Context: an optimization exercise on an open-source flow, tuned for small area, a short achievable clock period and few clock cycles. The choices shown serve that exercise and are no tape-out recipe. In this exercise RTL edits were held to simulation tests only and were not proved equivalent to the original. Not every run is shown, and edits may drop behaviour that the tests do not exercise.

Fig. 1: run 1, where the registers sit
Drawn at 1 px/um.
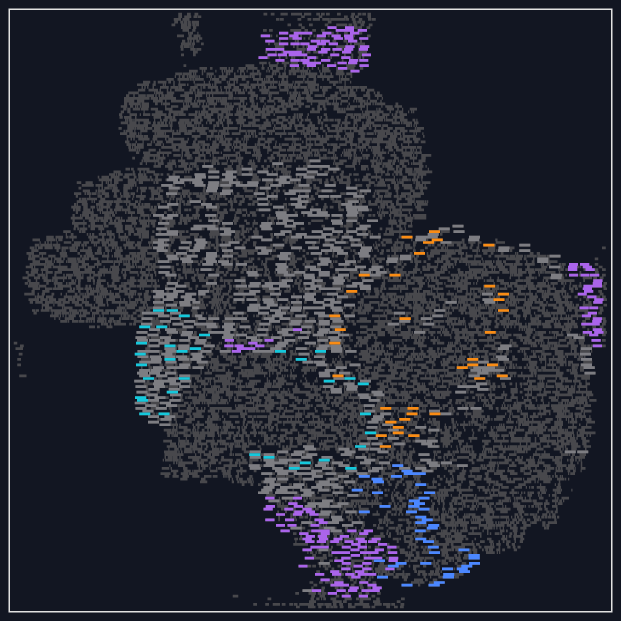
Fig. 2: run 1, routing congestion map
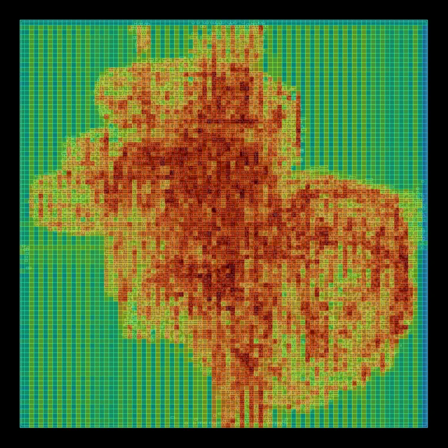
Fig. 3: run 1, metal 3
Drawn at 1 px/um. Cells faint in the background.
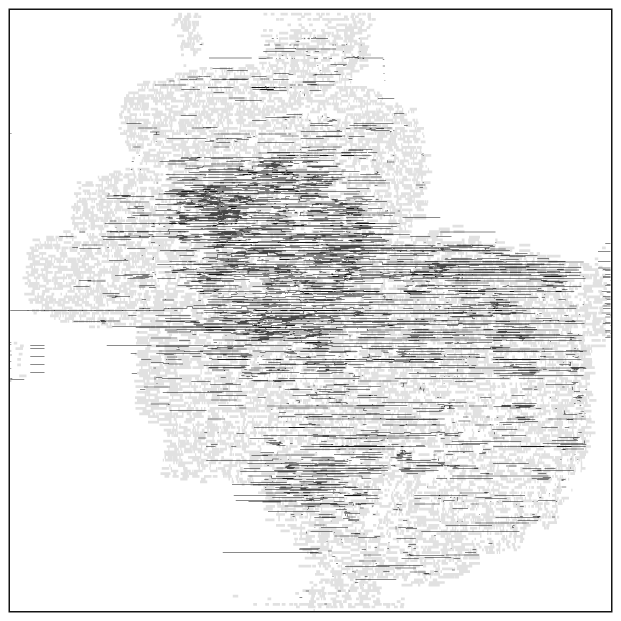
Fig. 4: run 1, I/O nets highlighted
Drawn at 1 px/um.
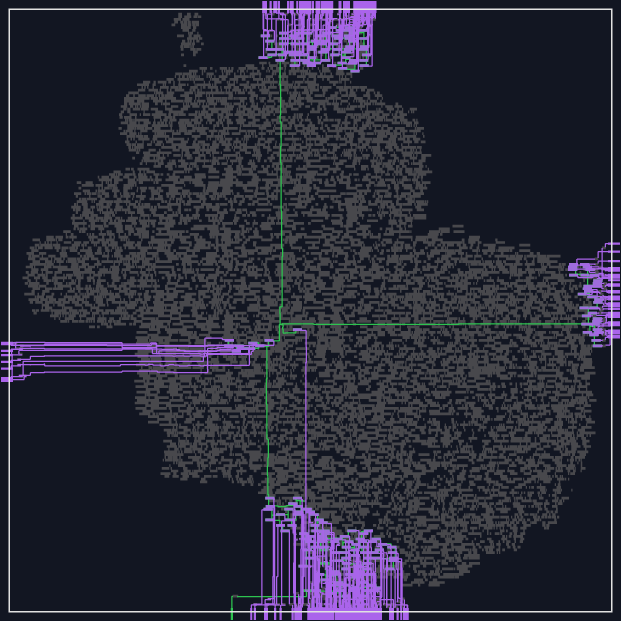
==> flow/design.v <==
module HAMMING_IP #(parameter IP_BIT = 8) (
    IN_code,
    OUT_code
);
input [IP_BIT+4-1:0] IN_code;
output reg [IP_BIT-1:0] OUT_code;
integer i;
wire [IP_BIT + 14:0] IN_pad = {IN_code, 11'b0};
wire [14:0] IN_ext = IN_pad[IP_BIT + 14:IP_BIT];
reg [14:0] corrected_code;
reg [10:0] OUT_ext;
wire signal_2_4;
wire signal_1_5, signal_1_6, signal_1_7, signal_1_8, signal_2_5, signal_2_6, signal_2_7, signal_2_8, signal_3_4, signal_3_5, signal_3_6, signal_3_7, signal_3_8, signal_4_2, signal_4_3, signal_4_4, signal_4_5, signal_4_6, signal_4_7, signal_4_8;
reg hamming_1, hamming_2, hamming_3, hamming_4;
wire [3:0] hamming_num;
assign signal_1_5 = IN_ext[14] ^ IN_ext[12] ^ IN_ext[10] ^ IN_ext[8] ^ IN_ext[6];
assign signal_1_6 = signal_1_5 ^ IN_ext[4];
assign signal_1_7 = signal_1_6 ^ IN_ext[2];
assign signal_1_8 = signal_1_7 ^ IN_ext[0];
assign signal_2_4 = IN_ext[13] ^ IN_ext[12] ^ IN_ext[9] ^ IN_ext[8];
assign signal_2_5 = signal_2_4 ^ IN_ext[5];
assign signal_2_6 = signal_2_5 ^ IN_ext[4];
assign signal_2_7 = signal_2_6 ^ IN_ext[1];
assign signal_2_8 = signal_2_7 ^ IN_ext[0];
assign signal_3_4 = IN_ext[11] ^ IN_ext[10] ^ IN_ext[9] ^ IN_ext[8];
assign signal_3_5 = signal_3_4 ^ IN_ext[3];
assign signal_3_6 = signal_3_5 ^ IN_ext[2];
assign signal_3_7 = signal_3_6 ^ IN_ext[1];
assign signal_3_8 = signal_3_7 ^ IN_ext[0];
assign signal_4_2 = IN_ext[7] ^ IN_ext[6];
assign signal_4_3 = signal_4_2 ^ IN_ext[5];
assign signal_4_4 = signal_4_3 ^ IN_ext[4];
assign signal_4_5 = signal_4_4 ^ IN_ext[3];
assign signal_4_6 = signal_4_5 ^ IN_ext[2];
assign signal_4_7 = signal_4_6 ^ IN_ext[1];
assign signal_4_8 = signal_4_7 ^ IN_ext[0];
always @(*) begin
    case(IP_BIT)
        5: hamming_1 = signal_4_2;
        6: hamming_1 = signal_4_3;
        7: hamming_1 = signal_4_4;
        8: hamming_1 = signal_4_5;
        9: hamming_1 = signal_4_6;
        10: hamming_1 = signal_4_7;
        11: hamming_1 = signal_4_8;
        default: hamming_1 = signal_4_2;
    endcase
end
always @(*) begin
    case(IP_BIT)
        5, 6, 7: hamming_2 = signal_3_4;
        8: hamming_2 = signal_3_5;
        9: hamming_2 = signal_3_6;
        10: hamming_2 = signal_3_7;
        11: hamming_2 = signal_3_8;
        default: hamming_2 = signal_3_4;
    endcase
end
always @(*) begin
    case(IP_BIT)
        5: hamming_3 = signal_2_4;
        6: hamming_3 = signal_2_5;
        7, 8, 9: hamming_3 = signal_2_6;
        10: hamming_3 = signal_2_7;
        11: hamming_3 = signal_2_8;
        default: hamming_3 = signal_2_6;
    endcase
end
always @(*) begin
    case(IP_BIT)
        5, 6: hamming_4 = signal_1_5;
        7, 8: hamming_4 = signal_1_6;
        9, 10: hamming_4 = signal_1_7;
        11: hamming_4 = signal_1_8;
        default: hamming_4 = signal_1_5;
    endcase
end
assign hamming_num = {hamming_1,hamming_2,hamming_3,hamming_4};
always @(*) begin
    for(i = 1; i <= 15; i  = i + 1) begin
        corrected_code[(15 - i)] = (i == hamming_num) ? ~IN_ext[(15 - i)] : IN_ext[(15 - i)];
    end
end
always @(*) begin
    OUT_ext[10] = corrected_code[12];
    OUT_ext[9] = corrected_code[10];
    OUT_ext[8] = corrected_code[9];
    OUT_ext[7] = corrected_code[8];
    OUT_ext[6] = corrected_code[6];
    OUT_ext[5] = corrected_code[5];
    OUT_ext[4] = corrected_code[4];
    OUT_ext[3] = corrected_code[3];
    OUT_ext[2] = corrected_code[2];
    OUT_ext[1] = corrected_code[1];
    OUT_ext[0] = corrected_code[0];
    OUT_code = OUT_ext[10 -: IP_BIT];
end
endmodule
module MDC(
    clk,
	rst_n,
	in_valid,
    in_data, 
	in_mode,
    out_valid, 
	out_data
);
input clk, rst_n, in_valid;
input [8:0] in_mode;
input [14:0] in_data;
output reg out_valid;
output reg [206:0] out_data;
parameter IN_DATA_BIT = 11;
parameter IN_MODE_BIT = 5;
wire [4:0] mode;
wire signed [10:0] indata;
reg [4:0] mode_reg;
reg [4:0] cnt;
reg signed [10:0] a,b,c,d,e,f,g,h,i;
reg signed [22:0] af_be, bg_cf, ch_dg, ej_fi, fk_gj ,gl_hk, jo_kn;
wire signed [22:0] kp_lo, in_jm;
reg signed [22:0] ag_ce, bh_df, ah_de, ek_gi, fl_hj;
reg signed [10:0] multiplicand_1, multiplicand_2, multiplicand_3, multiplicand_4, multiplicand_5, multiplier_1, multiplier_2;
reg signed [22:0] multiplier_3, multiplier_4, multiplier_5;
wire signed [10:0] multiplicand_6, multiplicand_7;
wire signed [35:0] multiplier_6, multiplier_7;
reg signed [35:0] summand1;
reg signed [35:0] ibg_jag_kaf, jch_kbh_lbg, ich_kah_lag, ibh_jah_laf, mfk_nek_oej;  
reg signed [35:0] jch_kbh, ibh_jah, ich_kah, ibg_jag, mfk_nek, ngl_ofl;
wire signed [35:0] ngl_ofl_pfk;
wire signed [22:0] mm12;
wire signed [35:0] mm34;
wire signed [35:0] smm5;
wire signed [47:0] mm67;
wire signed [47:0] det_4x4;
reg signed [47:0] mn;
HAMMING_IP #(IN_DATA_BIT) 
    IN_DECODE(.IN_code(in_data),.OUT_code(indata));
HAMMING_IP #(IN_MODE_BIT) 
    MODE_DECODE(.IN_code(in_mode),.OUT_code(mode));
always @(posedge clk or negedge rst_n) begin
    if(!rst_n) mode_reg <= 0;
    else if(in_valid && (cnt == 0)) mode_reg <= mode;
end
always @(posedge clk or negedge rst_n) begin
    if(!rst_n) out_data <= 0;
    else if(cnt == 16) begin
        if(mode_reg[4]) out_data <= {{159{det_4x4[47]}}, det_4x4};
        else if(mode_reg[1]) out_data <= {3'b0, {{15{ibg_jag_kaf[35]}},ibg_jag_kaf}, {{15{jch_kbh_lbg[35]}},jch_kbh_lbg}, {{15{mfk_nek_oej[35]}},mfk_nek_oej}, {{15{ngl_ofl_pfk[35]}},ngl_ofl_pfk}}; 
        else out_data <= {af_be, bg_cf, ch_dg, ej_fi, fk_gj, gl_hk, in_jm, jo_kn, kp_lo};   
    end
    else begin
        out_data <= 0;
    end
end
always @(posedge clk) begin
    if(in_valid) cnt <= cnt + 1;
    else cnt <= 0;
end
always @(posedge clk or negedge rst_n) begin
    if(!rst_n) out_valid <= 0;
    else if(cnt == 16) out_valid <= 1;
    else out_valid <= 0;
end
always @(posedge clk) begin
    if(in_valid && (cnt == 0 || cnt == 9)) a <= indata;  
end
always @(posedge clk) begin
    if(in_valid && (cnt == 1 || cnt == 10)) b <= indata;  
end
always @(posedge clk) begin
    if(in_valid && (cnt == 2 || cnt == 11)) c <= indata;  
end
always @(posedge clk) begin
    if(in_valid && (cnt == 3 || cnt == 12)) d <= indata;  
end
always @(posedge clk) begin
    if(in_valid && (cnt == 4 || cnt == 13)) e <= indata;  
end
always @(posedge clk) begin
    if(in_valid && (cnt == 5 || cnt == 14)) f <= indata;  
end
always @(posedge clk) begin
    if(in_valid && (cnt == 6 || cnt == 15)) g <= indata;  
end
always @(posedge clk) begin
    if(in_valid && cnt == 7) h <= indata;
end
always @(posedge clk) begin
    if(in_valid && cnt == 8) i <= indata;
end
always @(*) begin
    case(cnt)
        8: multiplicand_1 = c;
        10: multiplicand_1 = e;
        11: multiplicand_1 = f;
        12: multiplicand_1 = e;
        13: multiplicand_1 = f;
        14: multiplicand_1 = g;
        16: multiplicand_1 = i;
        default: multiplicand_1 = a;
    endcase
end
always @(*) begin
    case(cnt)
        6: multiplier_1 = f;
        7: multiplier_1 = g;
        8: multiplier_1 = h;
        10: multiplier_1 = a;
        13: multiplier_1 = c;
        14: multiplier_1 = c;
        15: multiplier_1 = f;
        16: multiplier_1 = e;
        default: multiplier_1 = b;
    endcase
end
always @(*) begin
    case(cnt)
        6: multiplicand_2 = b;
        7: multiplicand_2 = c;
        8: multiplicand_2 = d;
        10: multiplicand_2 = f;
        13: multiplicand_2 = h;
        14: multiplicand_2 = h;
        15: multiplicand_2 = b;
        16: multiplicand_2 = a;
        default: multiplicand_2 = g;
    endcase
end
always @(*) begin
    case(cnt)
        8: multiplier_2 = g;
        10: multiplier_2 = i;
        11: multiplier_2 = a;
        12: multiplier_2 = i;
        13: multiplier_2 = a;
        14: multiplier_2 = b;
        16: multiplier_2 = d;
        default: multiplier_2 = e;
    endcase
end
assign mm12 = multiplicand_1 * multiplier_1 - multiplicand_2 * multiplier_2;
always @(posedge clk) begin
    if(in_valid && cnt == 6) af_be <= mm12;
end
always @(posedge clk) begin
    if(in_valid && cnt == 7) ag_ce <= mm12;
end
always @(posedge clk) begin
    if(in_valid && cnt == 8) ch_dg <= mm12;
end
always @(posedge clk) begin
    if(in_valid && cnt == 10) ej_fi <= mm12;
end
always @(posedge clk) begin
    if(in_valid && cnt == 11) fk_gj <= mm12;
end
always @(posedge clk) begin
    if(in_valid && cnt == 12) ek_gi <= mm12;
end
always @(posedge clk) begin
    if(in_valid && cnt == 13) fl_hj <= mm12;
end
always @(posedge clk) begin
    if(in_valid && cnt == 14) gl_hk <= mm12;
end
always @(posedge clk) begin
    if(in_valid && cnt == 15) jo_kn <= mm12;
end
assign  in_jm = (cnt == 16) ? mm12 : 0;
always @(*) begin
    case(cnt)
        8: multiplicand_3 = a;
        10: multiplicand_3 = i;
        11: multiplicand_3 = a;
        12: multiplicand_3 = i;
        13: multiplicand_3 = i;
        14: multiplicand_3 = d;
        15: multiplicand_3 = e;
        default: multiplicand_3 = b;
    endcase
end
always @(*) begin
    case(cnt)
        7: multiplier_3 = g;
        10: multiplier_3 = bg_cf;
        11: multiplier_3 = ch_dg;
        12: multiplier_3 = ch_dg;
        13: multiplier_3 = bh_df;
        14: multiplier_3 = fk_gj;
        15: multiplier_3 = gl_hk;
        16: multiplier_3 = g;
        default: multiplier_3 = h;
    endcase
end
always @(*) begin
    case(cnt)
        7: multiplicand_4 = c;
        8: multiplicand_4 = d;
        9: multiplicand_4 = d;
        10: multiplicand_4 = a;
        13: multiplicand_4 = a;
        14: multiplicand_4 = e;
        15: multiplicand_4 = f;
        16: multiplicand_4 = c;
        default: multiplicand_4 = b;
    endcase
end
always @(*) begin
    case(cnt)
        8: multiplier_4 = e;
        10: multiplier_4 = ag_ce;
        11: multiplier_4 = bh_df;
        12: multiplier_4 = ah_de;
        13: multiplier_4 = ah_de;
        14: multiplier_4 = ek_gi;
        15: multiplier_4 = fl_hj;
        default: multiplier_4 = f;
    endcase
end
assign mm34 = multiplier_3 * multiplicand_3 - multiplier_4 * multiplicand_4;
always @(posedge clk) begin
    if(in_valid && cnt == 7) bg_cf <= mm34;
end
always @(posedge clk) begin
    if(in_valid && cnt == 8) ah_de <= mm34;
end
always @(posedge clk) begin
    if(in_valid && cnt == 9) bh_df <= mm34;
end
always @(posedge clk) begin
    if(in_valid && cnt == 10) ibg_jag <= mm34;
end
always @(posedge clk) begin
    if(in_valid && cnt == 11) jch_kbh <= mm34;
end
always @(posedge clk) begin
    if(in_valid && cnt == 12) ich_kah <= mm34;
end
always @(posedge clk) begin
    if(in_valid && cnt == 13) ibh_jah <= mm34;
end
always @(posedge clk) begin
    if(in_valid && cnt == 14) mfk_nek <= mm34;
end
always @(posedge clk) begin
    if(in_valid && cnt == 15) ngl_ofl <= mm34;
end
assign  kp_lo = (cnt == 16) ? mm34 : 0;
always @(*) begin
    case(cnt)
        11: summand1 = ibg_jag;
        12: summand1 = jch_kbh;
        13: summand1 = ich_kah;
        14: summand1 = ibh_jah;
        15: summand1 = mfk_nek;
        16: summand1 = ngl_ofl;
        default: summand1 = 0;
    endcase
end
always @(*) begin
    case(cnt)
        11: multiplicand_5 = b;
        15: multiplicand_5 = f;
        16: multiplicand_5 = g;
        default: multiplicand_5 = c;
    endcase
end
always @(*) begin
    case(cnt)
        11: multiplier_5 = af_be;
        12: multiplier_5 = bg_cf;
        13: multiplier_5 = ag_ce;
        14: multiplier_5 = af_be;
        15: multiplier_5 = ej_fi;
        16: multiplier_5 = fk_gj;
        default: multiplier_5 = 0;
    endcase
end
assign smm5 = summand1 + multiplier_5 * multiplicand_5;
always @(posedge clk) begin
    if(in_valid && cnt == 11) ibg_jag_kaf <= smm5;
end
always @(posedge clk) begin
    if(in_valid && cnt == 12) jch_kbh_lbg <= smm5;
end
always @(posedge clk) begin
    if(in_valid && cnt == 13) ich_kah_lag <= smm5;
end
always @(posedge clk) begin
    if(in_valid && cnt == 14) ibh_jah_laf <= smm5;
end
always @(posedge clk) begin
    if(in_valid && cnt == 15) mfk_nek_oej <= smm5;
end
assign ngl_ofl_pfk = (cnt == 16) ? smm5 : 0;
assign multiplicand_6 = (cnt == 16) ? g : e;
assign multiplier_6 = (cnt == 16) ? ibg_jag_kaf : ich_kah_lag;
assign multiplicand_7 = (cnt == 16) ? f : d;
assign multiplier_7 = (cnt == 16) ? ibh_jah_laf : jch_kbh_lbg;
assign mm67 =  multiplier_6 * multiplicand_6 - multiplier_7 * multiplicand_7;
always @(posedge clk) begin
    if(cnt == 14) mn <= mm67;
end
assign  det_4x4 = (cnt == 16) ? (mn + mm67) : 0;
endmodule
==> flow/run.sh <==
#!/bin/bash
# synth_recipe.tcl (not shown) runs the flow's synth.tcl, then flattens the netlist and writes it again
# the make line also repeats each setting of config.mk as NAME=value (left out here)
make -C /OpenROAD-flow-scripts/flow DESIGN_CONFIG=/design/flow/config.mk WORK_HOME=/design/flow/orfs CLKGATE_MAP_FILE= SYNTH_SCRIPT=/design/flow/synth_recipe.tcl finish
==> flow/config.mk <==
export PLATFORM = sky130hd
export DESIGN_NAME = MDC
export DESIGN_NICKNAME = MDC
export VERILOG_FILES = /design/flow/design.v
export SDC_FILE = /design/flow/constraint.sdc
export NUM_CORES = 4
export LEC_CHECK = 0
export CAP_MARGIN = 20
export CORE_MARGIN = 2
export CORE_UTILIZATION = 30
export SLEW_MARGIN = 20
==> flow/constraint.sdc <==
create_clock -name core_clock -period 13.5 [get_ports {clk}]
set_input_delay 2.7000 -clock core_clock [delete_from_list [all_inputs] [get_ports {clk}]]
set_output_delay 2.7000 -clock core_clock [all_outputs]
set_load 0.01 [all_outputs]
==> out/results.tsv, run 1 <==
metric	value	unit
busiest_layer	met2	
clock_latency	0.83	ns
setup_tns	0	ns
status	no timing/DRC/antenna violations	
clk_pin_slew	0.06	ns
yosysWarnings	3	
synth_ff_type	edfxtp_1	
drive_gt1_share	7.97	%
synthCells	10300	
cts-resized-gates	0	
use_met3	6.13	%
grt_pass1_wl	602000	um
wl_met1	150000	um
cp_num_buf_inv	9	
n_fill_cell	35900	
placedInstanceArea	117000	sq um
drt_pass1_iterations	13	
ys_async_sr_fraction	20.4	%
rrSetupSlack	0.60	ns
grt_overflow	0	
avgSynthCellArea	10.4	sq um
crit_start	cnt[0]	
clock-sinks	1028	
worstHoldStart	cnt[0]	
synthToLayoutAreaGrowth	13.2	%
seq_share	24.6	%
stdcell_area	121000	sq um
inverters	1841	
ys_ff_latch	1028	
synth_compound_area_share	8.08	%
fp.dieH	601	um
drc_errors	0	
multi_input_area	69100	sq um
tightest_slew	1.36	ns
numPortBuffers	234	
synth_top_family_by_area	adder cells	
slowest_stage	a21boi_4	
whs	0.499	ns
largest_reg_flops	207	
min_period_over_period	95.6	%
arrival	13.52	ns
reg2regPathDepth	43	
cts_root_buffer	clkbuf_16	
r2r_end	out_data[100]	
synth.most_common_cell	inv_1	
cp_max_fo	45	
finalHoldViolCount	0	
core	355000	sq um
maxCapViolations	0	
dp_cells	15200	
synthAdderAreaFrac	40.2	%
skew	0.0965	ns
start_util	30.1	%
grt_util_met1	28.0	%
seq_area_frac_synth	27.8	%
gp_congestion	1.00	
dp_hpwl	340000	um
routed_wl	424000	um
setup_viol	0	
crit_end	out_data[100]	
regMostFlops	out_data	
postCtsSetupBuffers	0	
yosys.area_share.simple	11.7	%
hold_path_end	cnt[0]	
drtIter0Drc	9683	
slowest_delay	0.64	ns
clock_buffers	142	
fin_nets	12900	
maxSlewViolCount	0	
muxShareOfSynthArea	1.83	%
netlist_top_cells_count	1838 x inv_1, 1837 x fa_1, 1410 x nand2_1	
clk_share	3.27	%
taps	4751	
synth_top_area_cell	fa_1	
mostFrequentLayoutCells	1837 x inv_1, 1837 x fa_1, 1410 x nand2_1, 926 x nor2_1, 813 x edfxtp_1	
rsz0062_at_grt	no	
fin_crit	12.90	ns
max_slew_margin	9.43	%
syn-cell-area	107000	sq um
finalWorstSetupSlack	0.598	ns
netlist.area_leader.share	34.4	%
multi_input_cells	6974	
grt_pass1_vias	81700	
seq_cell_count	1028	
place_ws	0.364	ns
grt_usage	23.3	%
cp_common_cell	fa_1	
critical_path.top_delay_family	adder cells	
antenna_cells	27	
buf_share	4.34	%
yosys-top-cells-area	fa_1 34%, edfxtp_1 23%, inv_1 6.5%, ha_1 5.8%, nand2_1 4.9%	
Testbench counts for the RTL of run 1, summed over its fixed seeds: cycles 8,168.
Notes on Fig. 1 above:
`ibg_jag` -> cyan  # placed flops 35
`mn` -> blue  # placed flops 48
`out_data` -> purple  # placed flops 207
`ibg_jag_kaf` -> orange  # placed flops 36
not colored = 702

Notes on Fig. 2 above:
met2 global-route usage: 35.1%
Wirelength per Cell: 27.5 um
Core Util, Final: 34.1%

Notes on Fig. 3 above:
nets with wire on the layer = 1218
wire length on this layer = 45.5 mm

Notes on Fig. 4 above:
`rst_n` -> green  # direction input, edge bottom, end cells 210, buffers 3, wire 2220 um
`out_data` -> purple  # direction output, edge 97 bottom, 68 top, 33 right, 9 left, end cells 207, buffers 207, wire 12700 um

==> run 2: a larger rewrite; changed files in full <==
==> flow/design.v <==
module HAMMING_IP #(parameter IP_BIT = 8) (
    IN_code,
    OUT_code
);
input  [IP_BIT+4-1:0] IN_code;
output reg [IP_BIT-1:0] OUT_code;
localparam N = IP_BIT + 4;
integer p, k;
reg [3:0] syn;
always @(*) begin
    syn = 4'd0;
    for (p = 1; p <= N; p = p + 1)
        if (IN_code[N-p]) syn = syn ^ p[3:0];
    k = IP_BIT - 1;
    OUT_code = {IP_BIT{1'b0}};
    for (p = 1; p <= N; p = p + 1) begin
        if ((p & (p - 1)) != 0) begin
            OUT_code[k] = IN_code[N-p] ^ (syn == p[3:0]);
            k = k - 1;
        end
    end
end
endmodule
module MDC(
    clk,
    rst_n,
    in_valid,
    in_data,
    in_mode,
    out_valid,
    out_data
);
input clk, rst_n, in_valid;
input [8:0] in_mode;
input [14:0] in_data;
output reg out_valid;
output reg [206:0] out_data;
wire [10:0] dec_data;
wire [4:0] dec_mode;
HAMMING_IP #(11) IN_DECODE (.IN_code(in_data), .OUT_code(dec_data));
HAMMING_IP #(5) MODE_DECODE (.IN_code(in_mode), .OUT_code(dec_mode));
reg [3:0] cnt;         
reg       v_r;         
reg [3:0] s_r;         
reg [10:0] x_r;
reg m4, m3;            
always @(posedge clk or negedge rst_n) begin
    if (!rst_n) begin
        cnt <= 4'd0;
        v_r <= 1'b0;
        s_r <= 4'd0;
        out_valid <= 1'b0;
    end else begin
        cnt <= in_valid ? cnt + 4'd1 : 4'd0;
        v_r <= in_valid;
        s_r <= cnt;
        out_valid <= v_r & (s_r == 4'd15);
    end
end
always @(posedge clk) begin
    if (in_valid) x_r <= dec_data;
    if (in_valid && cnt == 4'd0) begin
        m4 <= dec_mode[4];
        m3 <= ~dec_mode[4] & dec_mode[1];
    end
end
wire m2 = ~m4 & ~m3;
wire [15:0] sl = v_r ? (16'd1 << s_r) : 16'd0;
reg signed [10:0] E0, E1, E2, E3, F0, F1, F2, F3;
reg [21:0] P1a;
reg [21:0] P1b;
reg [24:0] P2a;
reg [21:0] P2b;
reg [21:0] P3a;
reg [21:0] P3b;
reg [33:0] Q1;
reg [33:0] Q2;
reg [33:0] Q3;
reg [33:0] Q4;
wire [10:0] X1;
wire [21:0] Y1;
wire [33:0] A1, S1;
wire init1, neg1;
assign X1 = ({11{(m4 & sl[4]) | (m4 & sl[5]) | (m4 & sl[6]) | (m4 & sl[7]) | (m4 & sl[8]) | (m4 & sl[9]) | (m4 & sl[10]) | (m4 & sl[11]) | (m4 & sl[12]) | (m4 & sl[13]) | (m4 & sl[14]) | (m4 & sl[15]) | (m3 & sl[8]) | (m3 & sl[9]) | (m3 & sl[10]) | (m3 & sl[11]) | (m3 & sl[12]) | (m3 & sl[13]) | (m3 & sl[14]) | (m2 & sl[4]) | (m2 & sl[5]) | (m2 & sl[6]) | (m2 & sl[7]) | (m2 & sl[12]) | (m2 & sl[13]) | (m2 & sl[14]) | (m2 & sl[15])}} & x_r);
assign Y1 = ({22{(m4 & sl[5]) | (m2 & sl[5]) | (m2 & sl[13])}} & {{11{E0[10]}}, E0})
    | ({22{(m4 & sl[4]) | (m2 & sl[4]) | (m2 & sl[12])}} & {{11{E1[10]}}, E1})
    | ({22{(m4 & sl[7]) | (m2 & sl[7]) | (m2 & sl[15])}} & {{11{E2[10]}}, E2})
    | ({22{(m4 & sl[6]) | (m2 & sl[6]) | (m2 & sl[14])}} & {{11{E3[10]}}, E3})
    | ({22{(m3 & sl[9])}} & {{11{F0[10]}}, F0})
    | ({22{(m3 & sl[8])}} & {{11{F1[10]}}, F1})
    | ({22{(m3 & sl[11])}} & {{11{F2[10]}}, F2})
    | ({22{(m3 & sl[10])}} & {{11{F3[10]}}, F3})
    | ({22{(m3 & sl[14])}} & P1a[21:0])
    | ({22{(m4 & sl[9])}} & P1b[21:0])
    | ({22{(m3 & sl[13])}} & P2a[21:0])
    | ({22{(m4 & sl[10])}} & P2b[21:0])
    | ({22{(m3 & sl[12])}} & P3a[21:0])
    | ({22{(m4 & sl[8]) | (m4 & sl[11])}} & P3b[21:0])
    | ({22{(m4 & sl[12])}} & Q1[33:12])
    | ({22{(m4 & sl[13])}} & Q2[33:12])
    | ({22{(m4 & sl[14])}} & Q3[33:12])
    | ({22{(m4 & sl[15])}} & Q4[33:12]);
assign A1 = ({34{(m4 & sl[5]) | (m3 & sl[9]) | (m2 & sl[5])}} & {{12{P1a[21]}}, P1a})
    | ({34{(m4 & sl[7]) | (m3 & sl[11]) | (m2 & sl[7])}} & {{12{P1b[21]}}, P1b})
    | ({34{(m4 & sl[10]) | (m4 & sl[11]) | (m4 & sl[13]) | (m4 & sl[14]) | (m4 & sl[15]) | (m3 & sl[13]) | (m3 & sl[14]) | (m2 & sl[13])}} & Q1)
    | ({34{(m2 & sl[15])}} & Q4);
assign neg1 = (m4 & sl[4]) | (m4 & sl[6]) | (m4 & sl[10]) | (m4 & sl[12]) | (m4 & sl[14]) | (m3 & sl[8]) | (m3 & sl[10]) | (m3 & sl[13]) | (m2 & sl[4]) | (m2 & sl[6]) | (m2 & sl[12]) | (m2 & sl[14]);
boothmac L1 (.x(X1), .sub(neg1), .y(Y1), .acc(A1), .sum(S1));
wire [10:0] X2;
wire [21:0] Y2;
wire [33:0] A2, S2;
wire init2, neg2;
assign X2 = ({11{(m3 & sl[12])}} & E1)
    | ({11{(m4 & sl[4]) | (m4 & sl[5]) | (m4 & sl[6]) | (m4 & sl[7]) | (m4 & sl[8]) | (m4 & sl[9]) | (m4 & sl[10]) | (m4 & sl[11]) | (m4 & sl[12]) | (m4 & sl[13]) | (m4 & sl[14]) | (m4 & sl[15]) | (m3 & sl[8]) | (m3 & sl[9]) | (m3 & sl[10]) | (m3 & sl[11]) | (m3 & sl[13]) | (m3 & sl[14]) | (m3 & sl[15]) | (m2 & sl[5]) | (m2 & sl[6]) | (m2 & sl[9]) | (m2 & sl[10])}} & x_r);
assign Y2 = ({22{(m4 & sl[6])}} & {{11{E0[10]}}, E0})
    | ({22{(m4 & sl[7]) | (m2 & sl[6])}} & {{11{E1[10]}}, E1})
    | ({22{(m4 & sl[4]) | (m2 & sl[5])}} & {{11{E2[10]}}, E2})
    | ({22{(m4 & sl[5])}} & {{11{E3[10]}}, E3})
    | ({22{(m3 & sl[10])}} & {{11{F0[10]}}, F0})
    | ({22{(m3 & sl[11]) | (m2 & sl[10])}} & {{11{F1[10]}}, F1})
    | ({22{(m3 & sl[8]) | (m2 & sl[9])}} & {{11{F2[10]}}, F2})
    | ({22{(m3 & sl[9])}} & {{11{F3[10]}}, F3})
    | ({22{(m4 & sl[8]) | (m3 & sl[12]) | (m3 & sl[13])}} & P1b[21:0])
    | ({22{(m4 & sl[9]) | (m4 & sl[11])}} & P2a[21:0])
    | ({22{(m3 & sl[14])}} & P2b[21:0])
    | ({22{(m4 & sl[10]) | (m3 & sl[15])}} & P3a[21:0])
    | ({22{(m4 & sl[12])}} & {10'd0, Q1[11:0]})
    | ({22{(m4 & sl[13])}} & {10'd0, Q2[11:0]})
    | ({22{(m4 & sl[14])}} & {10'd0, Q3[11:0]})
    | ({22{(m4 & sl[15])}} & {10'd0, Q4[11:0]});
assign A2 = ({34{(m4 & sl[6]) | (m4 & sl[13]) | (m4 & sl[14]) | (m4 & sl[15]) | (m3 & sl[10]) | (m2 & sl[6])}} & {{9{P2a[24]}}, P2a})
    | ({34{(m4 & sl[7]) | (m3 & sl[11]) | (m2 & sl[10])}} & {{12{P2b[21]}}, P2b})
    | ({34{(m4 & sl[10]) | (m4 & sl[11]) | (m3 & sl[14]) | (m3 & sl[15])}} & Q2)
    | ({34{(m4 & sl[9])}} & Q4);
assign neg2 = (m4 & sl[4]) | (m4 & sl[5]) | (m4 & sl[9]) | (m4 & sl[10]) | (m4 & sl[12]) | (m4 & sl[14]) | (m3 & sl[8]) | (m3 & sl[9]) | (m3 & sl[14]) | (m2 & sl[5]) | (m2 & sl[9]);
boothmac L2 (.x(X2), .sub(neg2), .y(Y2), .acc(A2), .sum(S2));
wire [10:0] X3;
wire [21:0] Y3;
wire [33:0] A3, S3;
wire init3, neg3;
assign X3 = ({11{(m3 & sl[11])}} & E0)
    | ({11{(m3 & sl[12])}} & E1)
    | ({11{(m3 & sl[13]) | (m3 & sl[14])}} & E2)
    | ({11{(m3 & sl[15])}} & E3)
    | ({11{(m4 & sl[4]) | (m4 & sl[5]) | (m4 & sl[6]) | (m4 & sl[7]) | (m4 & sl[8]) | (m4 & sl[9]) | (m4 & sl[10]) | (m4 & sl[11]) | (m3 & sl[9]) | (m3 & sl[10]) | (m2 & sl[8]) | (m2 & sl[9]) | (m2 & sl[10]) | (m2 & sl[11]) | (m2 & sl[13]) | (m2 & sl[14])}} & x_r);
assign Y3 = ({22{(m4 & sl[7])}} & {{11{E0[10]}}, E0})
    | ({22{(m4 & sl[6]) | (m2 & sl[14])}} & {{11{E1[10]}}, E1})
    | ({22{(m4 & sl[5]) | (m2 & sl[13])}} & {{11{E2[10]}}, E2})
    | ({22{(m4 & sl[4])}} & {{11{E3[10]}}, E3})
    | ({22{(m2 & sl[9])}} & {{11{F0[10]}}, F0})
    | ({22{(m3 & sl[10]) | (m2 & sl[8])}} & {{11{F1[10]}}, F1})
    | ({22{(m3 & sl[9]) | (m2 & sl[11])}} & {{11{F2[10]}}, F2})
    | ({22{(m2 & sl[10])}} & {{11{F3[10]}}, F3})
    | ({22{(m4 & sl[10]) | (m4 & sl[11]) | (m3 & sl[13])}} & P1a[21:0])
    | ({22{(m3 & sl[12])}} & P2a[21:0])
    | ({22{(m4 & sl[8]) | (m3 & sl[14])}} & P2b[21:0])
    | ({22{(m4 & sl[9]) | (m3 & sl[11]) | (m3 & sl[15])}} & P3a[21:0]);
assign A3 = ({34{(m4 & sl[7]) | (m3 & sl[10]) | (m2 & sl[9])}} & {{12{P3a[21]}}, P3a})
    | ({34{(m4 & sl[6]) | (m2 & sl[11])}} & {{12{P3b[21]}}, P3b})
    | ({34{(m4 & sl[9]) | (m4 & sl[11]) | (m3 & sl[12]) | (m3 & sl[13]) | (m2 & sl[14])}} & Q3)
    | ({34{(m4 & sl[10]) | (m3 & sl[14]) | (m3 & sl[15])}} & Q4);
assign neg3 = (m4 & sl[4]) | (m4 & sl[5]) | (m4 & sl[9]) | (m3 & sl[9]) | (m3 & sl[12]) | (m3 & sl[14]) | (m2 & sl[8]) | (m2 & sl[10]) | (m2 & sl[13]);
boothmac L3 (.x(X3), .sub(neg3), .y(Y3), .acc(A3), .sum(S3));
always @(posedge clk) begin
    if ((m4 & sl[4]) | (m4 & sl[5]) | (m3 & sl[8]) | (m3 & sl[9]) | (m2 & sl[4]) | (m2 & sl[5])) P1a <= S1[21:0];
    if ((m4 & sl[6]) | (m4 & sl[7]) | (m3 & sl[10]) | (m3 & sl[11]) | (m2 & sl[6]) | (m2 & sl[7])) P1b <= S1[21:0];
    if ((m4 & sl[4]) | (m4 & sl[6]) | (m4 & sl[12]) | (m4 & sl[13]) | (m4 & sl[14]) | (m4 & sl[15]) | (m3 & sl[8]) | (m3 & sl[10]) | (m2 & sl[5]) | (m2 & sl[6])) P2a <= S2[24:0];
    if ((m4 & sl[5]) | (m4 & sl[7]) | (m3 & sl[9]) | (m3 & sl[11]) | (m2 & sl[9]) | (m2 & sl[10])) P2b <= S2[21:0];
    if ((m4 & sl[4]) | (m4 & sl[7]) | (m3 & sl[9]) | (m3 & sl[10]) | (m2 & sl[8]) | (m2 & sl[9])) P3a <= S3[21:0];
    if ((m4 & sl[5]) | (m4 & sl[6]) | (m2 & sl[10]) | (m2 & sl[11])) P3b <= S3[21:0];
    if ((m4 & sl[9]) | (m4 & sl[10]) | (m4 & sl[11]) | (m4 & sl[12]) | (m4 & sl[13]) | (m4 & sl[14]) | (m4 & sl[15]) | (m3 & sl[12]) | (m3 & sl[13]) | (m3 & sl[14]) | (m2 & sl[12]) | (m2 & sl[13])) Q1 <= S1[33:0];
    if ((m4 & sl[8]) | (m4 & sl[10]) | (m4 & sl[11]) | (m3 & sl[13]) | (m3 & sl[14]) | (m3 & sl[15])) Q2 <= S2[33:0];
    if ((m4 & sl[8]) | (m4 & sl[9]) | (m4 & sl[11]) | (m3 & sl[11]) | (m3 & sl[12]) | (m3 & sl[13]) | (m2 & sl[13]) | (m2 & sl[14])) Q3 <= S3[33:0];
    if ((m4 & sl[8]) | (m2 & sl[14]) | (m2 & sl[15])) Q4 <= S1[33:0];
    else if ((m4 & sl[9]) | (m3 & sl[12])) Q4 <= S2[33:0];
    else if ((m4 & sl[10]) | (m3 & sl[14]) | (m3 & sl[15])) Q4 <= S3[33:0];
    if ((m2 & sl[0]) | (m3 & sl[0]) | (m4 & sl[0]) | (m2 & sl[8])) E0 <= x_r;
    if ((m2 & sl[1]) | (m3 & sl[1]) | (m4 & sl[1]) | (m2 & sl[9])) E1 <= x_r;
    if ((m2 & sl[2]) | (m3 & sl[2]) | (m4 & sl[2]) | (m2 & sl[10])) E2 <= x_r;
    if ((m2 & sl[3]) | (m3 & sl[3]) | (m4 & sl[3]) | (m2 & sl[11])) E3 <= x_r;
    if ((m2 & sl[4]) | (m3 & sl[4])) F0 <= x_r;
    if ((m2 & sl[5]) | (m3 & sl[5])) F1 <= x_r;
    if ((m2 & sl[6]) | (m3 & sl[6])) F2 <= x_r;
    if ((m2 & sl[7]) | (m3 & sl[7])) F3 <= x_r;
end
wire [33:0] det_hi = Q1 + {{21{P2a[24]}}, P2a[24:12]};
wire [45:0] det = {det_hi, P2a[11:0]};
always @(*) begin
    if (m4)
        out_data = {{161{det[45]}}, det};
    else if (m3)
        out_data = {3'b000, {17{Q3[33]}}, Q3, {17{Q4[33]}}, Q4,
                    {17{Q1[33]}}, Q1, {17{Q2[33]}}, Q2};
    else
        out_data = {P1a[21], P1a, P2a[21], P2a[21:0], P1b[21], P1b,
                    P3a[21], P3a, P2b[21], P2b, P3b[21], P3b,
                    Q1[21], Q1[21:0], Q3[21], Q3[21:0], Q4[21], Q4[21:0]};
end
endmodule
module boothmac (
    input  [10:0] x,
    input         sub,
    input  [21:0] y,
    input  [33:0] acc,
    output [33:0] sum
);
localparam YW = 22;
localparam AW = 34;
wire [12:0] xe = {x[10], x, 1'b0};
reg [AW-1:0] rows0, rows1, rows2, rows3, rows4, rows5, negs, cst;
reg [AW-1:0] r;
reg [YW:0] b;
reg one, two, ng;
integer j, i;
always @(*) begin
    cst = {AW{1'b0}};
    negs = {AW{1'b0}};
    rows0 = 0; rows1 = 0; rows2 = 0; rows3 = 0; rows4 = 0; rows5 = 0;
    for (j = 0; j < 6; j = j + 1) begin
        one = xe[2*j+1] ^ xe[2*j];
        two = (xe[2*j+2] & ~xe[2*j+1] & ~xe[2*j]) | (~xe[2*j+2] & xe[2*j+1] & xe[2*j]);
        ng  = (xe[2*j+2] ^ sub) & (one | two);
        for (i = 0; i <= YW; i = i + 1)
            b[i] = ((one & (i < YW ? y[i] : y[YW-1])) | (two & (i > 0 ? y[i-1] : 1'b0))) ^ ng;
        b[YW] = ~b[YW];
        r = {AW{1'b0}};
        for (i = 0; i <= YW; i = i + 1)
            if (i + 2*j < AW) r[i+2*j] = b[i];
        case (j)
            0: rows0 = r;
            1: rows1 = r;
            2: rows2 = r;
            3: rows3 = r;
            4: rows4 = r;
            default: rows5 = r;
        endcase
        negs[2*j] = ng;
        cst = cst - ({{(AW-1){1'b0}}, 1'b1} << (YW + 2*j));
    end
end
wire [AW-1:0] s1a = rows0 ^ rows1 ^ rows2;
wire [AW-1:0] c1a = ((rows0 & rows1) | (rows0 & rows2) | (rows1 & rows2)) << 1;
wire [AW-1:0] s1b = rows3 ^ rows4 ^ rows5;
wire [AW-1:0] c1b = ((rows3 & rows4) | (rows3 & rows5) | (rows4 & rows5)) << 1;
wire [AW-1:0] s1c = negs ^ cst ^ acc;
wire [AW-1:0] c1c = ((negs & cst) | (negs & acc) | (cst & acc)) << 1;
wire [AW-1:0] s2a = s1a ^ c1a ^ s1b;
wire [AW-1:0] c2a = ((s1a & c1a) | (s1a & s1b) | (c1a & s1b)) << 1;
wire [AW-1:0] s2b = c1b ^ s1c ^ c1c;
wire [AW-1:0] c2b = ((c1b & s1c) | (c1b & c1c) | (s1c & c1c)) << 1;
wire [AW-1:0] s3 = s2a ^ c2a ^ s2b;
wire [AW-1:0] c3 = ((s2a & c2a) | (s2a & s2b) | (c2a & s2b)) << 1;
wire [AW-1:0] s4 = s3 ^ c3 ^ c2b;
wire [AW-1:0] c4 = ((s3 & c3) | (s3 & c2b) | (c3 & c2b)) << 1;
assign sum = s4 + c4;
endmodule
Fig. 5: run 2, metal 3
Drawn at 1.5 px/um. Cells faint in the background.
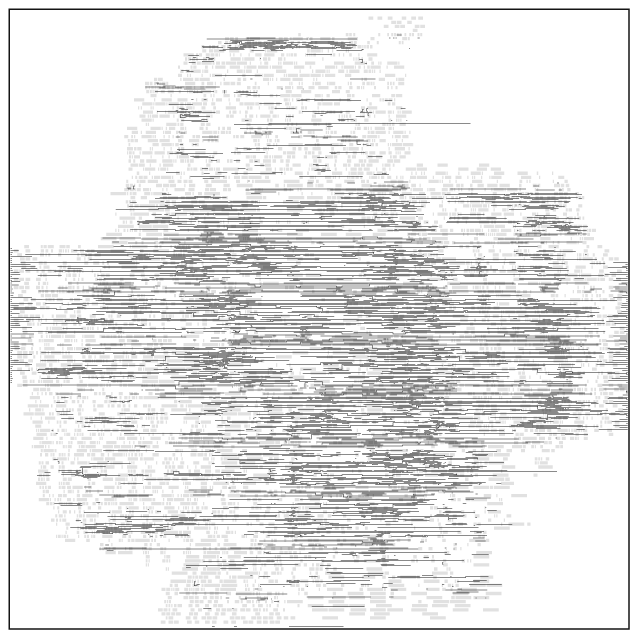
wire length on this layer = 44.1 mm
main direction = horizontal
longest straight run = 252 um
share of all routed wire = 15%

Fig. 6: run 2, I/O nets highlighted
Drawn at 1.5 px/um.
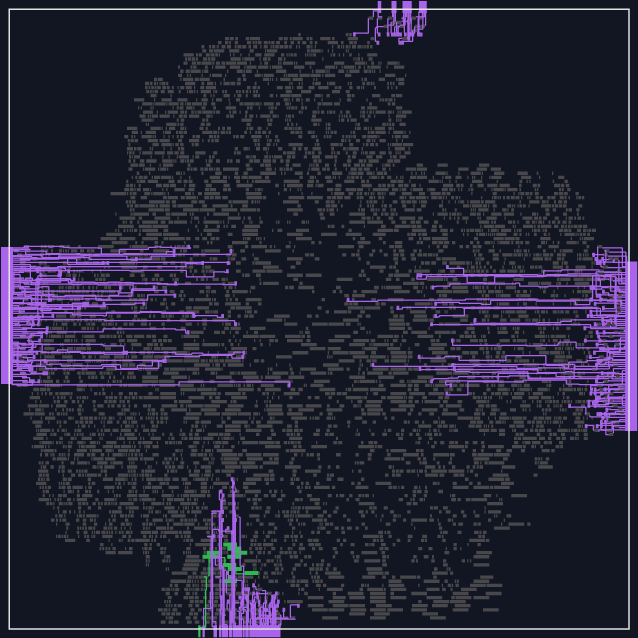
`out_data` -> purple  # direction output, edge 83 right, 67 left, 41 bottom, 16 top, end cells 204, buffers 207, wire 11200 um
`rst_n` -> green  # direction input, edge bottom, end cells 10, buffers 1, wire 118 um

Fig. 7: run 2, path with the least slack
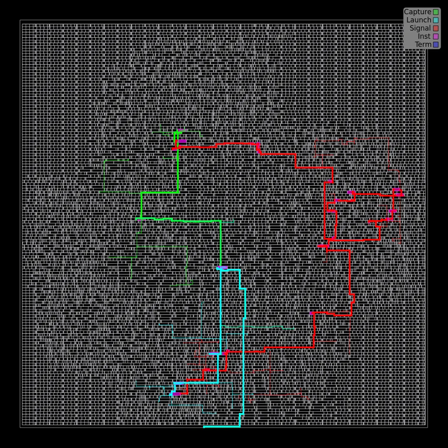
setup tns final: 0 ns
Layout Cells excl Fill: 8023
setup slack after layout: 2.10 ns
Core Util, Final: 34.4%

==> run 2 against run 1 <==
Cell count decreased by 48%. Synthesized area fell by 53%. Sequential share of layout area shrank 4.5 points. Critical path depth down 17. Clock skew decreased by 0.052 ns. Clock-buffer cell count fell by 92. Die area fell by 53%. Via count decreased by 36%. Setup slack better by 1.5 ns. Cell area decreased by 53%.
==> out/results.tsv, run 2 <==
metric	value	unit	change
start_util	30.3	%	+0.16 points
drtIter0Drc	10000		+3.6%
clk_pin_slew	0.07	ns	about the same
finalHoldViolCount	0		unchanged
antenna_cells	10		-63%
status	no timing/DRC/antenna violations		
seq_area	11400	sq um	
max_slew_margin	17.5	%	+8.1 points
maxSlewViolCount	0		unchanged
netlist.area_leader.share	22.4	%	-12 points
cp_num_buf_inv	1		-8
slowest_delay	0.95	ns	+0.31 ns
clock_buffers	50		-65%
synthCells	5766		-44%
wl_met1	110000	um	-27%
crit_end	Q4[31]		
synth_ff_type	edfxtp_1		
synth_compound_area_share	26.7	%	+19 points
gp_congestion	1.09		+8.5%
multi_input_cells	4353		-38%
whs	0.437	ns	-0.0617 ns
maxCapViolations	0		unchanged
seq_cell_count	382		-63%
grt_pass1_wl	394000	um	-34%
clock-sinks	382		-63%
syn-cell-area	50000	sq um	-53%
dp_hpwl	223000	um	-34%
routed_wl	289000	um	-32%
drc_errors	0		unchanged
use_met3	13.2	%	+7.1 points
grt_util_met1	42.7	%	+15 points
cp_common_cell	fa_1		
min_period_over_period	84.5	%	-11 points
grt_pass1_vias	47900		-41%
synth_top_family_by_area	compound AO/OA/AOI/OAI gates		
clk_share	2.95	%	-0.32 points
n_fill_cell	17100		-52%
hold_buffers	0		
grt_overflow	0		unchanged
synth_top_area_cell	edfxtp_1		
use_met2	46.5	%	+11 points
grt_usage	32.9	%	+9.7 points
fin_nets	6455		-50%
cp.depth	26		
numPortBuffers	234		unchanged
mostFrequentLayoutCells	684 x nand2_1, 577 x inv_1, 533 x a21oi_1, 372 x edfxtp_1, 352 x fa_1		
dp_cells	7924		-48%
cp_max_fo	25		-44%
clock_latency	0.66	ns	-0.17 ns
postCtsSetupBuffers	0		unchanged
fin_crit	11.40	ns	-1.50 ns
seq_area_frac_synth	22.9	%	-5.0 points
setup_viol	0		unchanged
busiest_layer	met2		
synthAdderAreaFrac	21.3	%	-19 points
ys_async_sr_fraction	2.62	%	-18 points
synth.most_common_cell	nand2_1		
taps	2189		-54%
drive_gt1_share	7.40	%	-0.57 points
stdcell_area	56800	sq um	-53%
crit_start	m3		
skew	0.0442	ns	-0.0523 ns
yosysWarnings	4		+1
slowest_stage	edfxtp_1		
yosys-top-cells-area	edfxtp_1 22%, fa_1 14%, ha_1 7.2%, a21oi_1 5.4%, nand2_1 5.1%		
synthToLayoutAreaGrowth	13.7	%	
wl_per_cell	36.1	um	+31%
place_ws	2.34	ns	+1.98 ns
worstHoldStart	cnt[1]		
tightest_slew	1.24	ns	-0.121 ns
netlist_top_cells_count	685 x nand2_1, 577 x inv_1, 540 x a21oi_1		
yosys.area_share.simple	11.5	%	-0.21 points
fp.dieH	412	um	-31%
drt_pass1_iterations	14		+1
multi_input_area	34900	sq um	-50%
critical_path.top_delay_family	compound AO/OA/AOI/OAI gates		
placedInstanceArea	55000	sq um	-53%
hold_path_end	s_r[1]		
buf_share	6.81	%	+2.5 points
r2r_end	Q4[31]		
Testbench counts for the RTL of run 2, summed over its fixed seeds: cycles 8,168.
==> run 3: too many edits to list; what changed since run 2 <==
flow/design.v: 256 -> 1155 lines; modules unchanged: 1
  MDC: edited, 176 -> 254 lines
  boothmac: edited, 57 -> 878 lines
==> module MDC as of run 3 <==
module MDC(
    clk,
    rst_n,
    in_valid,
    in_data,
    in_mode,
    out_valid,
    out_data
);
input clk, rst_n, in_valid;
input [8:0] in_mode;
input [14:0] in_data;
output reg out_valid;
output reg [206:0] out_data;
wire [10:0] dec_data;
wire [4:0] dec_mode;
HAMMING_IP #(11) IN_DECODE (.IN_code(in_data), .OUT_code(dec_data));
HAMMING_IP #(5) MODE_DECODE (.IN_code(in_mode), .OUT_code(dec_mode));
reg [3:0] cnt;         
reg last_r;            
reg m4, m3, m2;        
always @(posedge clk or negedge rst_n) begin
    if (!rst_n) begin
        cnt <= 4'd0;
        last_r <= 1'b0;
        out_valid <= 1'b0;
    end else begin
        cnt <= in_valid ? cnt + 4'd1 : 4'd0;
        last_r <= in_valid & (cnt == 4'd15);
        out_valid <= last_r;
    end
end
always @(posedge clk) begin
    if (in_valid && cnt == 4'd0) begin
        m4 <= dec_mode[4];
        m3 <= ~dec_mode[4] & dec_mode[1];
        m2 <= ~dec_mode[4] & ~dec_mode[1];
    end
end
reg signed [10:0] E0, E1, E2, E3, F0, F1, F2, F3;
reg [21:0] P1a;
reg [21:0] P1b;
reg [24:0] P2a;
reg [21:0] P2b;
reg [21:0] P3a;
reg [21:0] P3b;
reg [33:0] Q1;
reg [33:0] Q2;
reg [33:0] Q3;
reg [33:0] Q4;
function [17:0] booth;
    input [10:0] v;
    input sub;
    reg [12:0] e;
    integer j;
    reg o, t;
    begin
        e = {v[10], v, 1'b0};
        for (j = 0; j < 6; j = j + 1) begin
            o = e[2*j+1] ^ e[2*j];
            t = (e[2*j+2] & ~e[2*j+1] & ~e[2*j]) | (~e[2*j+2] & e[2*j+1] & e[2*j]);
            booth[j] = o;
            booth[6+j] = t;
            booth[12+j] = (e[2*j+2] ^ sub) & (o | t);
        end
    end
endfunction
wire [10:0] Xin1;
wire [21:0] Yin1;
wire sub1;
reg [17:0] BX1;
reg [21:0] Y1;
wire [33:0] A1, S1;
assign Xin1 = dec_data;
assign sub1 = (in_valid & (((cnt == 4'd4) & (m2 | m4)) | ((cnt == 4'd6) & (m2 | m4)) | ((cnt == 4'd8) & (m3)) | ((cnt == 4'd10) & (m3 | m4)) | ((cnt == 4'd12) & (m2 | m4)) | ((cnt == 4'd13) & (m3)) | ((cnt == 4'd14) & (m2 | m4))));
assign Yin1 = ({22{(in_valid & (((cnt == 4'd5) & (m2 | m4)) | ((cnt == 4'd13) & (m2))))}} & {{11{E0[10]}}, E0})
    | ({22{(in_valid & (((cnt == 4'd4) & (m2 | m4)) | ((cnt == 4'd12) & (m2))))}} & {{11{E1[10]}}, E1})
    | ({22{(in_valid & (((cnt == 4'd7) & (m2 | m4)) | ((cnt == 4'd15) & (m2))))}} & {{11{E2[10]}}, E2})
    | ({22{(in_valid & (((cnt == 4'd6) & (m2 | m4)) | ((cnt == 4'd14) & (m2))))}} & {{11{E3[10]}}, E3})
    | ({22{(in_valid & (((cnt == 4'd9) & (m3))))}} & {{11{F0[10]}}, F0})
    | ({22{(in_valid & (((cnt == 4'd8) & (m3))))}} & {{11{F1[10]}}, F1})
    | ({22{(in_valid & (((cnt == 4'd11) & (m3))))}} & {{11{F2[10]}}, F2})
    | ({22{(in_valid & (((cnt == 4'd10) & (m3))))}} & {{11{F3[10]}}, F3})
    | ({22{(in_valid & (((cnt == 4'd14) & (m3))))}} & P1a[21:0])
    | ({22{(in_valid & (((cnt == 4'd9) & (m4))))}} & P1b[21:0])
    | ({22{(in_valid & (((cnt == 4'd13) & (m3))))}} & P2a[21:0])
    | ({22{(in_valid & (((cnt == 4'd10) & (m4))))}} & P2b[21:0])
    | ({22{(in_valid & (((cnt == 4'd12) & (m3))))}} & P3a[21:0])
    | ({22{(in_valid & (((cnt == 4'd8) & (m4)) | ((cnt == 4'd11) & (m4))))}} & P3b[21:0])
    | ({22{(in_valid & (((cnt == 4'd12) & (m4))))}} & S1[33:12])
    | ({22{(in_valid & (((cnt == 4'd13) & (m4))))}} & Q2[33:12])
    | ({22{(in_valid & (((cnt == 4'd14) & (m4))))}} & Q3[33:12])
    | ({22{(in_valid & (((cnt == 4'd15) & (m4))))}} & Q4[33:12]);
always @(posedge clk) begin
    BX1 <= booth(Xin1, sub1);
    Y1 <= Yin1;
end
assign A1 = ({34{k0}} & {{12{P1a[21]}}, P1a})
    | ({34{k1}} & {{12{P1b[21]}}, P1b})
    | ({34{k2}} & Q1)
    | ({34{k3}} & Q4);
boothmac L1 (.one_i(BX1[5:0]), .two_i(BX1[11:6]), .ng_i(BX1[17:12]), .y(Y1), .acc(A1), .sum(S1));
wire [10:0] Xin2;
wire [21:0] Yin2;
wire sub2;
reg [17:0] BX2;
reg [21:0] Y2;
wire [33:0] A2, S2;
assign Xin2 = ({11{(in_valid & (((cnt == 4'd12) & (m3))))}} & E1)
    | ({11{(in_valid & (((cnt == 4'd4) & (m4)) | ((cnt == 4'd5) & (m2 | m4)) | ((cnt == 4'd6) & (m2 | m4)) | ((cnt == 4'd7) & (m4)) | ((cnt == 4'd8) & (m3 | m4)) | (cnt == 4'd9) | (cnt == 4'd10) | ((cnt == 4'd11) & (m3 | m4)) | ((cnt == 4'd12) & (m4)) | ((cnt == 4'd13) & (m3 | m4)) | ((cnt == 4'd14) & (m3 | m4)) | ((cnt == 4'd15) & (m3 | m4))))}} & dec_data);
assign sub2 = (in_valid & (((cnt == 4'd4) & (m4)) | ((cnt == 4'd5) & (m2 | m4)) | ((cnt == 4'd8) & (m3)) | (cnt == 4'd9) | ((cnt == 4'd10) & (m4)) | ((cnt == 4'd12) & (m4)) | ((cnt == 4'd14) & (m3 | m4))));
assign Yin2 = ({22{(in_valid & (((cnt == 4'd6) & (m4))))}} & {{11{E0[10]}}, E0})
    | ({22{(in_valid & (((cnt == 4'd6) & (m2)) | ((cnt == 4'd7) & (m4))))}} & {{11{E1[10]}}, E1})
    | ({22{(in_valid & (((cnt == 4'd4) & (m4)) | ((cnt == 4'd5) & (m2))))}} & {{11{E2[10]}}, E2})
    | ({22{(in_valid & (((cnt == 4'd5) & (m4))))}} & {{11{E3[10]}}, E3})
    | ({22{(in_valid & (((cnt == 4'd10) & (m3))))}} & {{11{F0[10]}}, F0})
    | ({22{(in_valid & (((cnt == 4'd10) & (m2)) | ((cnt == 4'd11) & (m3))))}} & {{11{F1[10]}}, F1})
    | ({22{(in_valid & (((cnt == 4'd8) & (m3)) | ((cnt == 4'd9) & (m2))))}} & {{11{F2[10]}}, F2})
    | ({22{(in_valid & (((cnt == 4'd9) & (m3))))}} & {{11{F3[10]}}, F3})
    | ({22{(in_valid & (((cnt == 4'd13) & (m3))))}} & P1b[21:0])
    | ({22{(in_valid & (((cnt == 4'd8) & (m4)) | ((cnt == 4'd12) & (m3))))}} & S1[21:0])
    | ({22{(in_valid & (((cnt == 4'd9) & (m4)) | ((cnt == 4'd11) & (m4))))}} & P2a[21:0])
    | ({22{(in_valid & (((cnt == 4'd14) & (m3))))}} & P2b[21:0])
    | ({22{(in_valid & (((cnt == 4'd10) & (m4)) | ((cnt == 4'd15) & (m3))))}} & P3a[21:0])
    | ({22{(in_valid & (((cnt == 4'd12) & (m4))))}} & {10'd0, S1[11:0]})
    | ({22{(in_valid & (((cnt == 4'd13) & (m4))))}} & {10'd0, Q2[11:0]})
    | ({22{(in_valid & (((cnt == 4'd14) & (m4))))}} & {10'd0, Q3[11:0]})
    | ({22{(in_valid & (((cnt == 4'd15) & (m4))))}} & {10'd0, Q4[11:0]});
always @(posedge clk) begin
    BX2 <= booth(Xin2, sub2);
    Y2 <= Yin2;
end
assign A2 = ({34{k4}} & {{9{P2a[24]}}, P2a})
    | ({34{k5}} & {{12{P2b[21]}}, P2b})
    | ({34{k6}} & Q2)
    | ({34{k7}} & Q4);
boothmac L2 (.one_i(BX2[5:0]), .two_i(BX2[11:6]), .ng_i(BX2[17:12]), .y(Y2), .acc(A2), .sum(S2));
wire [10:0] Xin3;
wire [21:0] Yin3;
wire sub3;
reg [17:0] BX3;
reg [21:0] Y3;
wire [33:0] A3, S3;
assign Xin3 = ({11{(in_valid & (((cnt == 4'd11) & (m3))))}} & E0)
    | ({11{(in_valid & (((cnt == 4'd12) & (m3))))}} & E1)
    | ({11{(in_valid & (((cnt == 4'd13) & (m3)) | ((cnt == 4'd14) & (m3))))}} & E2)
    | ({11{(in_valid & (((cnt == 4'd15) & (m3))))}} & E3)
    | ({11{(in_valid & (((cnt == 4'd4) & (m4)) | ((cnt == 4'd5) & (m4)) | ((cnt == 4'd6) & (m4)) | ((cnt == 4'd7) & (m4)) | ((cnt == 4'd8) & (m2 | m4)) | (cnt == 4'd9) | (cnt == 4'd10) | ((cnt == 4'd11) & (m2 | m4)) | ((cnt == 4'd13) & (m2)) | ((cnt == 4'd14) & (m2))))}} & dec_data);
assign sub3 = (in_valid & (((cnt == 4'd4) & (m4)) | ((cnt == 4'd5) & (m4)) | ((cnt == 4'd8) & (m2)) | ((cnt == 4'd9) & (m3 | m4)) | ((cnt == 4'd10) & (m2)) | ((cnt == 4'd12) & (m3)) | ((cnt == 4'd13) & (m2)) | ((cnt == 4'd14) & (m3))));
assign Yin3 = ({22{(in_valid & (((cnt == 4'd7) & (m4))))}} & {{11{E0[10]}}, E0})
    | ({22{(in_valid & (((cnt == 4'd6) & (m4)) | ((cnt == 4'd14) & (m2))))}} & {{11{E1[10]}}, E1})
    | ({22{(in_valid & (((cnt == 4'd5) & (m4)) | ((cnt == 4'd13) & (m2))))}} & {{11{E2[10]}}, E2})
    | ({22{(in_valid & (((cnt == 4'd4) & (m4))))}} & {{11{E3[10]}}, E3})
    | ({22{(in_valid & (((cnt == 4'd9) & (m2))))}} & {{11{F0[10]}}, F0})
    | ({22{(in_valid & (((cnt == 4'd8) & (m2)) | ((cnt == 4'd10) & (m3))))}} & {{11{F1[10]}}, F1})
    | ({22{(in_valid & (((cnt == 4'd9) & (m3)) | ((cnt == 4'd11) & (m2))))}} & {{11{F2[10]}}, F2})
    | ({22{(in_valid & (((cnt == 4'd10) & (m2))))}} & {{11{F3[10]}}, F3})
    | ({22{(in_valid & (((cnt == 4'd10) & (m4)) | ((cnt == 4'd11) & (m4)) | ((cnt == 4'd13) & (m3))))}} & P1a[21:0])
    | ({22{(in_valid & (((cnt == 4'd12) & (m3))))}} & P2a[21:0])
    | ({22{(in_valid & (((cnt == 4'd14) & (m3))))}} & P2b[21:0])
    | ({22{(in_valid & (((cnt == 4'd8) & (m4))))}} & S2[21:0])
    | ({22{(in_valid & (((cnt == 4'd9) & (m4)) | ((cnt == 4'd15) & (m3))))}} & P3a[21:0])
    | ({22{(in_valid & (((cnt == 4'd11) & (m3))))}} & S3[21:0]);
always @(posedge clk) begin
    BX3 <= booth(Xin3, sub3);
    Y3 <= Yin3;
end
assign A3 = ({34{k8}} & {{12{P3a[21]}}, P3a})
    | ({34{k9}} & {{12{P3b[21]}}, P3b})
    | ({34{k10}} & Q3)
    | ({34{k11}} & Q4);
boothmac L3 (.one_i(BX3[5:0]), .two_i(BX3[11:6]), .ng_i(BX3[17:12]), .y(Y3), .acc(A3), .sum(S3));
always @(posedge clk) begin
    if (k12) P1a <= S1[21:0];
    if (k13) P1b <= S1[21:0];
    if (k14) P2a <= S2[24:0];
    if (k15) P2b <= S2[21:0];
    if (k16) P3a <= S3[21:0];
    if (k17) P3b <= S3[21:0];
    if (k18) Q1 <= S1[33:0];
    if (k19) Q2 <= S2[33:0];
    if (k20) Q3 <= S3[33:0];
    if (k21) Q4 <= S1[33:0];
    else if (k22) Q4 <= S2[33:0];
    else if (k11) Q4 <= S3[33:0];
    if ((in_valid & ((cnt == 4'd0) | ((cnt == 4'd8) & (m2))))) E0 <= dec_data;
    if ((in_valid & ((cnt == 4'd1) | ((cnt == 4'd9) & (m2))))) E1 <= dec_data;
    if ((in_valid & ((cnt == 4'd2) | ((cnt == 4'd10) & (m2))))) E2 <= dec_data;
    if ((in_valid & ((cnt == 4'd3) | ((cnt == 4'd11) & (m2))))) E3 <= dec_data;
    if ((in_valid & (((cnt == 4'd4) & (m2 | m3))))) F0 <= dec_data;
    if ((in_valid & (((cnt == 4'd5) & (m2 | m3))))) F1 <= dec_data;
    if ((in_valid & (((cnt == 4'd6) & (m2 | m3))))) F2 <= dec_data;
    if ((in_valid & (((cnt == 4'd7) & (m2 | m3))))) F3 <= dec_data;
end
reg k0;
always @(posedge clk) k0 <= (in_valid & (((cnt == 4'd5) & (m2 | m4)) | ((cnt == 4'd9) & (m3))));
reg k1;
always @(posedge clk) k1 <= (in_valid & (((cnt == 4'd7) & (m2 | m4)) | ((cnt == 4'd11) & (m3))));
reg k2;
always @(posedge clk) k2 <= (in_valid & (((cnt == 4'd10) & (m4)) | ((cnt == 4'd11) & (m4)) | (cnt == 4'd13) | ((cnt == 4'd14) & (m3 | m4)) | ((cnt == 4'd15) & (m4))));
reg k3;
always @(posedge clk) k3 <= (in_valid & (((cnt == 4'd15) & (m2))));
reg k4;
always @(posedge clk) k4 <= (in_valid & (((cnt == 4'd6) & (m2 | m4)) | ((cnt == 4'd10) & (m3)) | ((cnt == 4'd13) & (m4)) | ((cnt == 4'd14) & (m4)) | ((cnt == 4'd15) & (m4))));
reg k5;
always @(posedge clk) k5 <= (in_valid & (((cnt == 4'd7) & (m4)) | ((cnt == 4'd10) & (m2)) | ((cnt == 4'd11) & (m3))));
reg k6;
always @(posedge clk) k6 <= (in_valid & (((cnt == 4'd10) & (m4)) | ((cnt == 4'd11) & (m4)) | ((cnt == 4'd14) & (m3)) | ((cnt == 4'd15) & (m3))));
reg k7;
always @(posedge clk) k7 <= (in_valid & (((cnt == 4'd9) & (m4))));
reg k8;
always @(posedge clk) k8 <= (in_valid & (((cnt == 4'd7) & (m4)) | ((cnt == 4'd9) & (m2)) | ((cnt == 4'd10) & (m3))));
reg k9;
always @(posedge clk) k9 <= (in_valid & (((cnt == 4'd6) & (m4)) | ((cnt == 4'd11) & (m2))));
reg k10;
always @(posedge clk) k10 <= (in_valid & (((cnt == 4'd9) & (m4)) | ((cnt == 4'd11) & (m4)) | ((cnt == 4'd12) & (m3)) | ((cnt == 4'd13) & (m3)) | ((cnt == 4'd14) & (m2))));
reg k11;
always @(posedge clk) k11 <= (in_valid & (((cnt == 4'd10) & (m4)) | ((cnt == 4'd14) & (m3)) | ((cnt == 4'd15) & (m3))));
reg k12;
always @(posedge clk) k12 <= (in_valid & (((cnt == 4'd4) & (m2 | m4)) | ((cnt == 4'd5) & (m2 | m4)) | ((cnt == 4'd8) & (m3)) | ((cnt == 4'd9) & (m3))));
reg k13;
always @(posedge clk) k13 <= (in_valid & (((cnt == 4'd6) & (m2 | m4)) | ((cnt == 4'd7) & (m2 | m4)) | ((cnt == 4'd10) & (m3)) | ((cnt == 4'd11) & (m3))));
reg k14;
always @(posedge clk) k14 <= (in_valid & (((cnt == 4'd4) & (m4)) | ((cnt == 4'd5) & (m2)) | ((cnt == 4'd6) & (m2 | m4)) | ((cnt == 4'd8) & (m3)) | ((cnt == 4'd10) & (m3)) | ((cnt == 4'd12) & (m4)) | ((cnt == 4'd13) & (m4)) | ((cnt == 4'd14) & (m4)) | ((cnt == 4'd15) & (m4))));
reg k15;
always @(posedge clk) k15 <= (in_valid & (((cnt == 4'd5) & (m4)) | ((cnt == 4'd7) & (m4)) | ((cnt == 4'd9) & (m2 | m3)) | ((cnt == 4'd10) & (m2)) | ((cnt == 4'd11) & (m3))));
reg k16;
always @(posedge clk) k16 <= (in_valid & (((cnt == 4'd4) & (m4)) | ((cnt == 4'd7) & (m4)) | ((cnt == 4'd8) & (m2)) | ((cnt == 4'd9) & (m2 | m3)) | ((cnt == 4'd10) & (m3))));
reg k17;
always @(posedge clk) k17 <= (in_valid & (((cnt == 4'd5) & (m4)) | ((cnt == 4'd6) & (m4)) | ((cnt == 4'd10) & (m2)) | ((cnt == 4'd11) & (m2))));
reg k18;
always @(posedge clk) k18 <= (in_valid & (((cnt == 4'd9) & (m4)) | ((cnt == 4'd10) & (m4)) | ((cnt == 4'd11) & (m4)) | (cnt == 4'd12) | (cnt == 4'd13) | ((cnt == 4'd14) & (m3 | m4)) | ((cnt == 4'd15) & (m4))));
reg k19;
always @(posedge clk) k19 <= (in_valid & (((cnt == 4'd8) & (m4)) | ((cnt == 4'd10) & (m4)) | ((cnt == 4'd11) & (m4)) | ((cnt == 4'd13) & (m3)) | ((cnt == 4'd14) & (m3)) | ((cnt == 4'd15) & (m3))));
reg k20;
always @(posedge clk) k20 <= (in_valid & (((cnt == 4'd8) & (m4)) | ((cnt == 4'd9) & (m4)) | ((cnt == 4'd11) & (m3 | m4)) | ((cnt == 4'd12) & (m3)) | ((cnt == 4'd13) & (m2 | m3)) | ((cnt == 4'd14) & (m2))));
reg k21;
always @(posedge clk) k21 <= (in_valid & (((cnt == 4'd8) & (m4)) | ((cnt == 4'd14) & (m2)) | ((cnt == 4'd15) & (m2))));
reg k22;
always @(posedge clk) k22 <= (in_valid & (((cnt == 4'd9) & (m4)) | ((cnt == 4'd12) & (m3))));
wire [33:0] det_hi = Q1 + {{21{P2a[24]}}, P2a[24:12]};
wire [45:0] det = {det_hi, P2a[11:0]};
always @(*) begin
    if (m4)
        out_data = {{161{det[45]}}, det};
    else if (m3)
        out_data = {3'b000, {17{Q3[33]}}, Q3, {17{Q4[33]}}, Q4,
                    {17{Q1[33]}}, Q1, {17{Q2[33]}}, Q2};
    else
        out_data = {P1a[21], P1a, P2a[21], P2a[21:0], P1b[21], P1b,
                    P3a[21], P3a, P2b[21], P2b, P3b[21], P3b,
                    Q1[21], Q1[21:0], Q3[21], Q3[21:0], Q4[21], Q4[21:0]};
end
endmodule
--- a/flow/config.mk
+++ b/flow/config.mk
@@ -8,4 +8,5 @@
 export CAP_MARGIN = 20
 export CORE_MARGIN = 2
-export CORE_UTILIZATION = 30
+export CORE_UTILIZATION = 40
+export SETUP_SLACK_MARGIN = 5
 export SLEW_MARGIN = 20
Fig. 8: run 3, metal 3
Drawn at 2 px/um. Cells faint in the background.
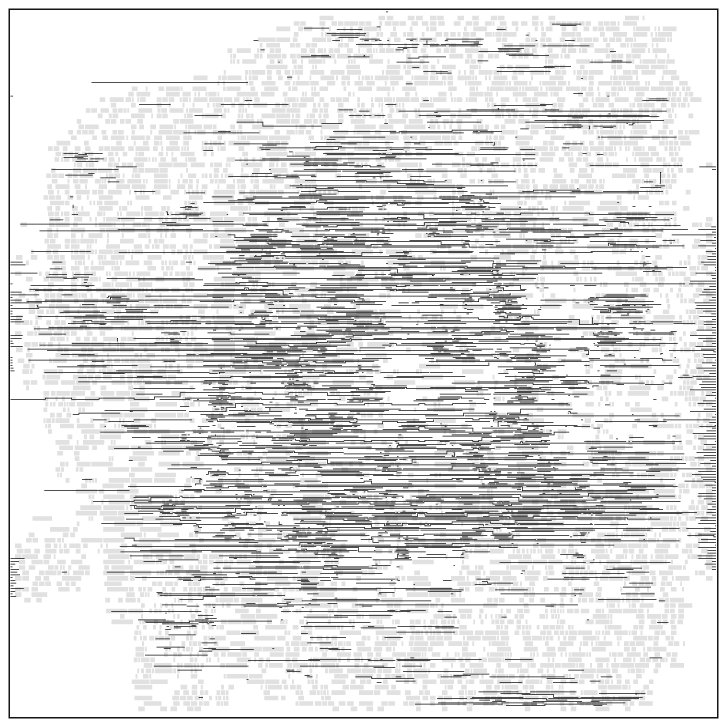
wire length on this layer = 37.5 mm
longest straight run = 219 um
main direction = horizontal
nets with wire on the layer = 1072

Fig. 9: run 3, path with the least slack
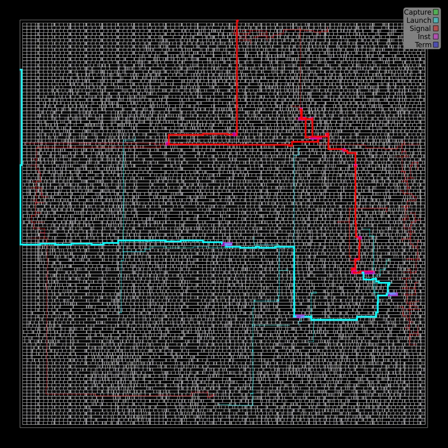
Layout Cells excl Fill: 6914
setup slack after layout: 5.31 ns
crit path time final: 8.19 ns
Core Util, Final: 45.4%

Fig. 10: run 3, routing congestion map
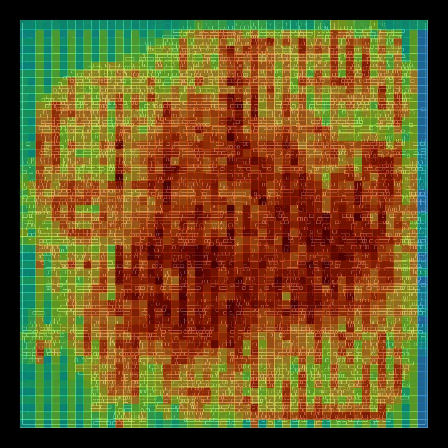
GR Util met3: 16.9%
met1 usage: 52.1%
Wirelength per Cell: 37.4 um

==> run 3 against run 2 <==
Via count shrank 9.5%. Clock-buffer cell count grew 31. Synthesized area decreased by 2.2%. Largest cell class unchanged. First-iteration DRC count is 17% lower. Global-route usage is 7.1 points higher. Critical endpoint is now out_data[91]. Routed wire length shrank 11%. Hold slack worse by 0.085 ns. Cell area decreased by 2.8%. Die area is 26% lower. Utilization grew 11 points.
==> out/results.tsv, run 3 <==
metric	value	unit	change
status	no timing/DRC/antenna violations		
netlist.area_leader.share	22.2	%	-0.11 points
netlist_top_cells_count	536 x a22oi_1, 452 x inv_1, 379 x nand2_1		
crit_start	Q1[1]		
synth-xor-area-share	10.5	%	
seq_share	25.1	%	
final_common_cell	a22oi_1		
clk_path_buf_depth	3		
synth_compound_area_share	23.9	%	-2.8 points
critical_path.top_delay_family	compound AO/OA/AOI/OAI gates		
grt_pass1_vias	43500		-9.2%
path_cells	ha_1 -> a21o_1 -> a21oi_1 -> o31a_1 -> a31oi_1 -> nor3b_1 -> o21ai_0 -> a21oi_1 -> o21ai_0 -> mux2_4 -> buf_16 -> o21ai_2 -> clkdlybuf4s50_1		
finalHoldViolCount	0		unchanged
arrival	5.49	ns	
skew	0.0723	ns	+0.0281 ns
hold_buffers	0		unchanged
die_width	354	um	
hold_path_end	out_valid		
cp-end-kind	output port		
ys_async_sr_fraction	1.18	%	-1.4 points
maxCapViolations	0		unchanged
clock_buffers	81		+62%
synth_ff_type	edfxtp_1		
ioPinCount	235		
start_util	40.2	%	+10 points
routed_wl	258000	um	-11%
fp.dieH	354	um	-14%
drt_pass1_iterations	10		-4
antenna_found_initial	34		
ys_ff_latch	508		
route.antenna.remaining_nets	0		
reg2reg_from	BX2[2]		
grt_max_degree	132		
cts_buffers	59		
synthCells	5207		-9.7%
drc_errors	0		unchanged
avgSynthCellArea	9.39	sq um	
wl_met2	102000	um	
buf_share	6.31	%	-0.50 points
cts_tree	done		
yosys.area_share.simple	8.14	%	-3.4 points
clock-sinks	508		+33%
dp_hpwl	195000	um	-13%
vias_per_cell	6.76		
postCtsSetupBuffers	0		unchanged
dp_cells	6774		-15%
hold_depth	0		
grt_overflow	0		unchanged
min_period_over_period	60.7	%	-24 points
synth_edf_count	362		
yosysWarnings	3		-1
place_ws	5.12	ns	+2.78 ns
synth_top_area_cell	edfxtp_1		
synth_top_family_by_area	compound AO/OA/AOI/OAI gates		
placedInstanceArea	53100	sq um	-3.5%
grt_usage	40.1	%	+7.1 points
synthAdderAreaFrac	19.2	%	-2.1 points
seq_area_frac_synth	28.3	%	+5.4 points
worstHoldStart	last_r		
ys_types	84		
stdcell_area	55200	sq um	-2.8%
met3_length	37500	um	
cp_num_buf_inv	2		+1
htreeDepth	2		
clock_latency	0.74	ns	+0.08 ns
slowest_stage	clkdlybuf4s50_1		
clk_share	3.64	%	+0.69 points
rrSetupSlack	5.97	ns	
fin_nets	5791		-10%
yosys-top-cells-area	edfxtp_1 22%, fa_1 13%, a22oi_1 8.2%, ha_1 5.8%, dfxtp_1 5.7%		
maxSlewViolCount	0		unchanged
grt_pass1_wl	354000	um	-10%
cp.depth	13		-50%
use_met2	54.6	%	+8.2 points
startpoint_type	flop		
muxShareOfSynthArea	3.12	%	
clk_pin_slew	0.06	ns	about the same
seq_cell_count	508		+33%
r2r_end	Q4[32]		
worst_hold_path_type	reg2reg		
cp_max_fo	131		+420%
drive_gt1_share	6.71	%	-0.69 points
syn-cell-area	48900	sq um	-2.2%
mostFrequentLayoutCells	536 x a22oi_1, 452 x inv_1, 379 x nand2_1, 362 x edfxtp_1, 325 x fa_1		
rows	128		
multi_input_cells	3808		-13%
n_fill_cell	11600		-32%
crit_end	out_data[91]		
numPortBuffers	234		unchanged
max_slew_margin	9.81	%	-7.7 points
whs	0.352	ns	-0.0850 ns
path_class	reg2out		
wl_met1	99500	um	-9.7%
syn_nets	5785		
multi_input_area	32100	sq um	-8.1%
synthToLayoutAreaGrowth	13.0	%	
core	122000	sq um	
largest_class	multi-input combinational cells		
drtIter0Drc	8371		-17%
setup_viol	0		unchanged
tightest_slew	1.35	ns	+0.114 ns
inverters	455		
routed.top_layer	met5		
cts-resized-gates	3		
synth.most_common_cell	a22oi_1		
gp_congestion	1.10		+1.2%
antenna_cells	25		+15
reg2regPathDepth	20		
fmax	122	MHz	
setup_tns	0	ns	unchanged
via_count	46800		
die-area	125000	sq um	
taps	1625		-26%
slowest_delay	0.75	ns	-0.20 ns
busiest_layer	met2		
multi_input_area_share	58.1	%	
seq_area	13800	sq um	+21%
Testbench counts for the RTL of run 3, summed over its fixed seeds: cycles 8,168.
--- run 4 (diff from run 3) ---
==> flow/flow/run.sh (new file) <==
#!/bin/bash
set -euo pipefail
MARGIN=$(cat flow/margin.txt)
bash standard.sh synth > synth.log 2>&1
sed 's/"\${@:-finish}"/SETUP_SLACK_MARGIN='"$MARGIN"' "${@:-finish}"/' standard.sh > standard_margin.sh
grep -q "SETUP_SLACK_MARGIN=$MARGIN" standard_margin.sh
bash standard_margin.sh finish > layout.log 2>&1
==> flow/flow/margin.txt (new file) <==
7.5
==> flow/standard.sh (new file) <==
#!/bin/bash
# synth_recipe.tcl (not shown) runs the flow's synth.tcl, then flattens the netlist and writes it again
# the make line also repeats each setting of config.mk as NAME=value (left out here)
make -C /OpenROAD-flow-scripts/flow DESIGN_CONFIG=/design/flow/config.mk WORK_HOME=/design/flow/orfs CLKGATE_MAP_FILE= SYNTH_SCRIPT=/design/flow/synth_recipe.tcl "${@:-finish}"
removed: flow/run.sh
Fig. 11: run 4, metal 3
Drawn at 2 px/um. Cells faint in the background.
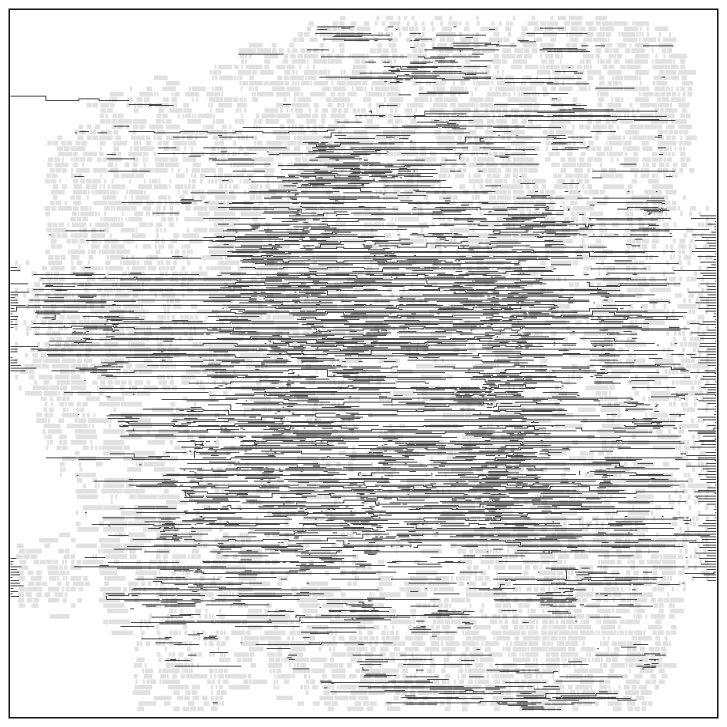
nets with wire on the layer = 1159
share of all routed wire = 16%
main direction = horizontal
longest straight run = 203 um
wire length on this layer = 43.5 mm

Fig. 12: run 4, path with the least slack
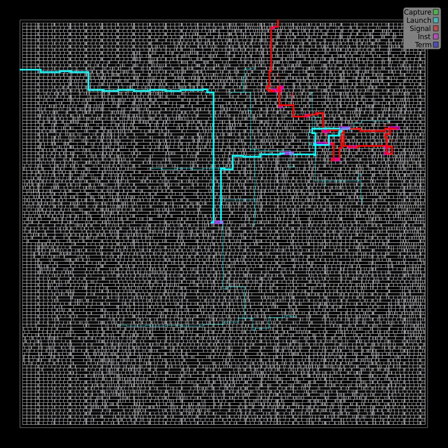
Layout Cells excl Fill: 7087
setup slack after layout: 6.70 ns
crit path time final: 6.80 ns
Core Util, Final: 48.5%

Fig. 13: run 4, wiring by layer
Drawn at 1.5 px/um.
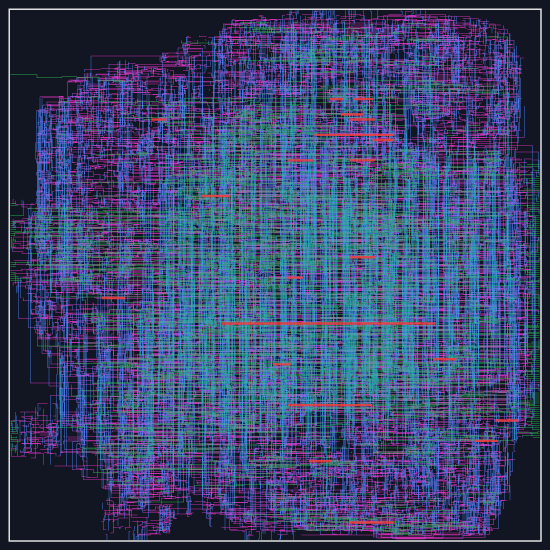
met2 -> blue  # wire length 108 mm
met1 -> magenta  # wire length 104 mm
met5 -> red  # wire length 494 um
met3 -> green  # wire length 43.5 mm
met4 -> cyan  # wire length 21.0 mm

==> run 4 against run 3 <==
First-iteration DRC count increased by 11%. Sequential share of layout area decreased by 1.3 points. Still clean on timing, DRC and antenna. Register-to-register slack improved by 1.5 ns.
==> out/results.tsv, run 4 <==
metric	value	unit	change
routed_wl	277000	um	+7.1%
die-area	125000	sq um	unchanged
place_ws	5.87	ns	+0.750 ns
synth_ff_type	edfxtp_1		
grt_pass1_vias	44900		+3.2%
clock_latency	0.70	ns	-0.04 ns
yosys.area_share.simple	8.14	%	unchanged
grt_max_degree	131		-0.76%
grt_util_met1	55.0	%	+3.0 points
hold_depth	0		unchanged
ioPinCount	235		unchanged
multi_input_area	34000	sq um	+6.1%
antenna_found_initial	41		+21%
clk_path_buf_depth	3		unchanged
route.antenna.remaining_nets	0		unchanged
syn-cell-area	48900	sq um	unchanged
taps	1625		unchanged
path_class	reg2out		
r2r_end	Y3[19]		
whs	0.349	ns	-0.00329 ns
netlist.area_leader.share	22.2	%	unchanged
synthCells	5207		unchanged
cp-end-kind	output port		
cp_max_fo	6		-95%
vias_per_cell	6.86		+1.4%
reg2reg_from	BX2[7]		
setup_tns	0	ns	unchanged
n_fill_cell	11400		-1.9%
busiest_layer	met2		
skew	0.0336	ns	-0.0386 ns
grt_usage	42.1	%	+2.1 points
multi_input_area_share	57.7	%	-0.38 points
status	no timing/DRC/antenna violations		
multi_input_cells	3810		+0.053%
synth.most_common_cell	a22oi_1		
clk_share	3.47	%	-0.17 points
via_count	48600		+4.0%
worst_hold_path_type	reg2reg		
final_common_cell	a22oi_1		
crit_end	out_data[40]		
stdcell_area	58900	sq um	+6.8%
cts_buffers	60		+1.7%
seq_area	14000	sq um	+1.3%
met3_length	43500	um	+16%
ys_types	84		unchanged
die_width	354	um	unchanged
netlist_top_cells_count	536 x a22oi_1, 452 x inv_1, 379 x nand2_1		
hold_path_end	out_valid		
cp_num_buf_inv	4		+2
cts-resized-gates	1102		+1099
worstHoldStart	last_r		
clock_buffers	80		-1.2%
muxShareOfSynthArea	3.12	%	unchanged
synth-xor-area-share	10.5	%	unchanged
drtIter0Drc	9259		+11%
rows	128		unchanged
cts_tree	done		
mostFrequentLayoutCells	496 x a22oi_1, 448 x inv_1, 371 x nand2_1, 362 x edfxtp_1, 323 x fa_1		
drive_gt1_share	20.2	%	+13 points
largest_class	multi-input combinational cells		
synthToLayoutAreaGrowth	20.6	%	
synth_top_family_by_area	compound AO/OA/AOI/OAI gates		
crit_start	P2a[24]		
maxSlewViolCount	0		unchanged
postCtsSetupBuffers	87		+87
fp.dieH	354	um	unchanged
routed.top_layer	met5		
use_met3	18.6	%	+1.7 points
tightest_slew	1.36	ns	+0.00654 ns
start_util	40.2	%	unchanged
dp_hpwl	196000	um	+0.75%
dp_cells	6785		+0.16%
ys_ff_latch	508		unchanged
seq_share	23.8	%	-1.3 points
avgSynthCellArea	9.39	sq um	unchanged
min_period_over_period	50.4	%	-10 points
seq_area_frac_synth	28.3	%	unchanged
buf_share	8.60	%	+2.3 points
synth_top_area_cell	edfxtp_1		
fmax	147	MHz	+20%
--- run 5: outline of the changes from run 4 ---
flow/design.v: 1155 -> 1159 lines; modules unchanged: 2
  MDC: edited, 254 -> 258 lines
==> flow/flow/run.sh (replaced) <==
#!/bin/bash
# The standard layout (standard.sh) with the standard synthesis unchanged.  Two changes to how
# the layout is made, none to the constraints (the standard flow's SDC: clock period, I/O delays, loads):
#  - the resizer's timing repair aims at a larger setup margin (flow/margin.txt, in ns);
#  - the port buffers that the standard flow inserts use buf_4 cells.
# Each tool's output goes to its own log here (synth.log, layout.log) and under orfs/logs.
set -euo pipefail
MARGIN=$(cat flow/margin.txt)
bash standard.sh synth > synth.log 2>&1
sed 's/"\${@:-finish}"/SETUP_SLACK_MARGIN='"$MARGIN"' "BUFFER_PORTS_ARGS=-buffer_cell sky130_fd_sc_hd__buf_4" "${@:-finish}"/' standard.sh > standard_margin.sh
grep -q "SETUP_SLACK_MARGIN=$MARGIN" standard_margin.sh
bash standard_margin.sh finish > layout.log 2>&1
Fig. 14: run 5, I/O nets highlighted
Drawn at 1.5 px/um.
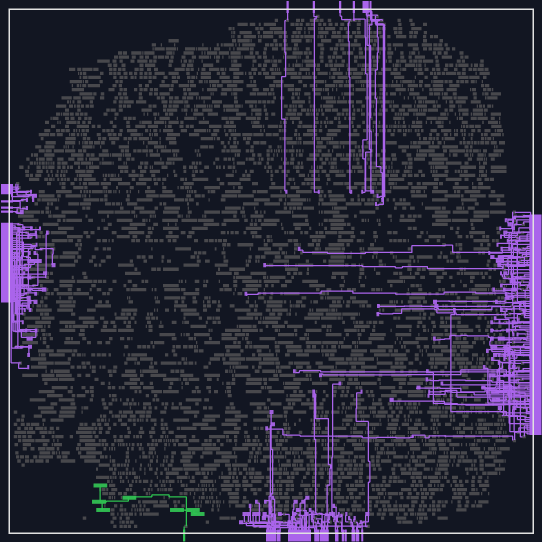
`out_data` -> purple  # direction output, edge 108 right, 47 left, 43 bottom, 9 top, end cells 204, buffers 207, wire 8730 um
`rst_n` -> green  # direction input, edge bottom, end cells 7, buffers 1, wire 109 um

Fig. 15: run 5, path with the least slack
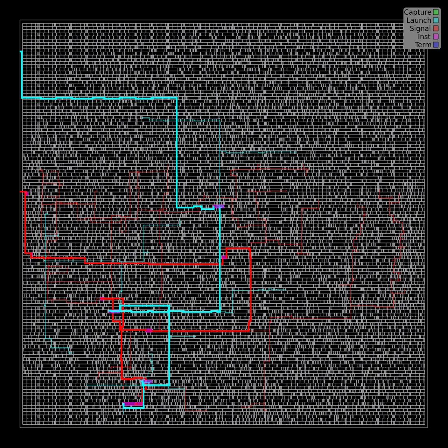
Core Util, Final: 45.6%
crit path time final: 6.14 ns

Fig. 16: run 5, routing congestion map
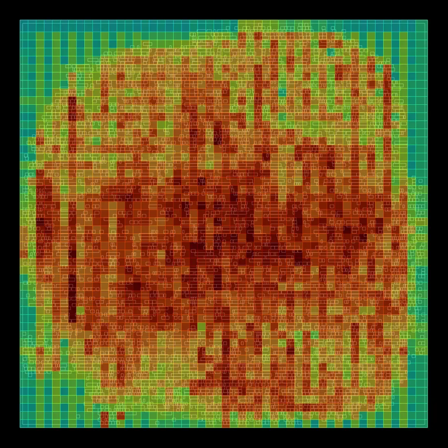
Global Route Usage Sum: 39.9%
GR Util met3: 14.7%
busiest metal layer after global routing: met2
Wirelength per Cell: 37.8 um

==> run 5 against run 4 <==
Critical path type unchanged. Critical path depth fell by 8. First-iteration DRC count fell by 16%. Sequential cell count rose by 1. Largest cell class unchanged.
==> out/results.tsv, run 5 <==
metric	value	unit	change
multi_input_area_share	58.1	%	+0.43 points
clk_share	3.73	%	+0.26 points
crit_end	out_data[124]		
synth_top_area_cell	edfxtp_1		
final_common_cell	a22oi_1		
seq_share	26.2	%	+2.4 points
whs	0.355	ns	+0.00606 ns
syn-cell-area	47400	sq um	-3.0%
grt_pass1_vias	42300		-5.8%
min_period_over_period	45.5	%	-4.9 points
synth.most_common_cell	a22oi_1		
place_ws	6.66	ns	+0.794 ns
routed_wl	250000	um	-9.7%
synthToLayoutAreaGrowth	13.3	%	
ys_ff_latch	509		+0.20%
clock_latency	0.73	ns	+0.03 ns
path_class	reg2out		
grt_max_degree	128		-2.3%
seq_area	14100	sq um	+0.42%
skew	0.0614	ns	+0.0278 ns
ioPinCount	235		unchanged
cts_tree	done		
synth-xor-area-share	10.4	%	-0.060 points
met3_length	34900	um	-20%
status	no timing/DRC/antenna violations		
cp_max_fo	71		+65
drive_gt1_share	14.7	%	-5.5 points
stdcell_area	53700	sq um	-8.8%
mostFrequentLayoutCells	454 x a22oi_1, 410 x nand2_1, 390 x inv_1, 362 x edfxtp_1, 362 x buf_4		
postCtsSetupBuffers	6		-93%
netlist.area_leader.share	22.9	%	+0.68 points
crit_start	m3		
fp.dieH	348	um	-1.5%
buf_share	5.55	%	-3.0 points
reg2reg_from	BX1[8]		
maxSlewViolCount	0		unchanged
hold_depth	0		unchanged
taps	1536		-5.5%
synthCells	4994		-4.1%
finalNonFillerCells	6617		-6.6%
n_fill_cell	11300		-1.1%
fmax	163	MHz	+11%
finalWorstSetupSlack	7.36	ns	+0.666 ns
multi_input_area	31200	sq um	-8.2%
vias_per_cell	6.80		-0.85%
die_width	348	um	-1.5%
worstHoldStart	fin_r		
hold_path_end	out_valid		
muxShareOfSynthArea	1.28	%	-1.8 points
multi_input_cells	3668		-3.7%
antenna_found_initial	23		-44%
largest_class	multi-input combinational cells		
cts-resized-gates	148		-87%
routed.top_layer	met5		
setup_tns	0	ns	unchanged
cp-end-kind	output port		
synth_ff_type	edfxtp_1		
via_count	45000		-7.4%
yosys.area_share.simple	10.2	%	+2.0 points
dp_cells	6464		-4.7%
clock_buffers	81		+1.3%
drtIter0Drc	7791		-16%
netlist_top_cells_count	466 x a22oi_1, 413 x nand2_1, 390 x inv_1		
ys_types	86		+2.4%
dp_hpwl	184000	um	-6.4%
synth_top_family_by_area	compound AO/OA/AOI/OAI gates		
yosys-top-cells-area	edfxtp_1 23%, fa_1 14%, a22oi_1 7.4%, dfxtp_1 5.9%, xnor2_1 5.2%		
avgSynthCellArea	9.49	sq um	+1.2%
tightest_slew	1.31	ns	-0.0486 ns
Testbench counts for the RTL of run 5, summed over its fixed seeds: cycles 8,648.
--- run 6 (diff from run 5) ---
==> flow/flow/run.sh (replaced) <==
#!/bin/bash
# The standard layout (standard.sh) with the standard synthesis unchanged.  Two changes to how
# the layout is made, none to the constraints (the standard flow's SDC: clock period, I/O delays, loads):
#  - the resizer's timing repair aims at a larger setup margin (flow/margin.txt, in ns);
#  - the port buffers that the standard flow inserts use buf_2 cells.
# Each tool's output goes to its own log here (synth.log, layout.log) and under orfs/logs.
set -euo pipefail
MARGIN=$(cat flow/margin.txt)
bash standard.sh synth > synth.log 2>&1
sed 's/"\${@:-finish}"/SETUP_SLACK_MARGIN='"$MARGIN"' "BUFFER_PORTS_ARGS=-buffer_cell sky130_fd_sc_hd__buf_2" "${@:-finish}"/' standard.sh > standard_margin.sh
grep -q "SETUP_SLACK_MARGIN=$MARGIN" standard_margin.sh
bash standard_margin.sh finish > layout.log 2>&1
Fig. 17: run 6, routed metal per tile
Drawn at 1 px/um. The die is cut into 35 by 35 equal tiles; dark purple is low, yellow is high, scaled to the fullest tile. Values are wire area over tile area, all layers added.
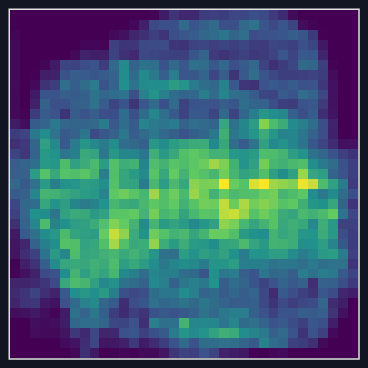
nearly empty tiles = 11%
densest ninth of the die = middle
fullest tile = 1.1

Fig. 18: run 6, routing congestion map
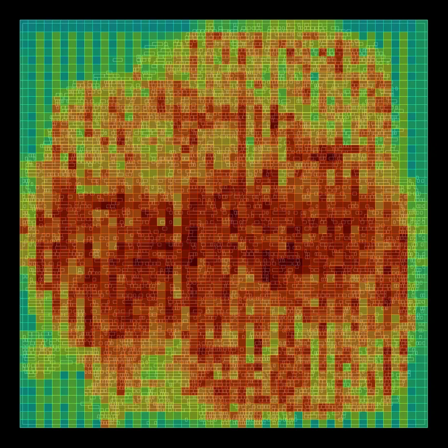
met1 usage: 50.1%
Wirelength per Cell: 37.0 um
Core Util, Final: 45.1%

Fig. 19: run 6, wiring by layer
Drawn at 1.5 px/um.
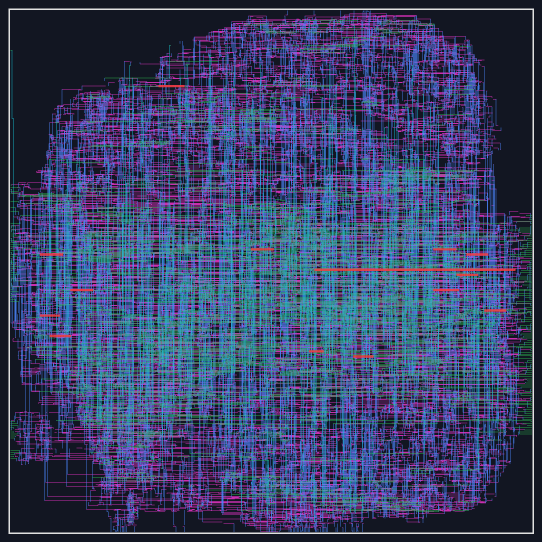
met1 -> magenta  # wire length 93.0 mm
met2 -> blue  # wire length 97.0 mm
met5 -> red  # wire length 303 um
met4 -> cyan  # wire length 20.7 mm
met3 -> green  # wire length 33.8 mm

==> run 6 against run 5 <==
Synthesized area unchanged. First-iteration DRC count down 1.4%. Non-clock buffer count down 11. Sequential share of layout area up 0.32 points. Critical path depth up 4. Critical path type is now in2reg. Clock-buffer cell count unchanged.
==> out/results.tsv, run 6 <==
metric	value	unit	change
status	no timing/DRC/antenna violations		
ys_ff_latch	509		unchanged
crit_start	in_valid		
max_slew_margin	18.2	%	
dp_cells	6456		-0.12%
htreeDepth	2		
yosys-top-cells-area	edfxtp_1 23%, fa_1 14%, a22oi_1 7.4%, dfxtp_1 5.9%, xnor2_1 5.2%		
routed.top_layer	met5		
maxCapViolations	0		
netlist_top_cells_count	466 x a22oi_1, 413 x nand2_1, 390 x inv_1		
cts-resized-gates	147		-0.68%
ys_types	86		unchanged
synthToLayoutAreaGrowth	12.0	%	
drt_pass1_iterations	12		
clock_latency	0.74	ns	about the same
multi_input_area	31200	sq um	-0.23%
tightest_slew	1.22	ns	-0.0927 ns
antenna_found_initial	27		+17%
seq_share	26.5	%	+0.32 points
placedInstanceArea	50000	sq um	
skew	0.0705	ns	+0.00909 ns
grt_overflow	0		
largest_class	multi-input combinational cells		
multi_input_area_share	58.7	%	+0.55 points
clock_buffers	81		unchanged
seq_cell_count	509		
place_ws	6.78	ns	+0.116 ns
clock-sinks	509		
fmax	162	MHz	-0.53%
path_class	in2reg		
syn-cell-area	47400	sq um	unchanged
synthAdderAreaFrac	18.8	%	
stdcell_area	53100	sq um	-1.2%
path_cells	buf_2 -> nand2_1 -> buf_4 -> nor2_4 -> buf_4 -> buf_4 -> nor2_1 -> nand2_1 -> nand2_1 -> nand3_1		
cts_root_buffer	clkbuf_16		
cts_tree	done		
ys_async_sr_fraction	1.38	%	
yosys.area_share.simple	10.2	%	unchanged
worstHoldStart	fin_r		
taps	1536		unchanged
synth_compound_area_share	23.5	%	
routed_wl	245000	um	-2.0%
die-area	121000	sq um	
hold_depth	0		unchanged
reg2regPathDepth	18		
rsz0062_at_grt	yes		
seq_area	14100	sq um	about the same
crit_end	Y2[3]		
drive_gt1_share	14.5	%	-0.17 points
synth_top_area_cell	edfxtp_1		
fp.dieH	348	um	unchanged
multi_input_cells	3668		unchanged
numPortBuffers	234		
inverters	391		
cp.depth	10		
startpoint_type	input pin		
whs	0.350	ns	-0.00491 ns
start_util	40.3	%	
clk_pin_slew	0.06	ns	
yosysWarnings	3		
antenna_cells	19		
use_met3	15.1	%	+0.43 points
min_period_over_period	45.7	%	+0.24 points
slowest_stage	nand2_1		
postCtsSetupBuffers	10		+4
cp_max_fo	37		-48%
gp_congestion	1.03		
finalHoldViolCount	0		
final_common_cell	a22oi_1		
buf_share	4.44	%	-1.1 points
synth-xor-area-share	10.4	%	unchanged
synth_top_family_by_area	compound AO/OA/AOI/OAI gates		
wl_met2	97000	um	
vias_per_cell	6.81		about the same
ioPinCount	235		unchanged
mostFrequentLayoutCells	458 x a22oi_1, 411 x nand2_1, 390 x inv_1, 362 x edfxtp_1, 323 x fa_1		
cp_num_buf_inv	4		
setup_viol	0		
worst_hold_path_type	reg2reg		
arrival	6.78	ns	
critical_path.top_delay_family	simple AND/OR/NAND/NOR gates		
grt_usage	39.1	%	-0.77 points
synth_ff_type	edfxtp_1		
clk_path_buf_depth	3		
synth_edf_count	362		
clk_share	3.88	%	+0.15 points
drc_errors	0		
syn_nets	5538		
buffers_excl_clock	372		
netlist.area_leader.share	22.9	%	unchanged
rrSetupSlack	7.57	ns	
fin_crit	6.17	ns	+0.0330 ns
cp-end-kind	flop		
n_fill_cell	11300		-0.036%
fin_nets	5547		
reg2reg_from	BX1[8]		
rows	126		
via_count	45000		-0.0044%
use_met2	53.9	%	
grt_max_degree	92		-28%
maxSlewViolCount	0		unchanged
hold_buffers	0		
die_width	348	um	unchanged
synth.most_common_cell	a22oi_1		
slowest_delay	0.68	ns	
critPathRequiredTime	14.11	ns	
hold_path_end	out_valid		
met3_length	33800	um	-3.1%
busiest_layer	met2		
dp_hpwl	181000	um	-1.7%
route.antenna.remaining_nets	0		
cts_buffers	61		
finalNonFillerCells	6611		-0.091%
grt_pass1_wl	337000	um	
r2r_end	Y1[7]		
seq_area_frac_synth	29.2	%	
muxShareOfSynthArea	1.28	%	unchanged
wl_met1	93000	um	
avgSynthCellArea	9.49	sq um	unchanged
core	118000	sq um	
finalWorstSetupSlack	7.33	ns	-0.0330 ns
drtIter0Drc	7681		-1.4%
synthCells	4994		unchanged
grt_pass1_vias	42100		-0.41%
setup_tns	0	ns	unchanged
--- run 7 (diff from run 6) ---
==> flow/flow/margin.txt (replaced) <==
8
Fig. 20: run 7, routed metal per tile
Drawn at 1 px/um. The die is cut into 35 by 35 equal tiles; dark purple is low, yellow is high, scaled to the fullest tile. Values are wire area over tile area, all layers added.
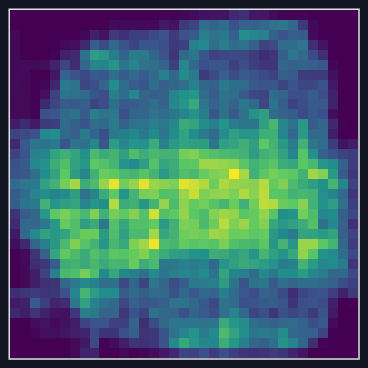
emptiest ninth of the die = top left
nearly empty tiles = 11%
densest ninth of the die = middle
mean over tiles = 0.39

Fig. 21: run 7, metal 3
Drawn at 2 px/um. Cells faint in the background.
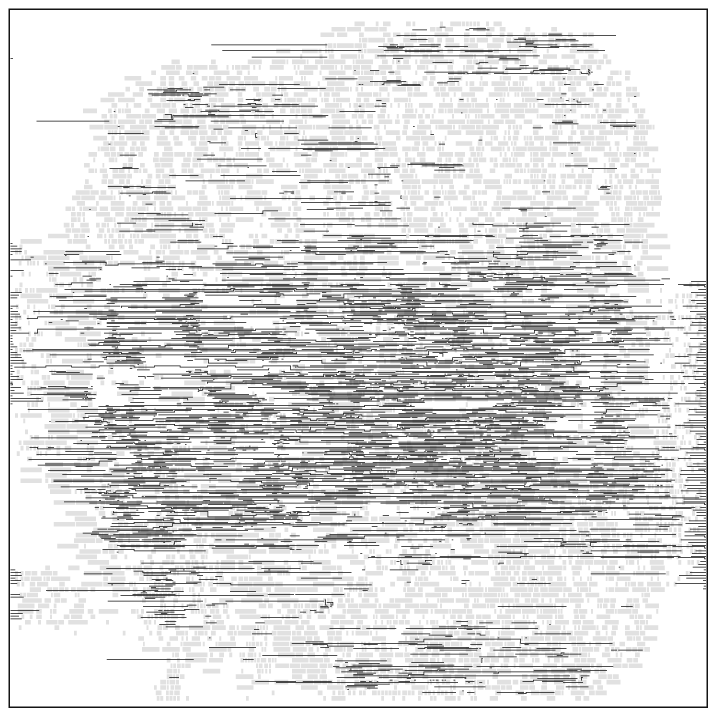
main direction = horizontal
nets with wire on the layer = 1105
longest straight run = 215 um
share of all routed wire = 15%
wire length on this layer = 38.8 mm

Fig. 22: run 7, path with the least slack
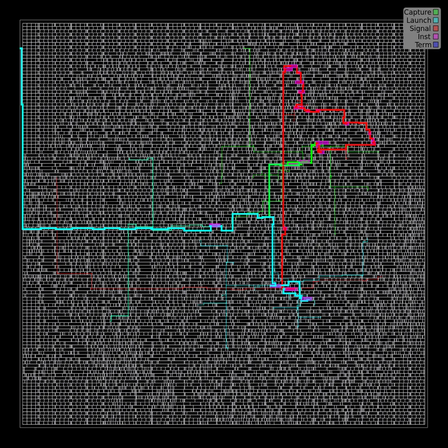
setup slack after layout: 7.70 ns
Core Util, Final: 48.1%
Layout Cells excl Fill: 6747
crit path time final: 5.80 ns

==> run 7 against run 6 <==
Critical path type is now reg2reg. Synthesized area unchanged. Critical path depth up 6. Cell area up 6.6%. Largest cell class unchanged. Die area unchanged. Non-clock buffer count up 145. Global-route usage up 1.2 points. Still clean on timing, DRC and antenna.
==> out/results.tsv, run 7 <==
metric	value	unit	change
yosysWarnings	3		unchanged
clock-sinks	509		unchanged
final_common_cell	nand2_1		
multi_input_area	33000	sq um	+6.0%
maxSlewViolCount	0		unchanged
fmax	172	MHz	+6.4%
rsz0062_at_grt	yes		
seq_area	14100	sq um	+0.35%
synth-xor-area-share	10.4	%	unchanged
use_met2	55.3	%	+1.4 points
place_ws	6.77	ns	-0.0108 ns
clk_pin_slew	0.07	ns	about the same
met3_length	38800	um	+15%
numPortBuffers	234		unchanged
routed.top_layer	met5		
cp.depth	16		+6
crit_end	Q4[32]		
grt_util_met1	51.1	%	+0.94 points
dp_hpwl	181000	um	+0.20%
dp_cells	6462		+0.093%
taps	1536		unchanged
yosys-top-cells-area	edfxtp_1 23%, fa_1 14%, a22oi_1 7.4%, dfxtp_1 5.9%, xnor2_1 5.2%		
tightest_slew	1.25	ns	+0.0306 ns
n_fill_cell	10900		-2.9%
synth_top_area_cell	edfxtp_1		
clk_share	3.45	%	-0.43 points
synth_compound_area_share	23.5	%	unchanged
mostFrequentLayoutCells	405 x nand2_1, 395 x a22oi_1, 380 x inv_1, 362 x edfxtp_1, 318 x fa_1		
setup_tns	0	ns	unchanged
path_class	reg2reg		
htreeDepth	2		unchanged
seq_area_frac_synth	29.2	%	unchanged
ys_ff_latch	509		unchanged
worstHoldStart	fin_r		
cts_buffers	60		-1.6%
syn_nets	5538		unchanged
rrSetupSlack	7.70	ns	+0.13 ns
avgSynthCellArea	9.49	sq um	unchanged
vias_per_cell	6.91		+1.5%
drt_pass1_iterations	14		+2
cts_tree	done		
wl_met2	101000	um	+3.7%
gp_congestion	1.08		+4.8%
largest_class	multi-input combinational cells		
setup_viol	0		unchanged
hold_depth	0		unchanged
grt_pass1_vias	43100		+2.4%
multi_input_cells	3669		+0.027%
use_met3	17.6	%	+2.5 points
hold_path_end	out_valid		
die_width	348	um	unchanged
start_util	40.3	%	unchanged
yosys.area_share.simple	10.2	%	unchanged
critPathRequiredTime	13.96	ns	-0.15 ns
status	no timing/DRC/antenna violations		
grt_usage	40.3	%	+1.2 points
inverters	391		unchanged
synth_ff_type	edfxtp_1		
ioPinCount	235		unchanged
clk_path_buf_depth	3		unchanged
skew	0.0322	ns	-0.0383 ns
antenna_cells	11		-8
worst_hold_path_type	reg2reg		
cp_max_fo	6		-84%
synthCells	4994		unchanged
rows	126		unchanged
crit_start	Q3[13]		
maxCapViolations	0		unchanged
buf_share	7.17	%	+2.7 points
startpoint_type	flop		
multi_input_area_share	58.4	%	-0.32 points
core	118000	sq um	unchanged
cp_num_buf_inv	1		-3
netlist.area_leader.share	22.9	%	unchanged
wl_met1	94200	um	+1.3%
stdcell_area	56600	sq um	+6.6%
seq_cell_count	509		unchanged
min_period_over_period	43.0	%	-2.7 points
synth_top_family_by_area	compound AO/OA/AOI/OAI gates		
slowest_delay	1.07	ns	+0.39 ns
grt_overflow	0		unchanged
grt_pass1_wl	345000	um	+2.6%
via_count	46600		+3.6%
die-area	121000	sq um	unchanged
syn-cell-area	47400	sq um	unchanged
--- run 8: outline of the changes from run 7 ---
flow/design.v: 1159 -> 1153 lines; modules unchanged: 2
  MDC: edited, 258 -> 252 lines
==> flow/flow/margin.txt (replaced) <==
7.5
Fig. 23: run 8, routing congestion map
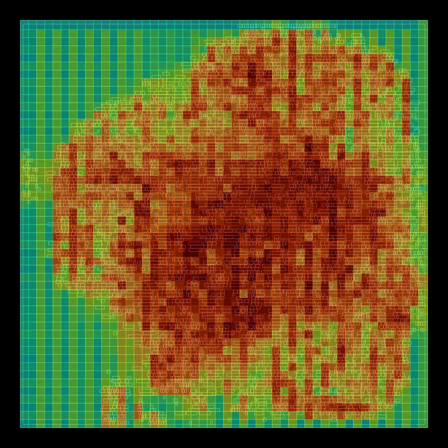
Core Util, Final: 44.8%
met2 global-route usage: 49.3%
Wirelength per Cell: 34.6 um

Fig. 24: run 8, I/O nets highlighted
Drawn at 1.5 px/um.
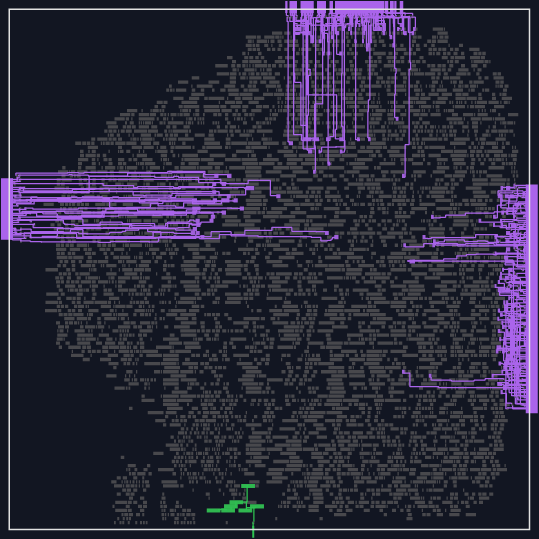
`rst_n` -> green  # direction input, edge bottom, end cells 7, buffers 1, wire 53.9 um
`out_data` -> purple  # direction output, edge 112 right, 65 top, 30 left, end cells 204, buffers 207, wire 10500 um

Fig. 25: run 8, metal 3
Drawn at 2 px/um. Cells faint in the background.
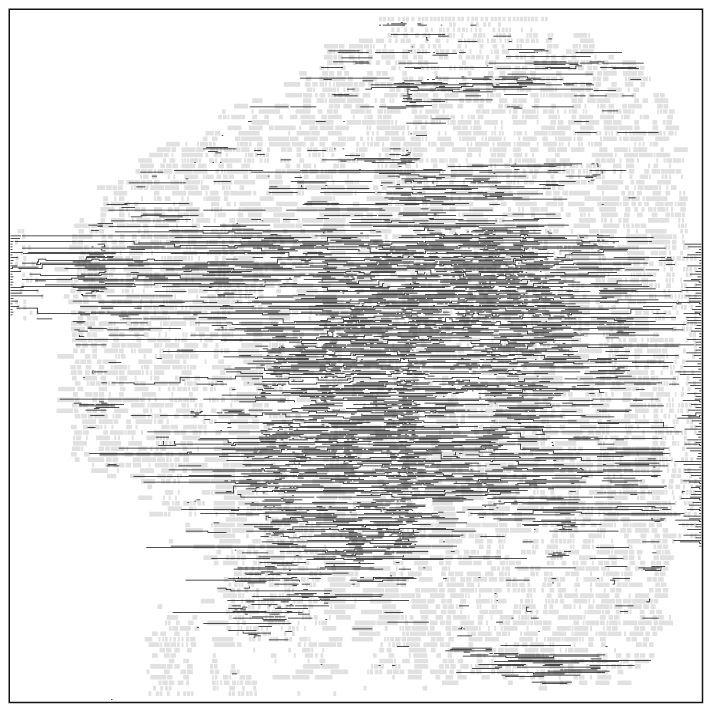
longest straight run = 196 um
main direction = horizontal
share of all routed wire = 17%

==> run 8 against run 7 <==
Still clean. Sequential share of layout area rose by 2.0 points. Hold slack barely moved. Sequential cell count fell by 3. Synthesized cell count fell by 1.4%. Critical path type unchanged.
==> out/results.tsv, run 8 <==
metric	value	unit	change
status	no timing/DRC/antenna violations		
clock-sinks	506		-0.59%
syn_nets	5470		-1.2%
fmax	163	MHz	-5.2%
drt_pass1_iterations	23		+9
met3_length	37700	um	-3.0%
seq_area_frac_synth	29.5	%	+0.28 points
dp_cells	6366		-1.5%
yosysWarnings	3		unchanged
cts_buffers	58		-3.3%
use_met3	18.1	%	+0.45 points
rrSetupSlack	7.38	ns	-0.32 ns
stdcell_area	52000	sq um	-8.1%
ioPinCount	235		unchanged
hold_depth	0		unchanged
htreeDepth	2		unchanged
clk_share	3.72	%	+0.27 points
rsz0062_at_grt	yes		
wl_met1	80100	um	-15%
die-area	120000	sq um	-1.4%
grt_pass1_wl	312000	um	-9.5%
syn-cell-area	46800	sq um	-1.4%
netlist.area_leader.share	23.3	%	+0.32 points
grt_usage	36.0	%	-4.3 points
synth_ff_type	edfxtp_1		
numPortBuffers	234		unchanged
rows	125		-0.79%
startpoint_type	flop		
grt_pass1_vias	41600		-3.5%
skew	0.0448	ns	+0.0125 ns
dp_hpwl	165000	um	-9.0%
largest_class	multi-input combinational cells		
ys_ff_latch	506		-0.59%
crit_start	P3a[9]		
die_width	346	um	-0.69%
tightest_slew	1.29	ns	+0.0423 ns
cp_num_buf_inv	1		unchanged
via_count	44300		-4.9%
grt_overflow	0		unchanged
finalWorstSetupSlack	7.38	ns	-0.317 ns
mostFrequentLayoutCells	458 x inv_1, 449 x a22oi_1, 362 x edfxtp_1, 361 x nand2_1, 324 x fa_1		
gp_congestion	1.09		+0.92%
synth-xor-area-share	10.4	%	-0.054 points
finalNonFillerCells	6523		-3.3%
setup_viol	0		unchanged
wl_met2	87400	um	-13%
avgSynthCellArea	9.49	sq um	about the same
slowest_delay	0.84	ns	-0.23 ns
yosys.area_share.simple	9.70	%	-0.47 points
multi_input_cells	3541		-3.5%
cp.depth	14		-2
multi_input_area_share	57.8	%	-0.62 points
critPathRequiredTime	14.06	ns	+0.10 ns
synth_top_area_cell	edfxtp_1		
worstHoldStart	fin_r		
setup_tns	0	ns	unchanged
multi_input_area	30100	sq um	-9.0%
Testbench counts for the RTL of run 8, summed over its fixed seeds: cycles 8,648.
--- run 9 (diff from run 8) ---
==> flow/flow/margin.txt (replaced) <==
8
Fig. 26: run 9, routing congestion map
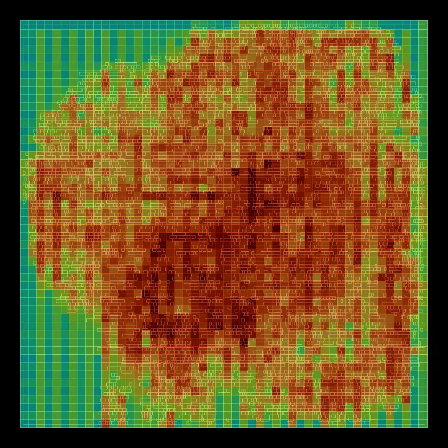
Wirelength per Cell: 36.7 um
Global Route Usage Sum: 38.9%
Core Util, Final: 48.0%
met1 usage: 50.5%

Fig. 27: run 9, metal 3
Drawn at 2 px/um. Cells faint in the background.
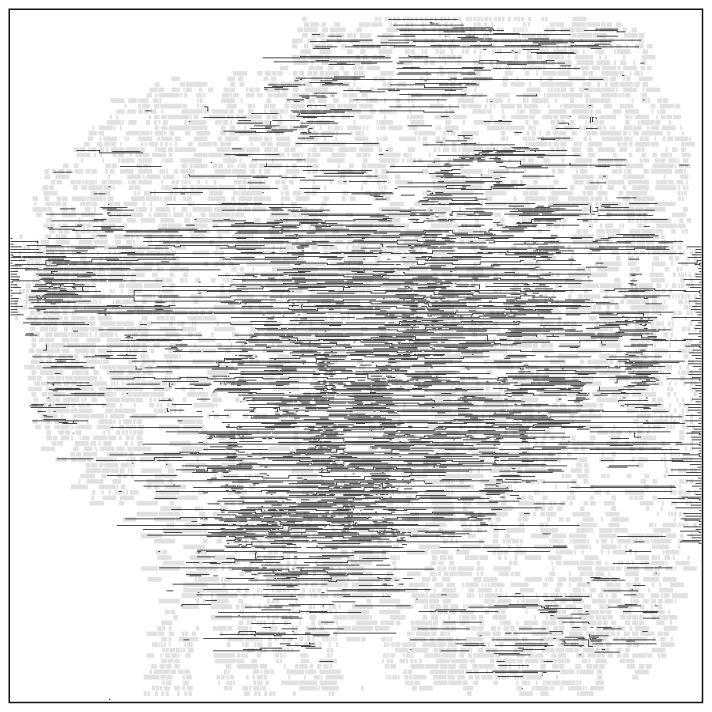
nets with wire on the layer = 1093
main direction = horizontal

Fig. 28: run 9, path with the least slack
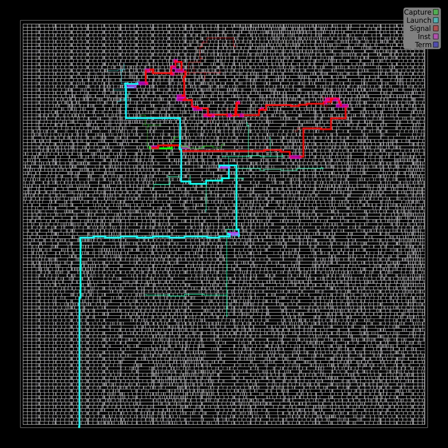
crit path time final: 5.73 ns
Layout Cells excl Fill: 6687
setup slack after layout: 7.77 ns

==> run 9 against run 8 <==
Still clean. Maximum frequency up 6.7%. Global-route usage rose by 2.9 points. Sequential share of layout area shrank 1.7 points. Synthesized cell count did not move. Sequential cell count is the same. Non-clock buffer count grew 160. First-iteration DRC count fell by 19%. Synthesized area did not move. Cell count is 2.5% higher. Largest cell class unchanged. Highest routed layer unchanged.
==> out/results.tsv, run 9 <==
metric	value	unit	change
worstHoldStart	fin_r		
grt_pass1_wl	333000	um	+6.6%
clock-sinks	506		unchanged
tightest_slew	1.28	ns	-0.00581 ns
status	no timing/DRC/antenna violations		
grt_pass1_vias	42100		+1.2%
crit_start	BX1[8]		
maxSlewViolCount	0		
yosys.area_share.simple	9.70	%	unchanged
syn_nets	5470		unchanged
cts_buffers	59		+1.7%
setup_viol	0		unchanged
gp_congestion	1.06		-2.8%
core	116000	sq um	
htreeDepth	2		unchanged
drt_pass1_iterations	12		-48%
buffers_excl_clock	532		
use_met3	16.1	%	-2.0 points
drc_errors	0		
inverters	459		
antenna_cells	12		
hold_path_end	out_valid		
netlist.area_leader.share	23.3	%	unchanged
skew	0.0342	ns	-0.0106 ns
setup_tns	0	ns	unchanged
maxCapViolations	0		
dp_hpwl	177000	um	+7.7%
slowest_delay	0.50	ns	-0.34 ns
fp.dieH	346	um	
seq_area	14100	sq um	
rrSetupSlack	7.77	ns	+0.39 ns
die-area	120000	sq um	unchanged
met3_length	37300	um	-0.86%
startpoint_type	flop		
final_common_cell	inv_1		
die_width	346	um	unchanged
seq_area_frac_synth	29.5	%	unchanged
synth_ff_type	edfxtp_1		
ys_types	82		
finalHoldViolCount	0		
syn-cell-area	46800	sq um	unchanged
synth_top_area_cell	edfxtp_1		
largest_class	multi-input combinational cells		
mostFrequentLayoutCells	444 x inv_1, 382 x a22oi_1, 362 x edfxtp_1, 354 x nand2_1, 307 x fa_1		
via_count	45500		+2.6%
path_class	reg2reg		
path_cells	buf_6 -> buf_4 -> a22oi_2 -> xor2_1 -> fa_1 -> fa_1 -> fa_1 -> inv_1 -> fa_1 -> ha_4 -> and4_4 -> nand2_2 -> or4_4 -> o211ai_1 -> o21ai_2 -> a2111oi_4 -> o21ai_1 -> nand2b_1 -> xnor2_4 -> o2111ai_4		
ioPinCount	235		unchanged
multi_input_area	31900	sq um	+6.3%
critPathRequiredTime	13.93	ns	-0.13 ns
multi_input_cells	3542		+0.028%
multi_input_area_share	57.4	%	-0.39 points
numPortBuffers	234		unchanged
cp.depth	20		+6
clk_share	3.51	%	-0.21 points
hold_depth	0		unchanged
cts_tree	done		
wl_met2	99200	um	+13%
grt_max_degree	140		
rows	125		unchanged
cts_root_buffer	clkbuf_16		
use_met2	55.5	%	+6.2 points
rsz0062_at_grt	yes		
taps	1524		
dp_cells	6368		+0.031%
avgSynthCellArea	9.49	sq um	unchanged
synth-xor-area-share	10.4	%	unchanged
grt_overflow	0		unchanged
routed_wl	245000	um	
wl_met1	90900	um	+13%
cp_num_buf_inv	3		+2
ys_ff_latch	506		unchanged
stdcell_area	55700	sq um	+7.0%
yosysWarnings	3		unchanged
cts-resized-gates	368		
start_util	40.3	%	
fmax	174	MHz	+6.7%
synthAdderAreaFrac	19.1	%	
clk_pin_slew	0.07	ns	
buf_share	7.28	%	

## Gallery

I/O nets highlighted.
Drawn at 1.5 px/um.
shot_01.png
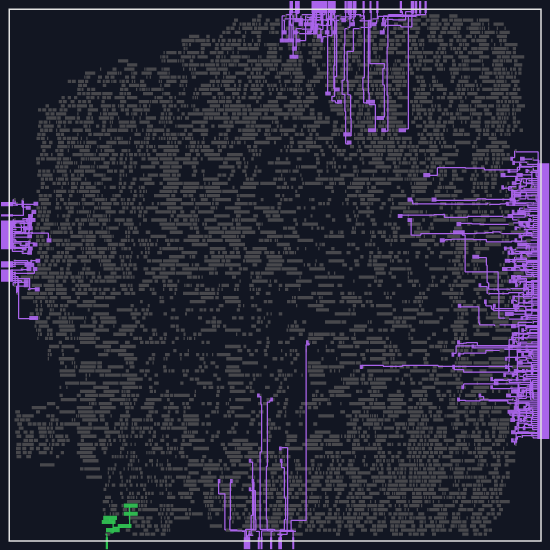
shot_02.png
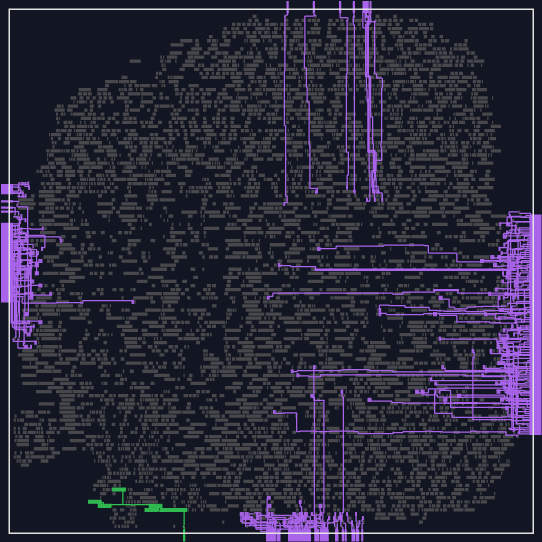
Run 6 is shot_02.png.
Run 4 is shot_01.png.

Key to shot_02.png:
`out_data` -> purple  # direction output, edge 108 right, 47 left, 43 bottom, 9 top, end cells 204, buffers 207, wire 8270 um
`rst_n` -> green  # direction input, edge bottom, end cells 7, buffers 1, wire 78.7 um

port drivers added, routing unchanged:
In the flow no input, the clock included, has a driving cell. The finished layouts below were timed again as built, in two steps. Step 1 assumes that a clkbuf_16 drives the clock port and a buf_2 every other input. Step 2 also shifts input and output timing later by t, the mid clock arrival at the registers, as if the neighbouring blocks saw the same clock. a / b / c = no drivers / after step 1 / after step 2; a / b = the first two.
run	shift t [ns]	setup slack, ns	worst setup path at the end	worst slew at a driven data input, ns	cell pins on the clock port's net
run 1	0.887	0.598 / 0.598 / 0.598	register to register	0.26	1
run 2	0.706	2.096 / 2.096 / 2.096	register to register	0.05	1
run 3	0.774	5.311 / 5.237 / 5.970	register to register	0.03	1
run 4	0.763	6.697 / 6.620 / 7.004	input to register	0.04	1
run 5	0.768	7.362 / 7.290 / 7.140	input to register	0.04	1
run 6	0.778	7.329 / 7.382 / 6.608	input to register	0.03	1
run 7	0.778	7.698 / 7.698 / 7.287	input to register	0.06	1
run 8	0.738	7.381 / 7.381 / 6.699	input to register	0.03	1
run 9	0.732	7.767 / 7.767 / 7.365	input to register	0.03	1
After both steps every run listed still meets setup and hold. The setup slack of run 6, which loses most, moves by +0.053 ns with the drivers and by -0.721 ns with both steps.
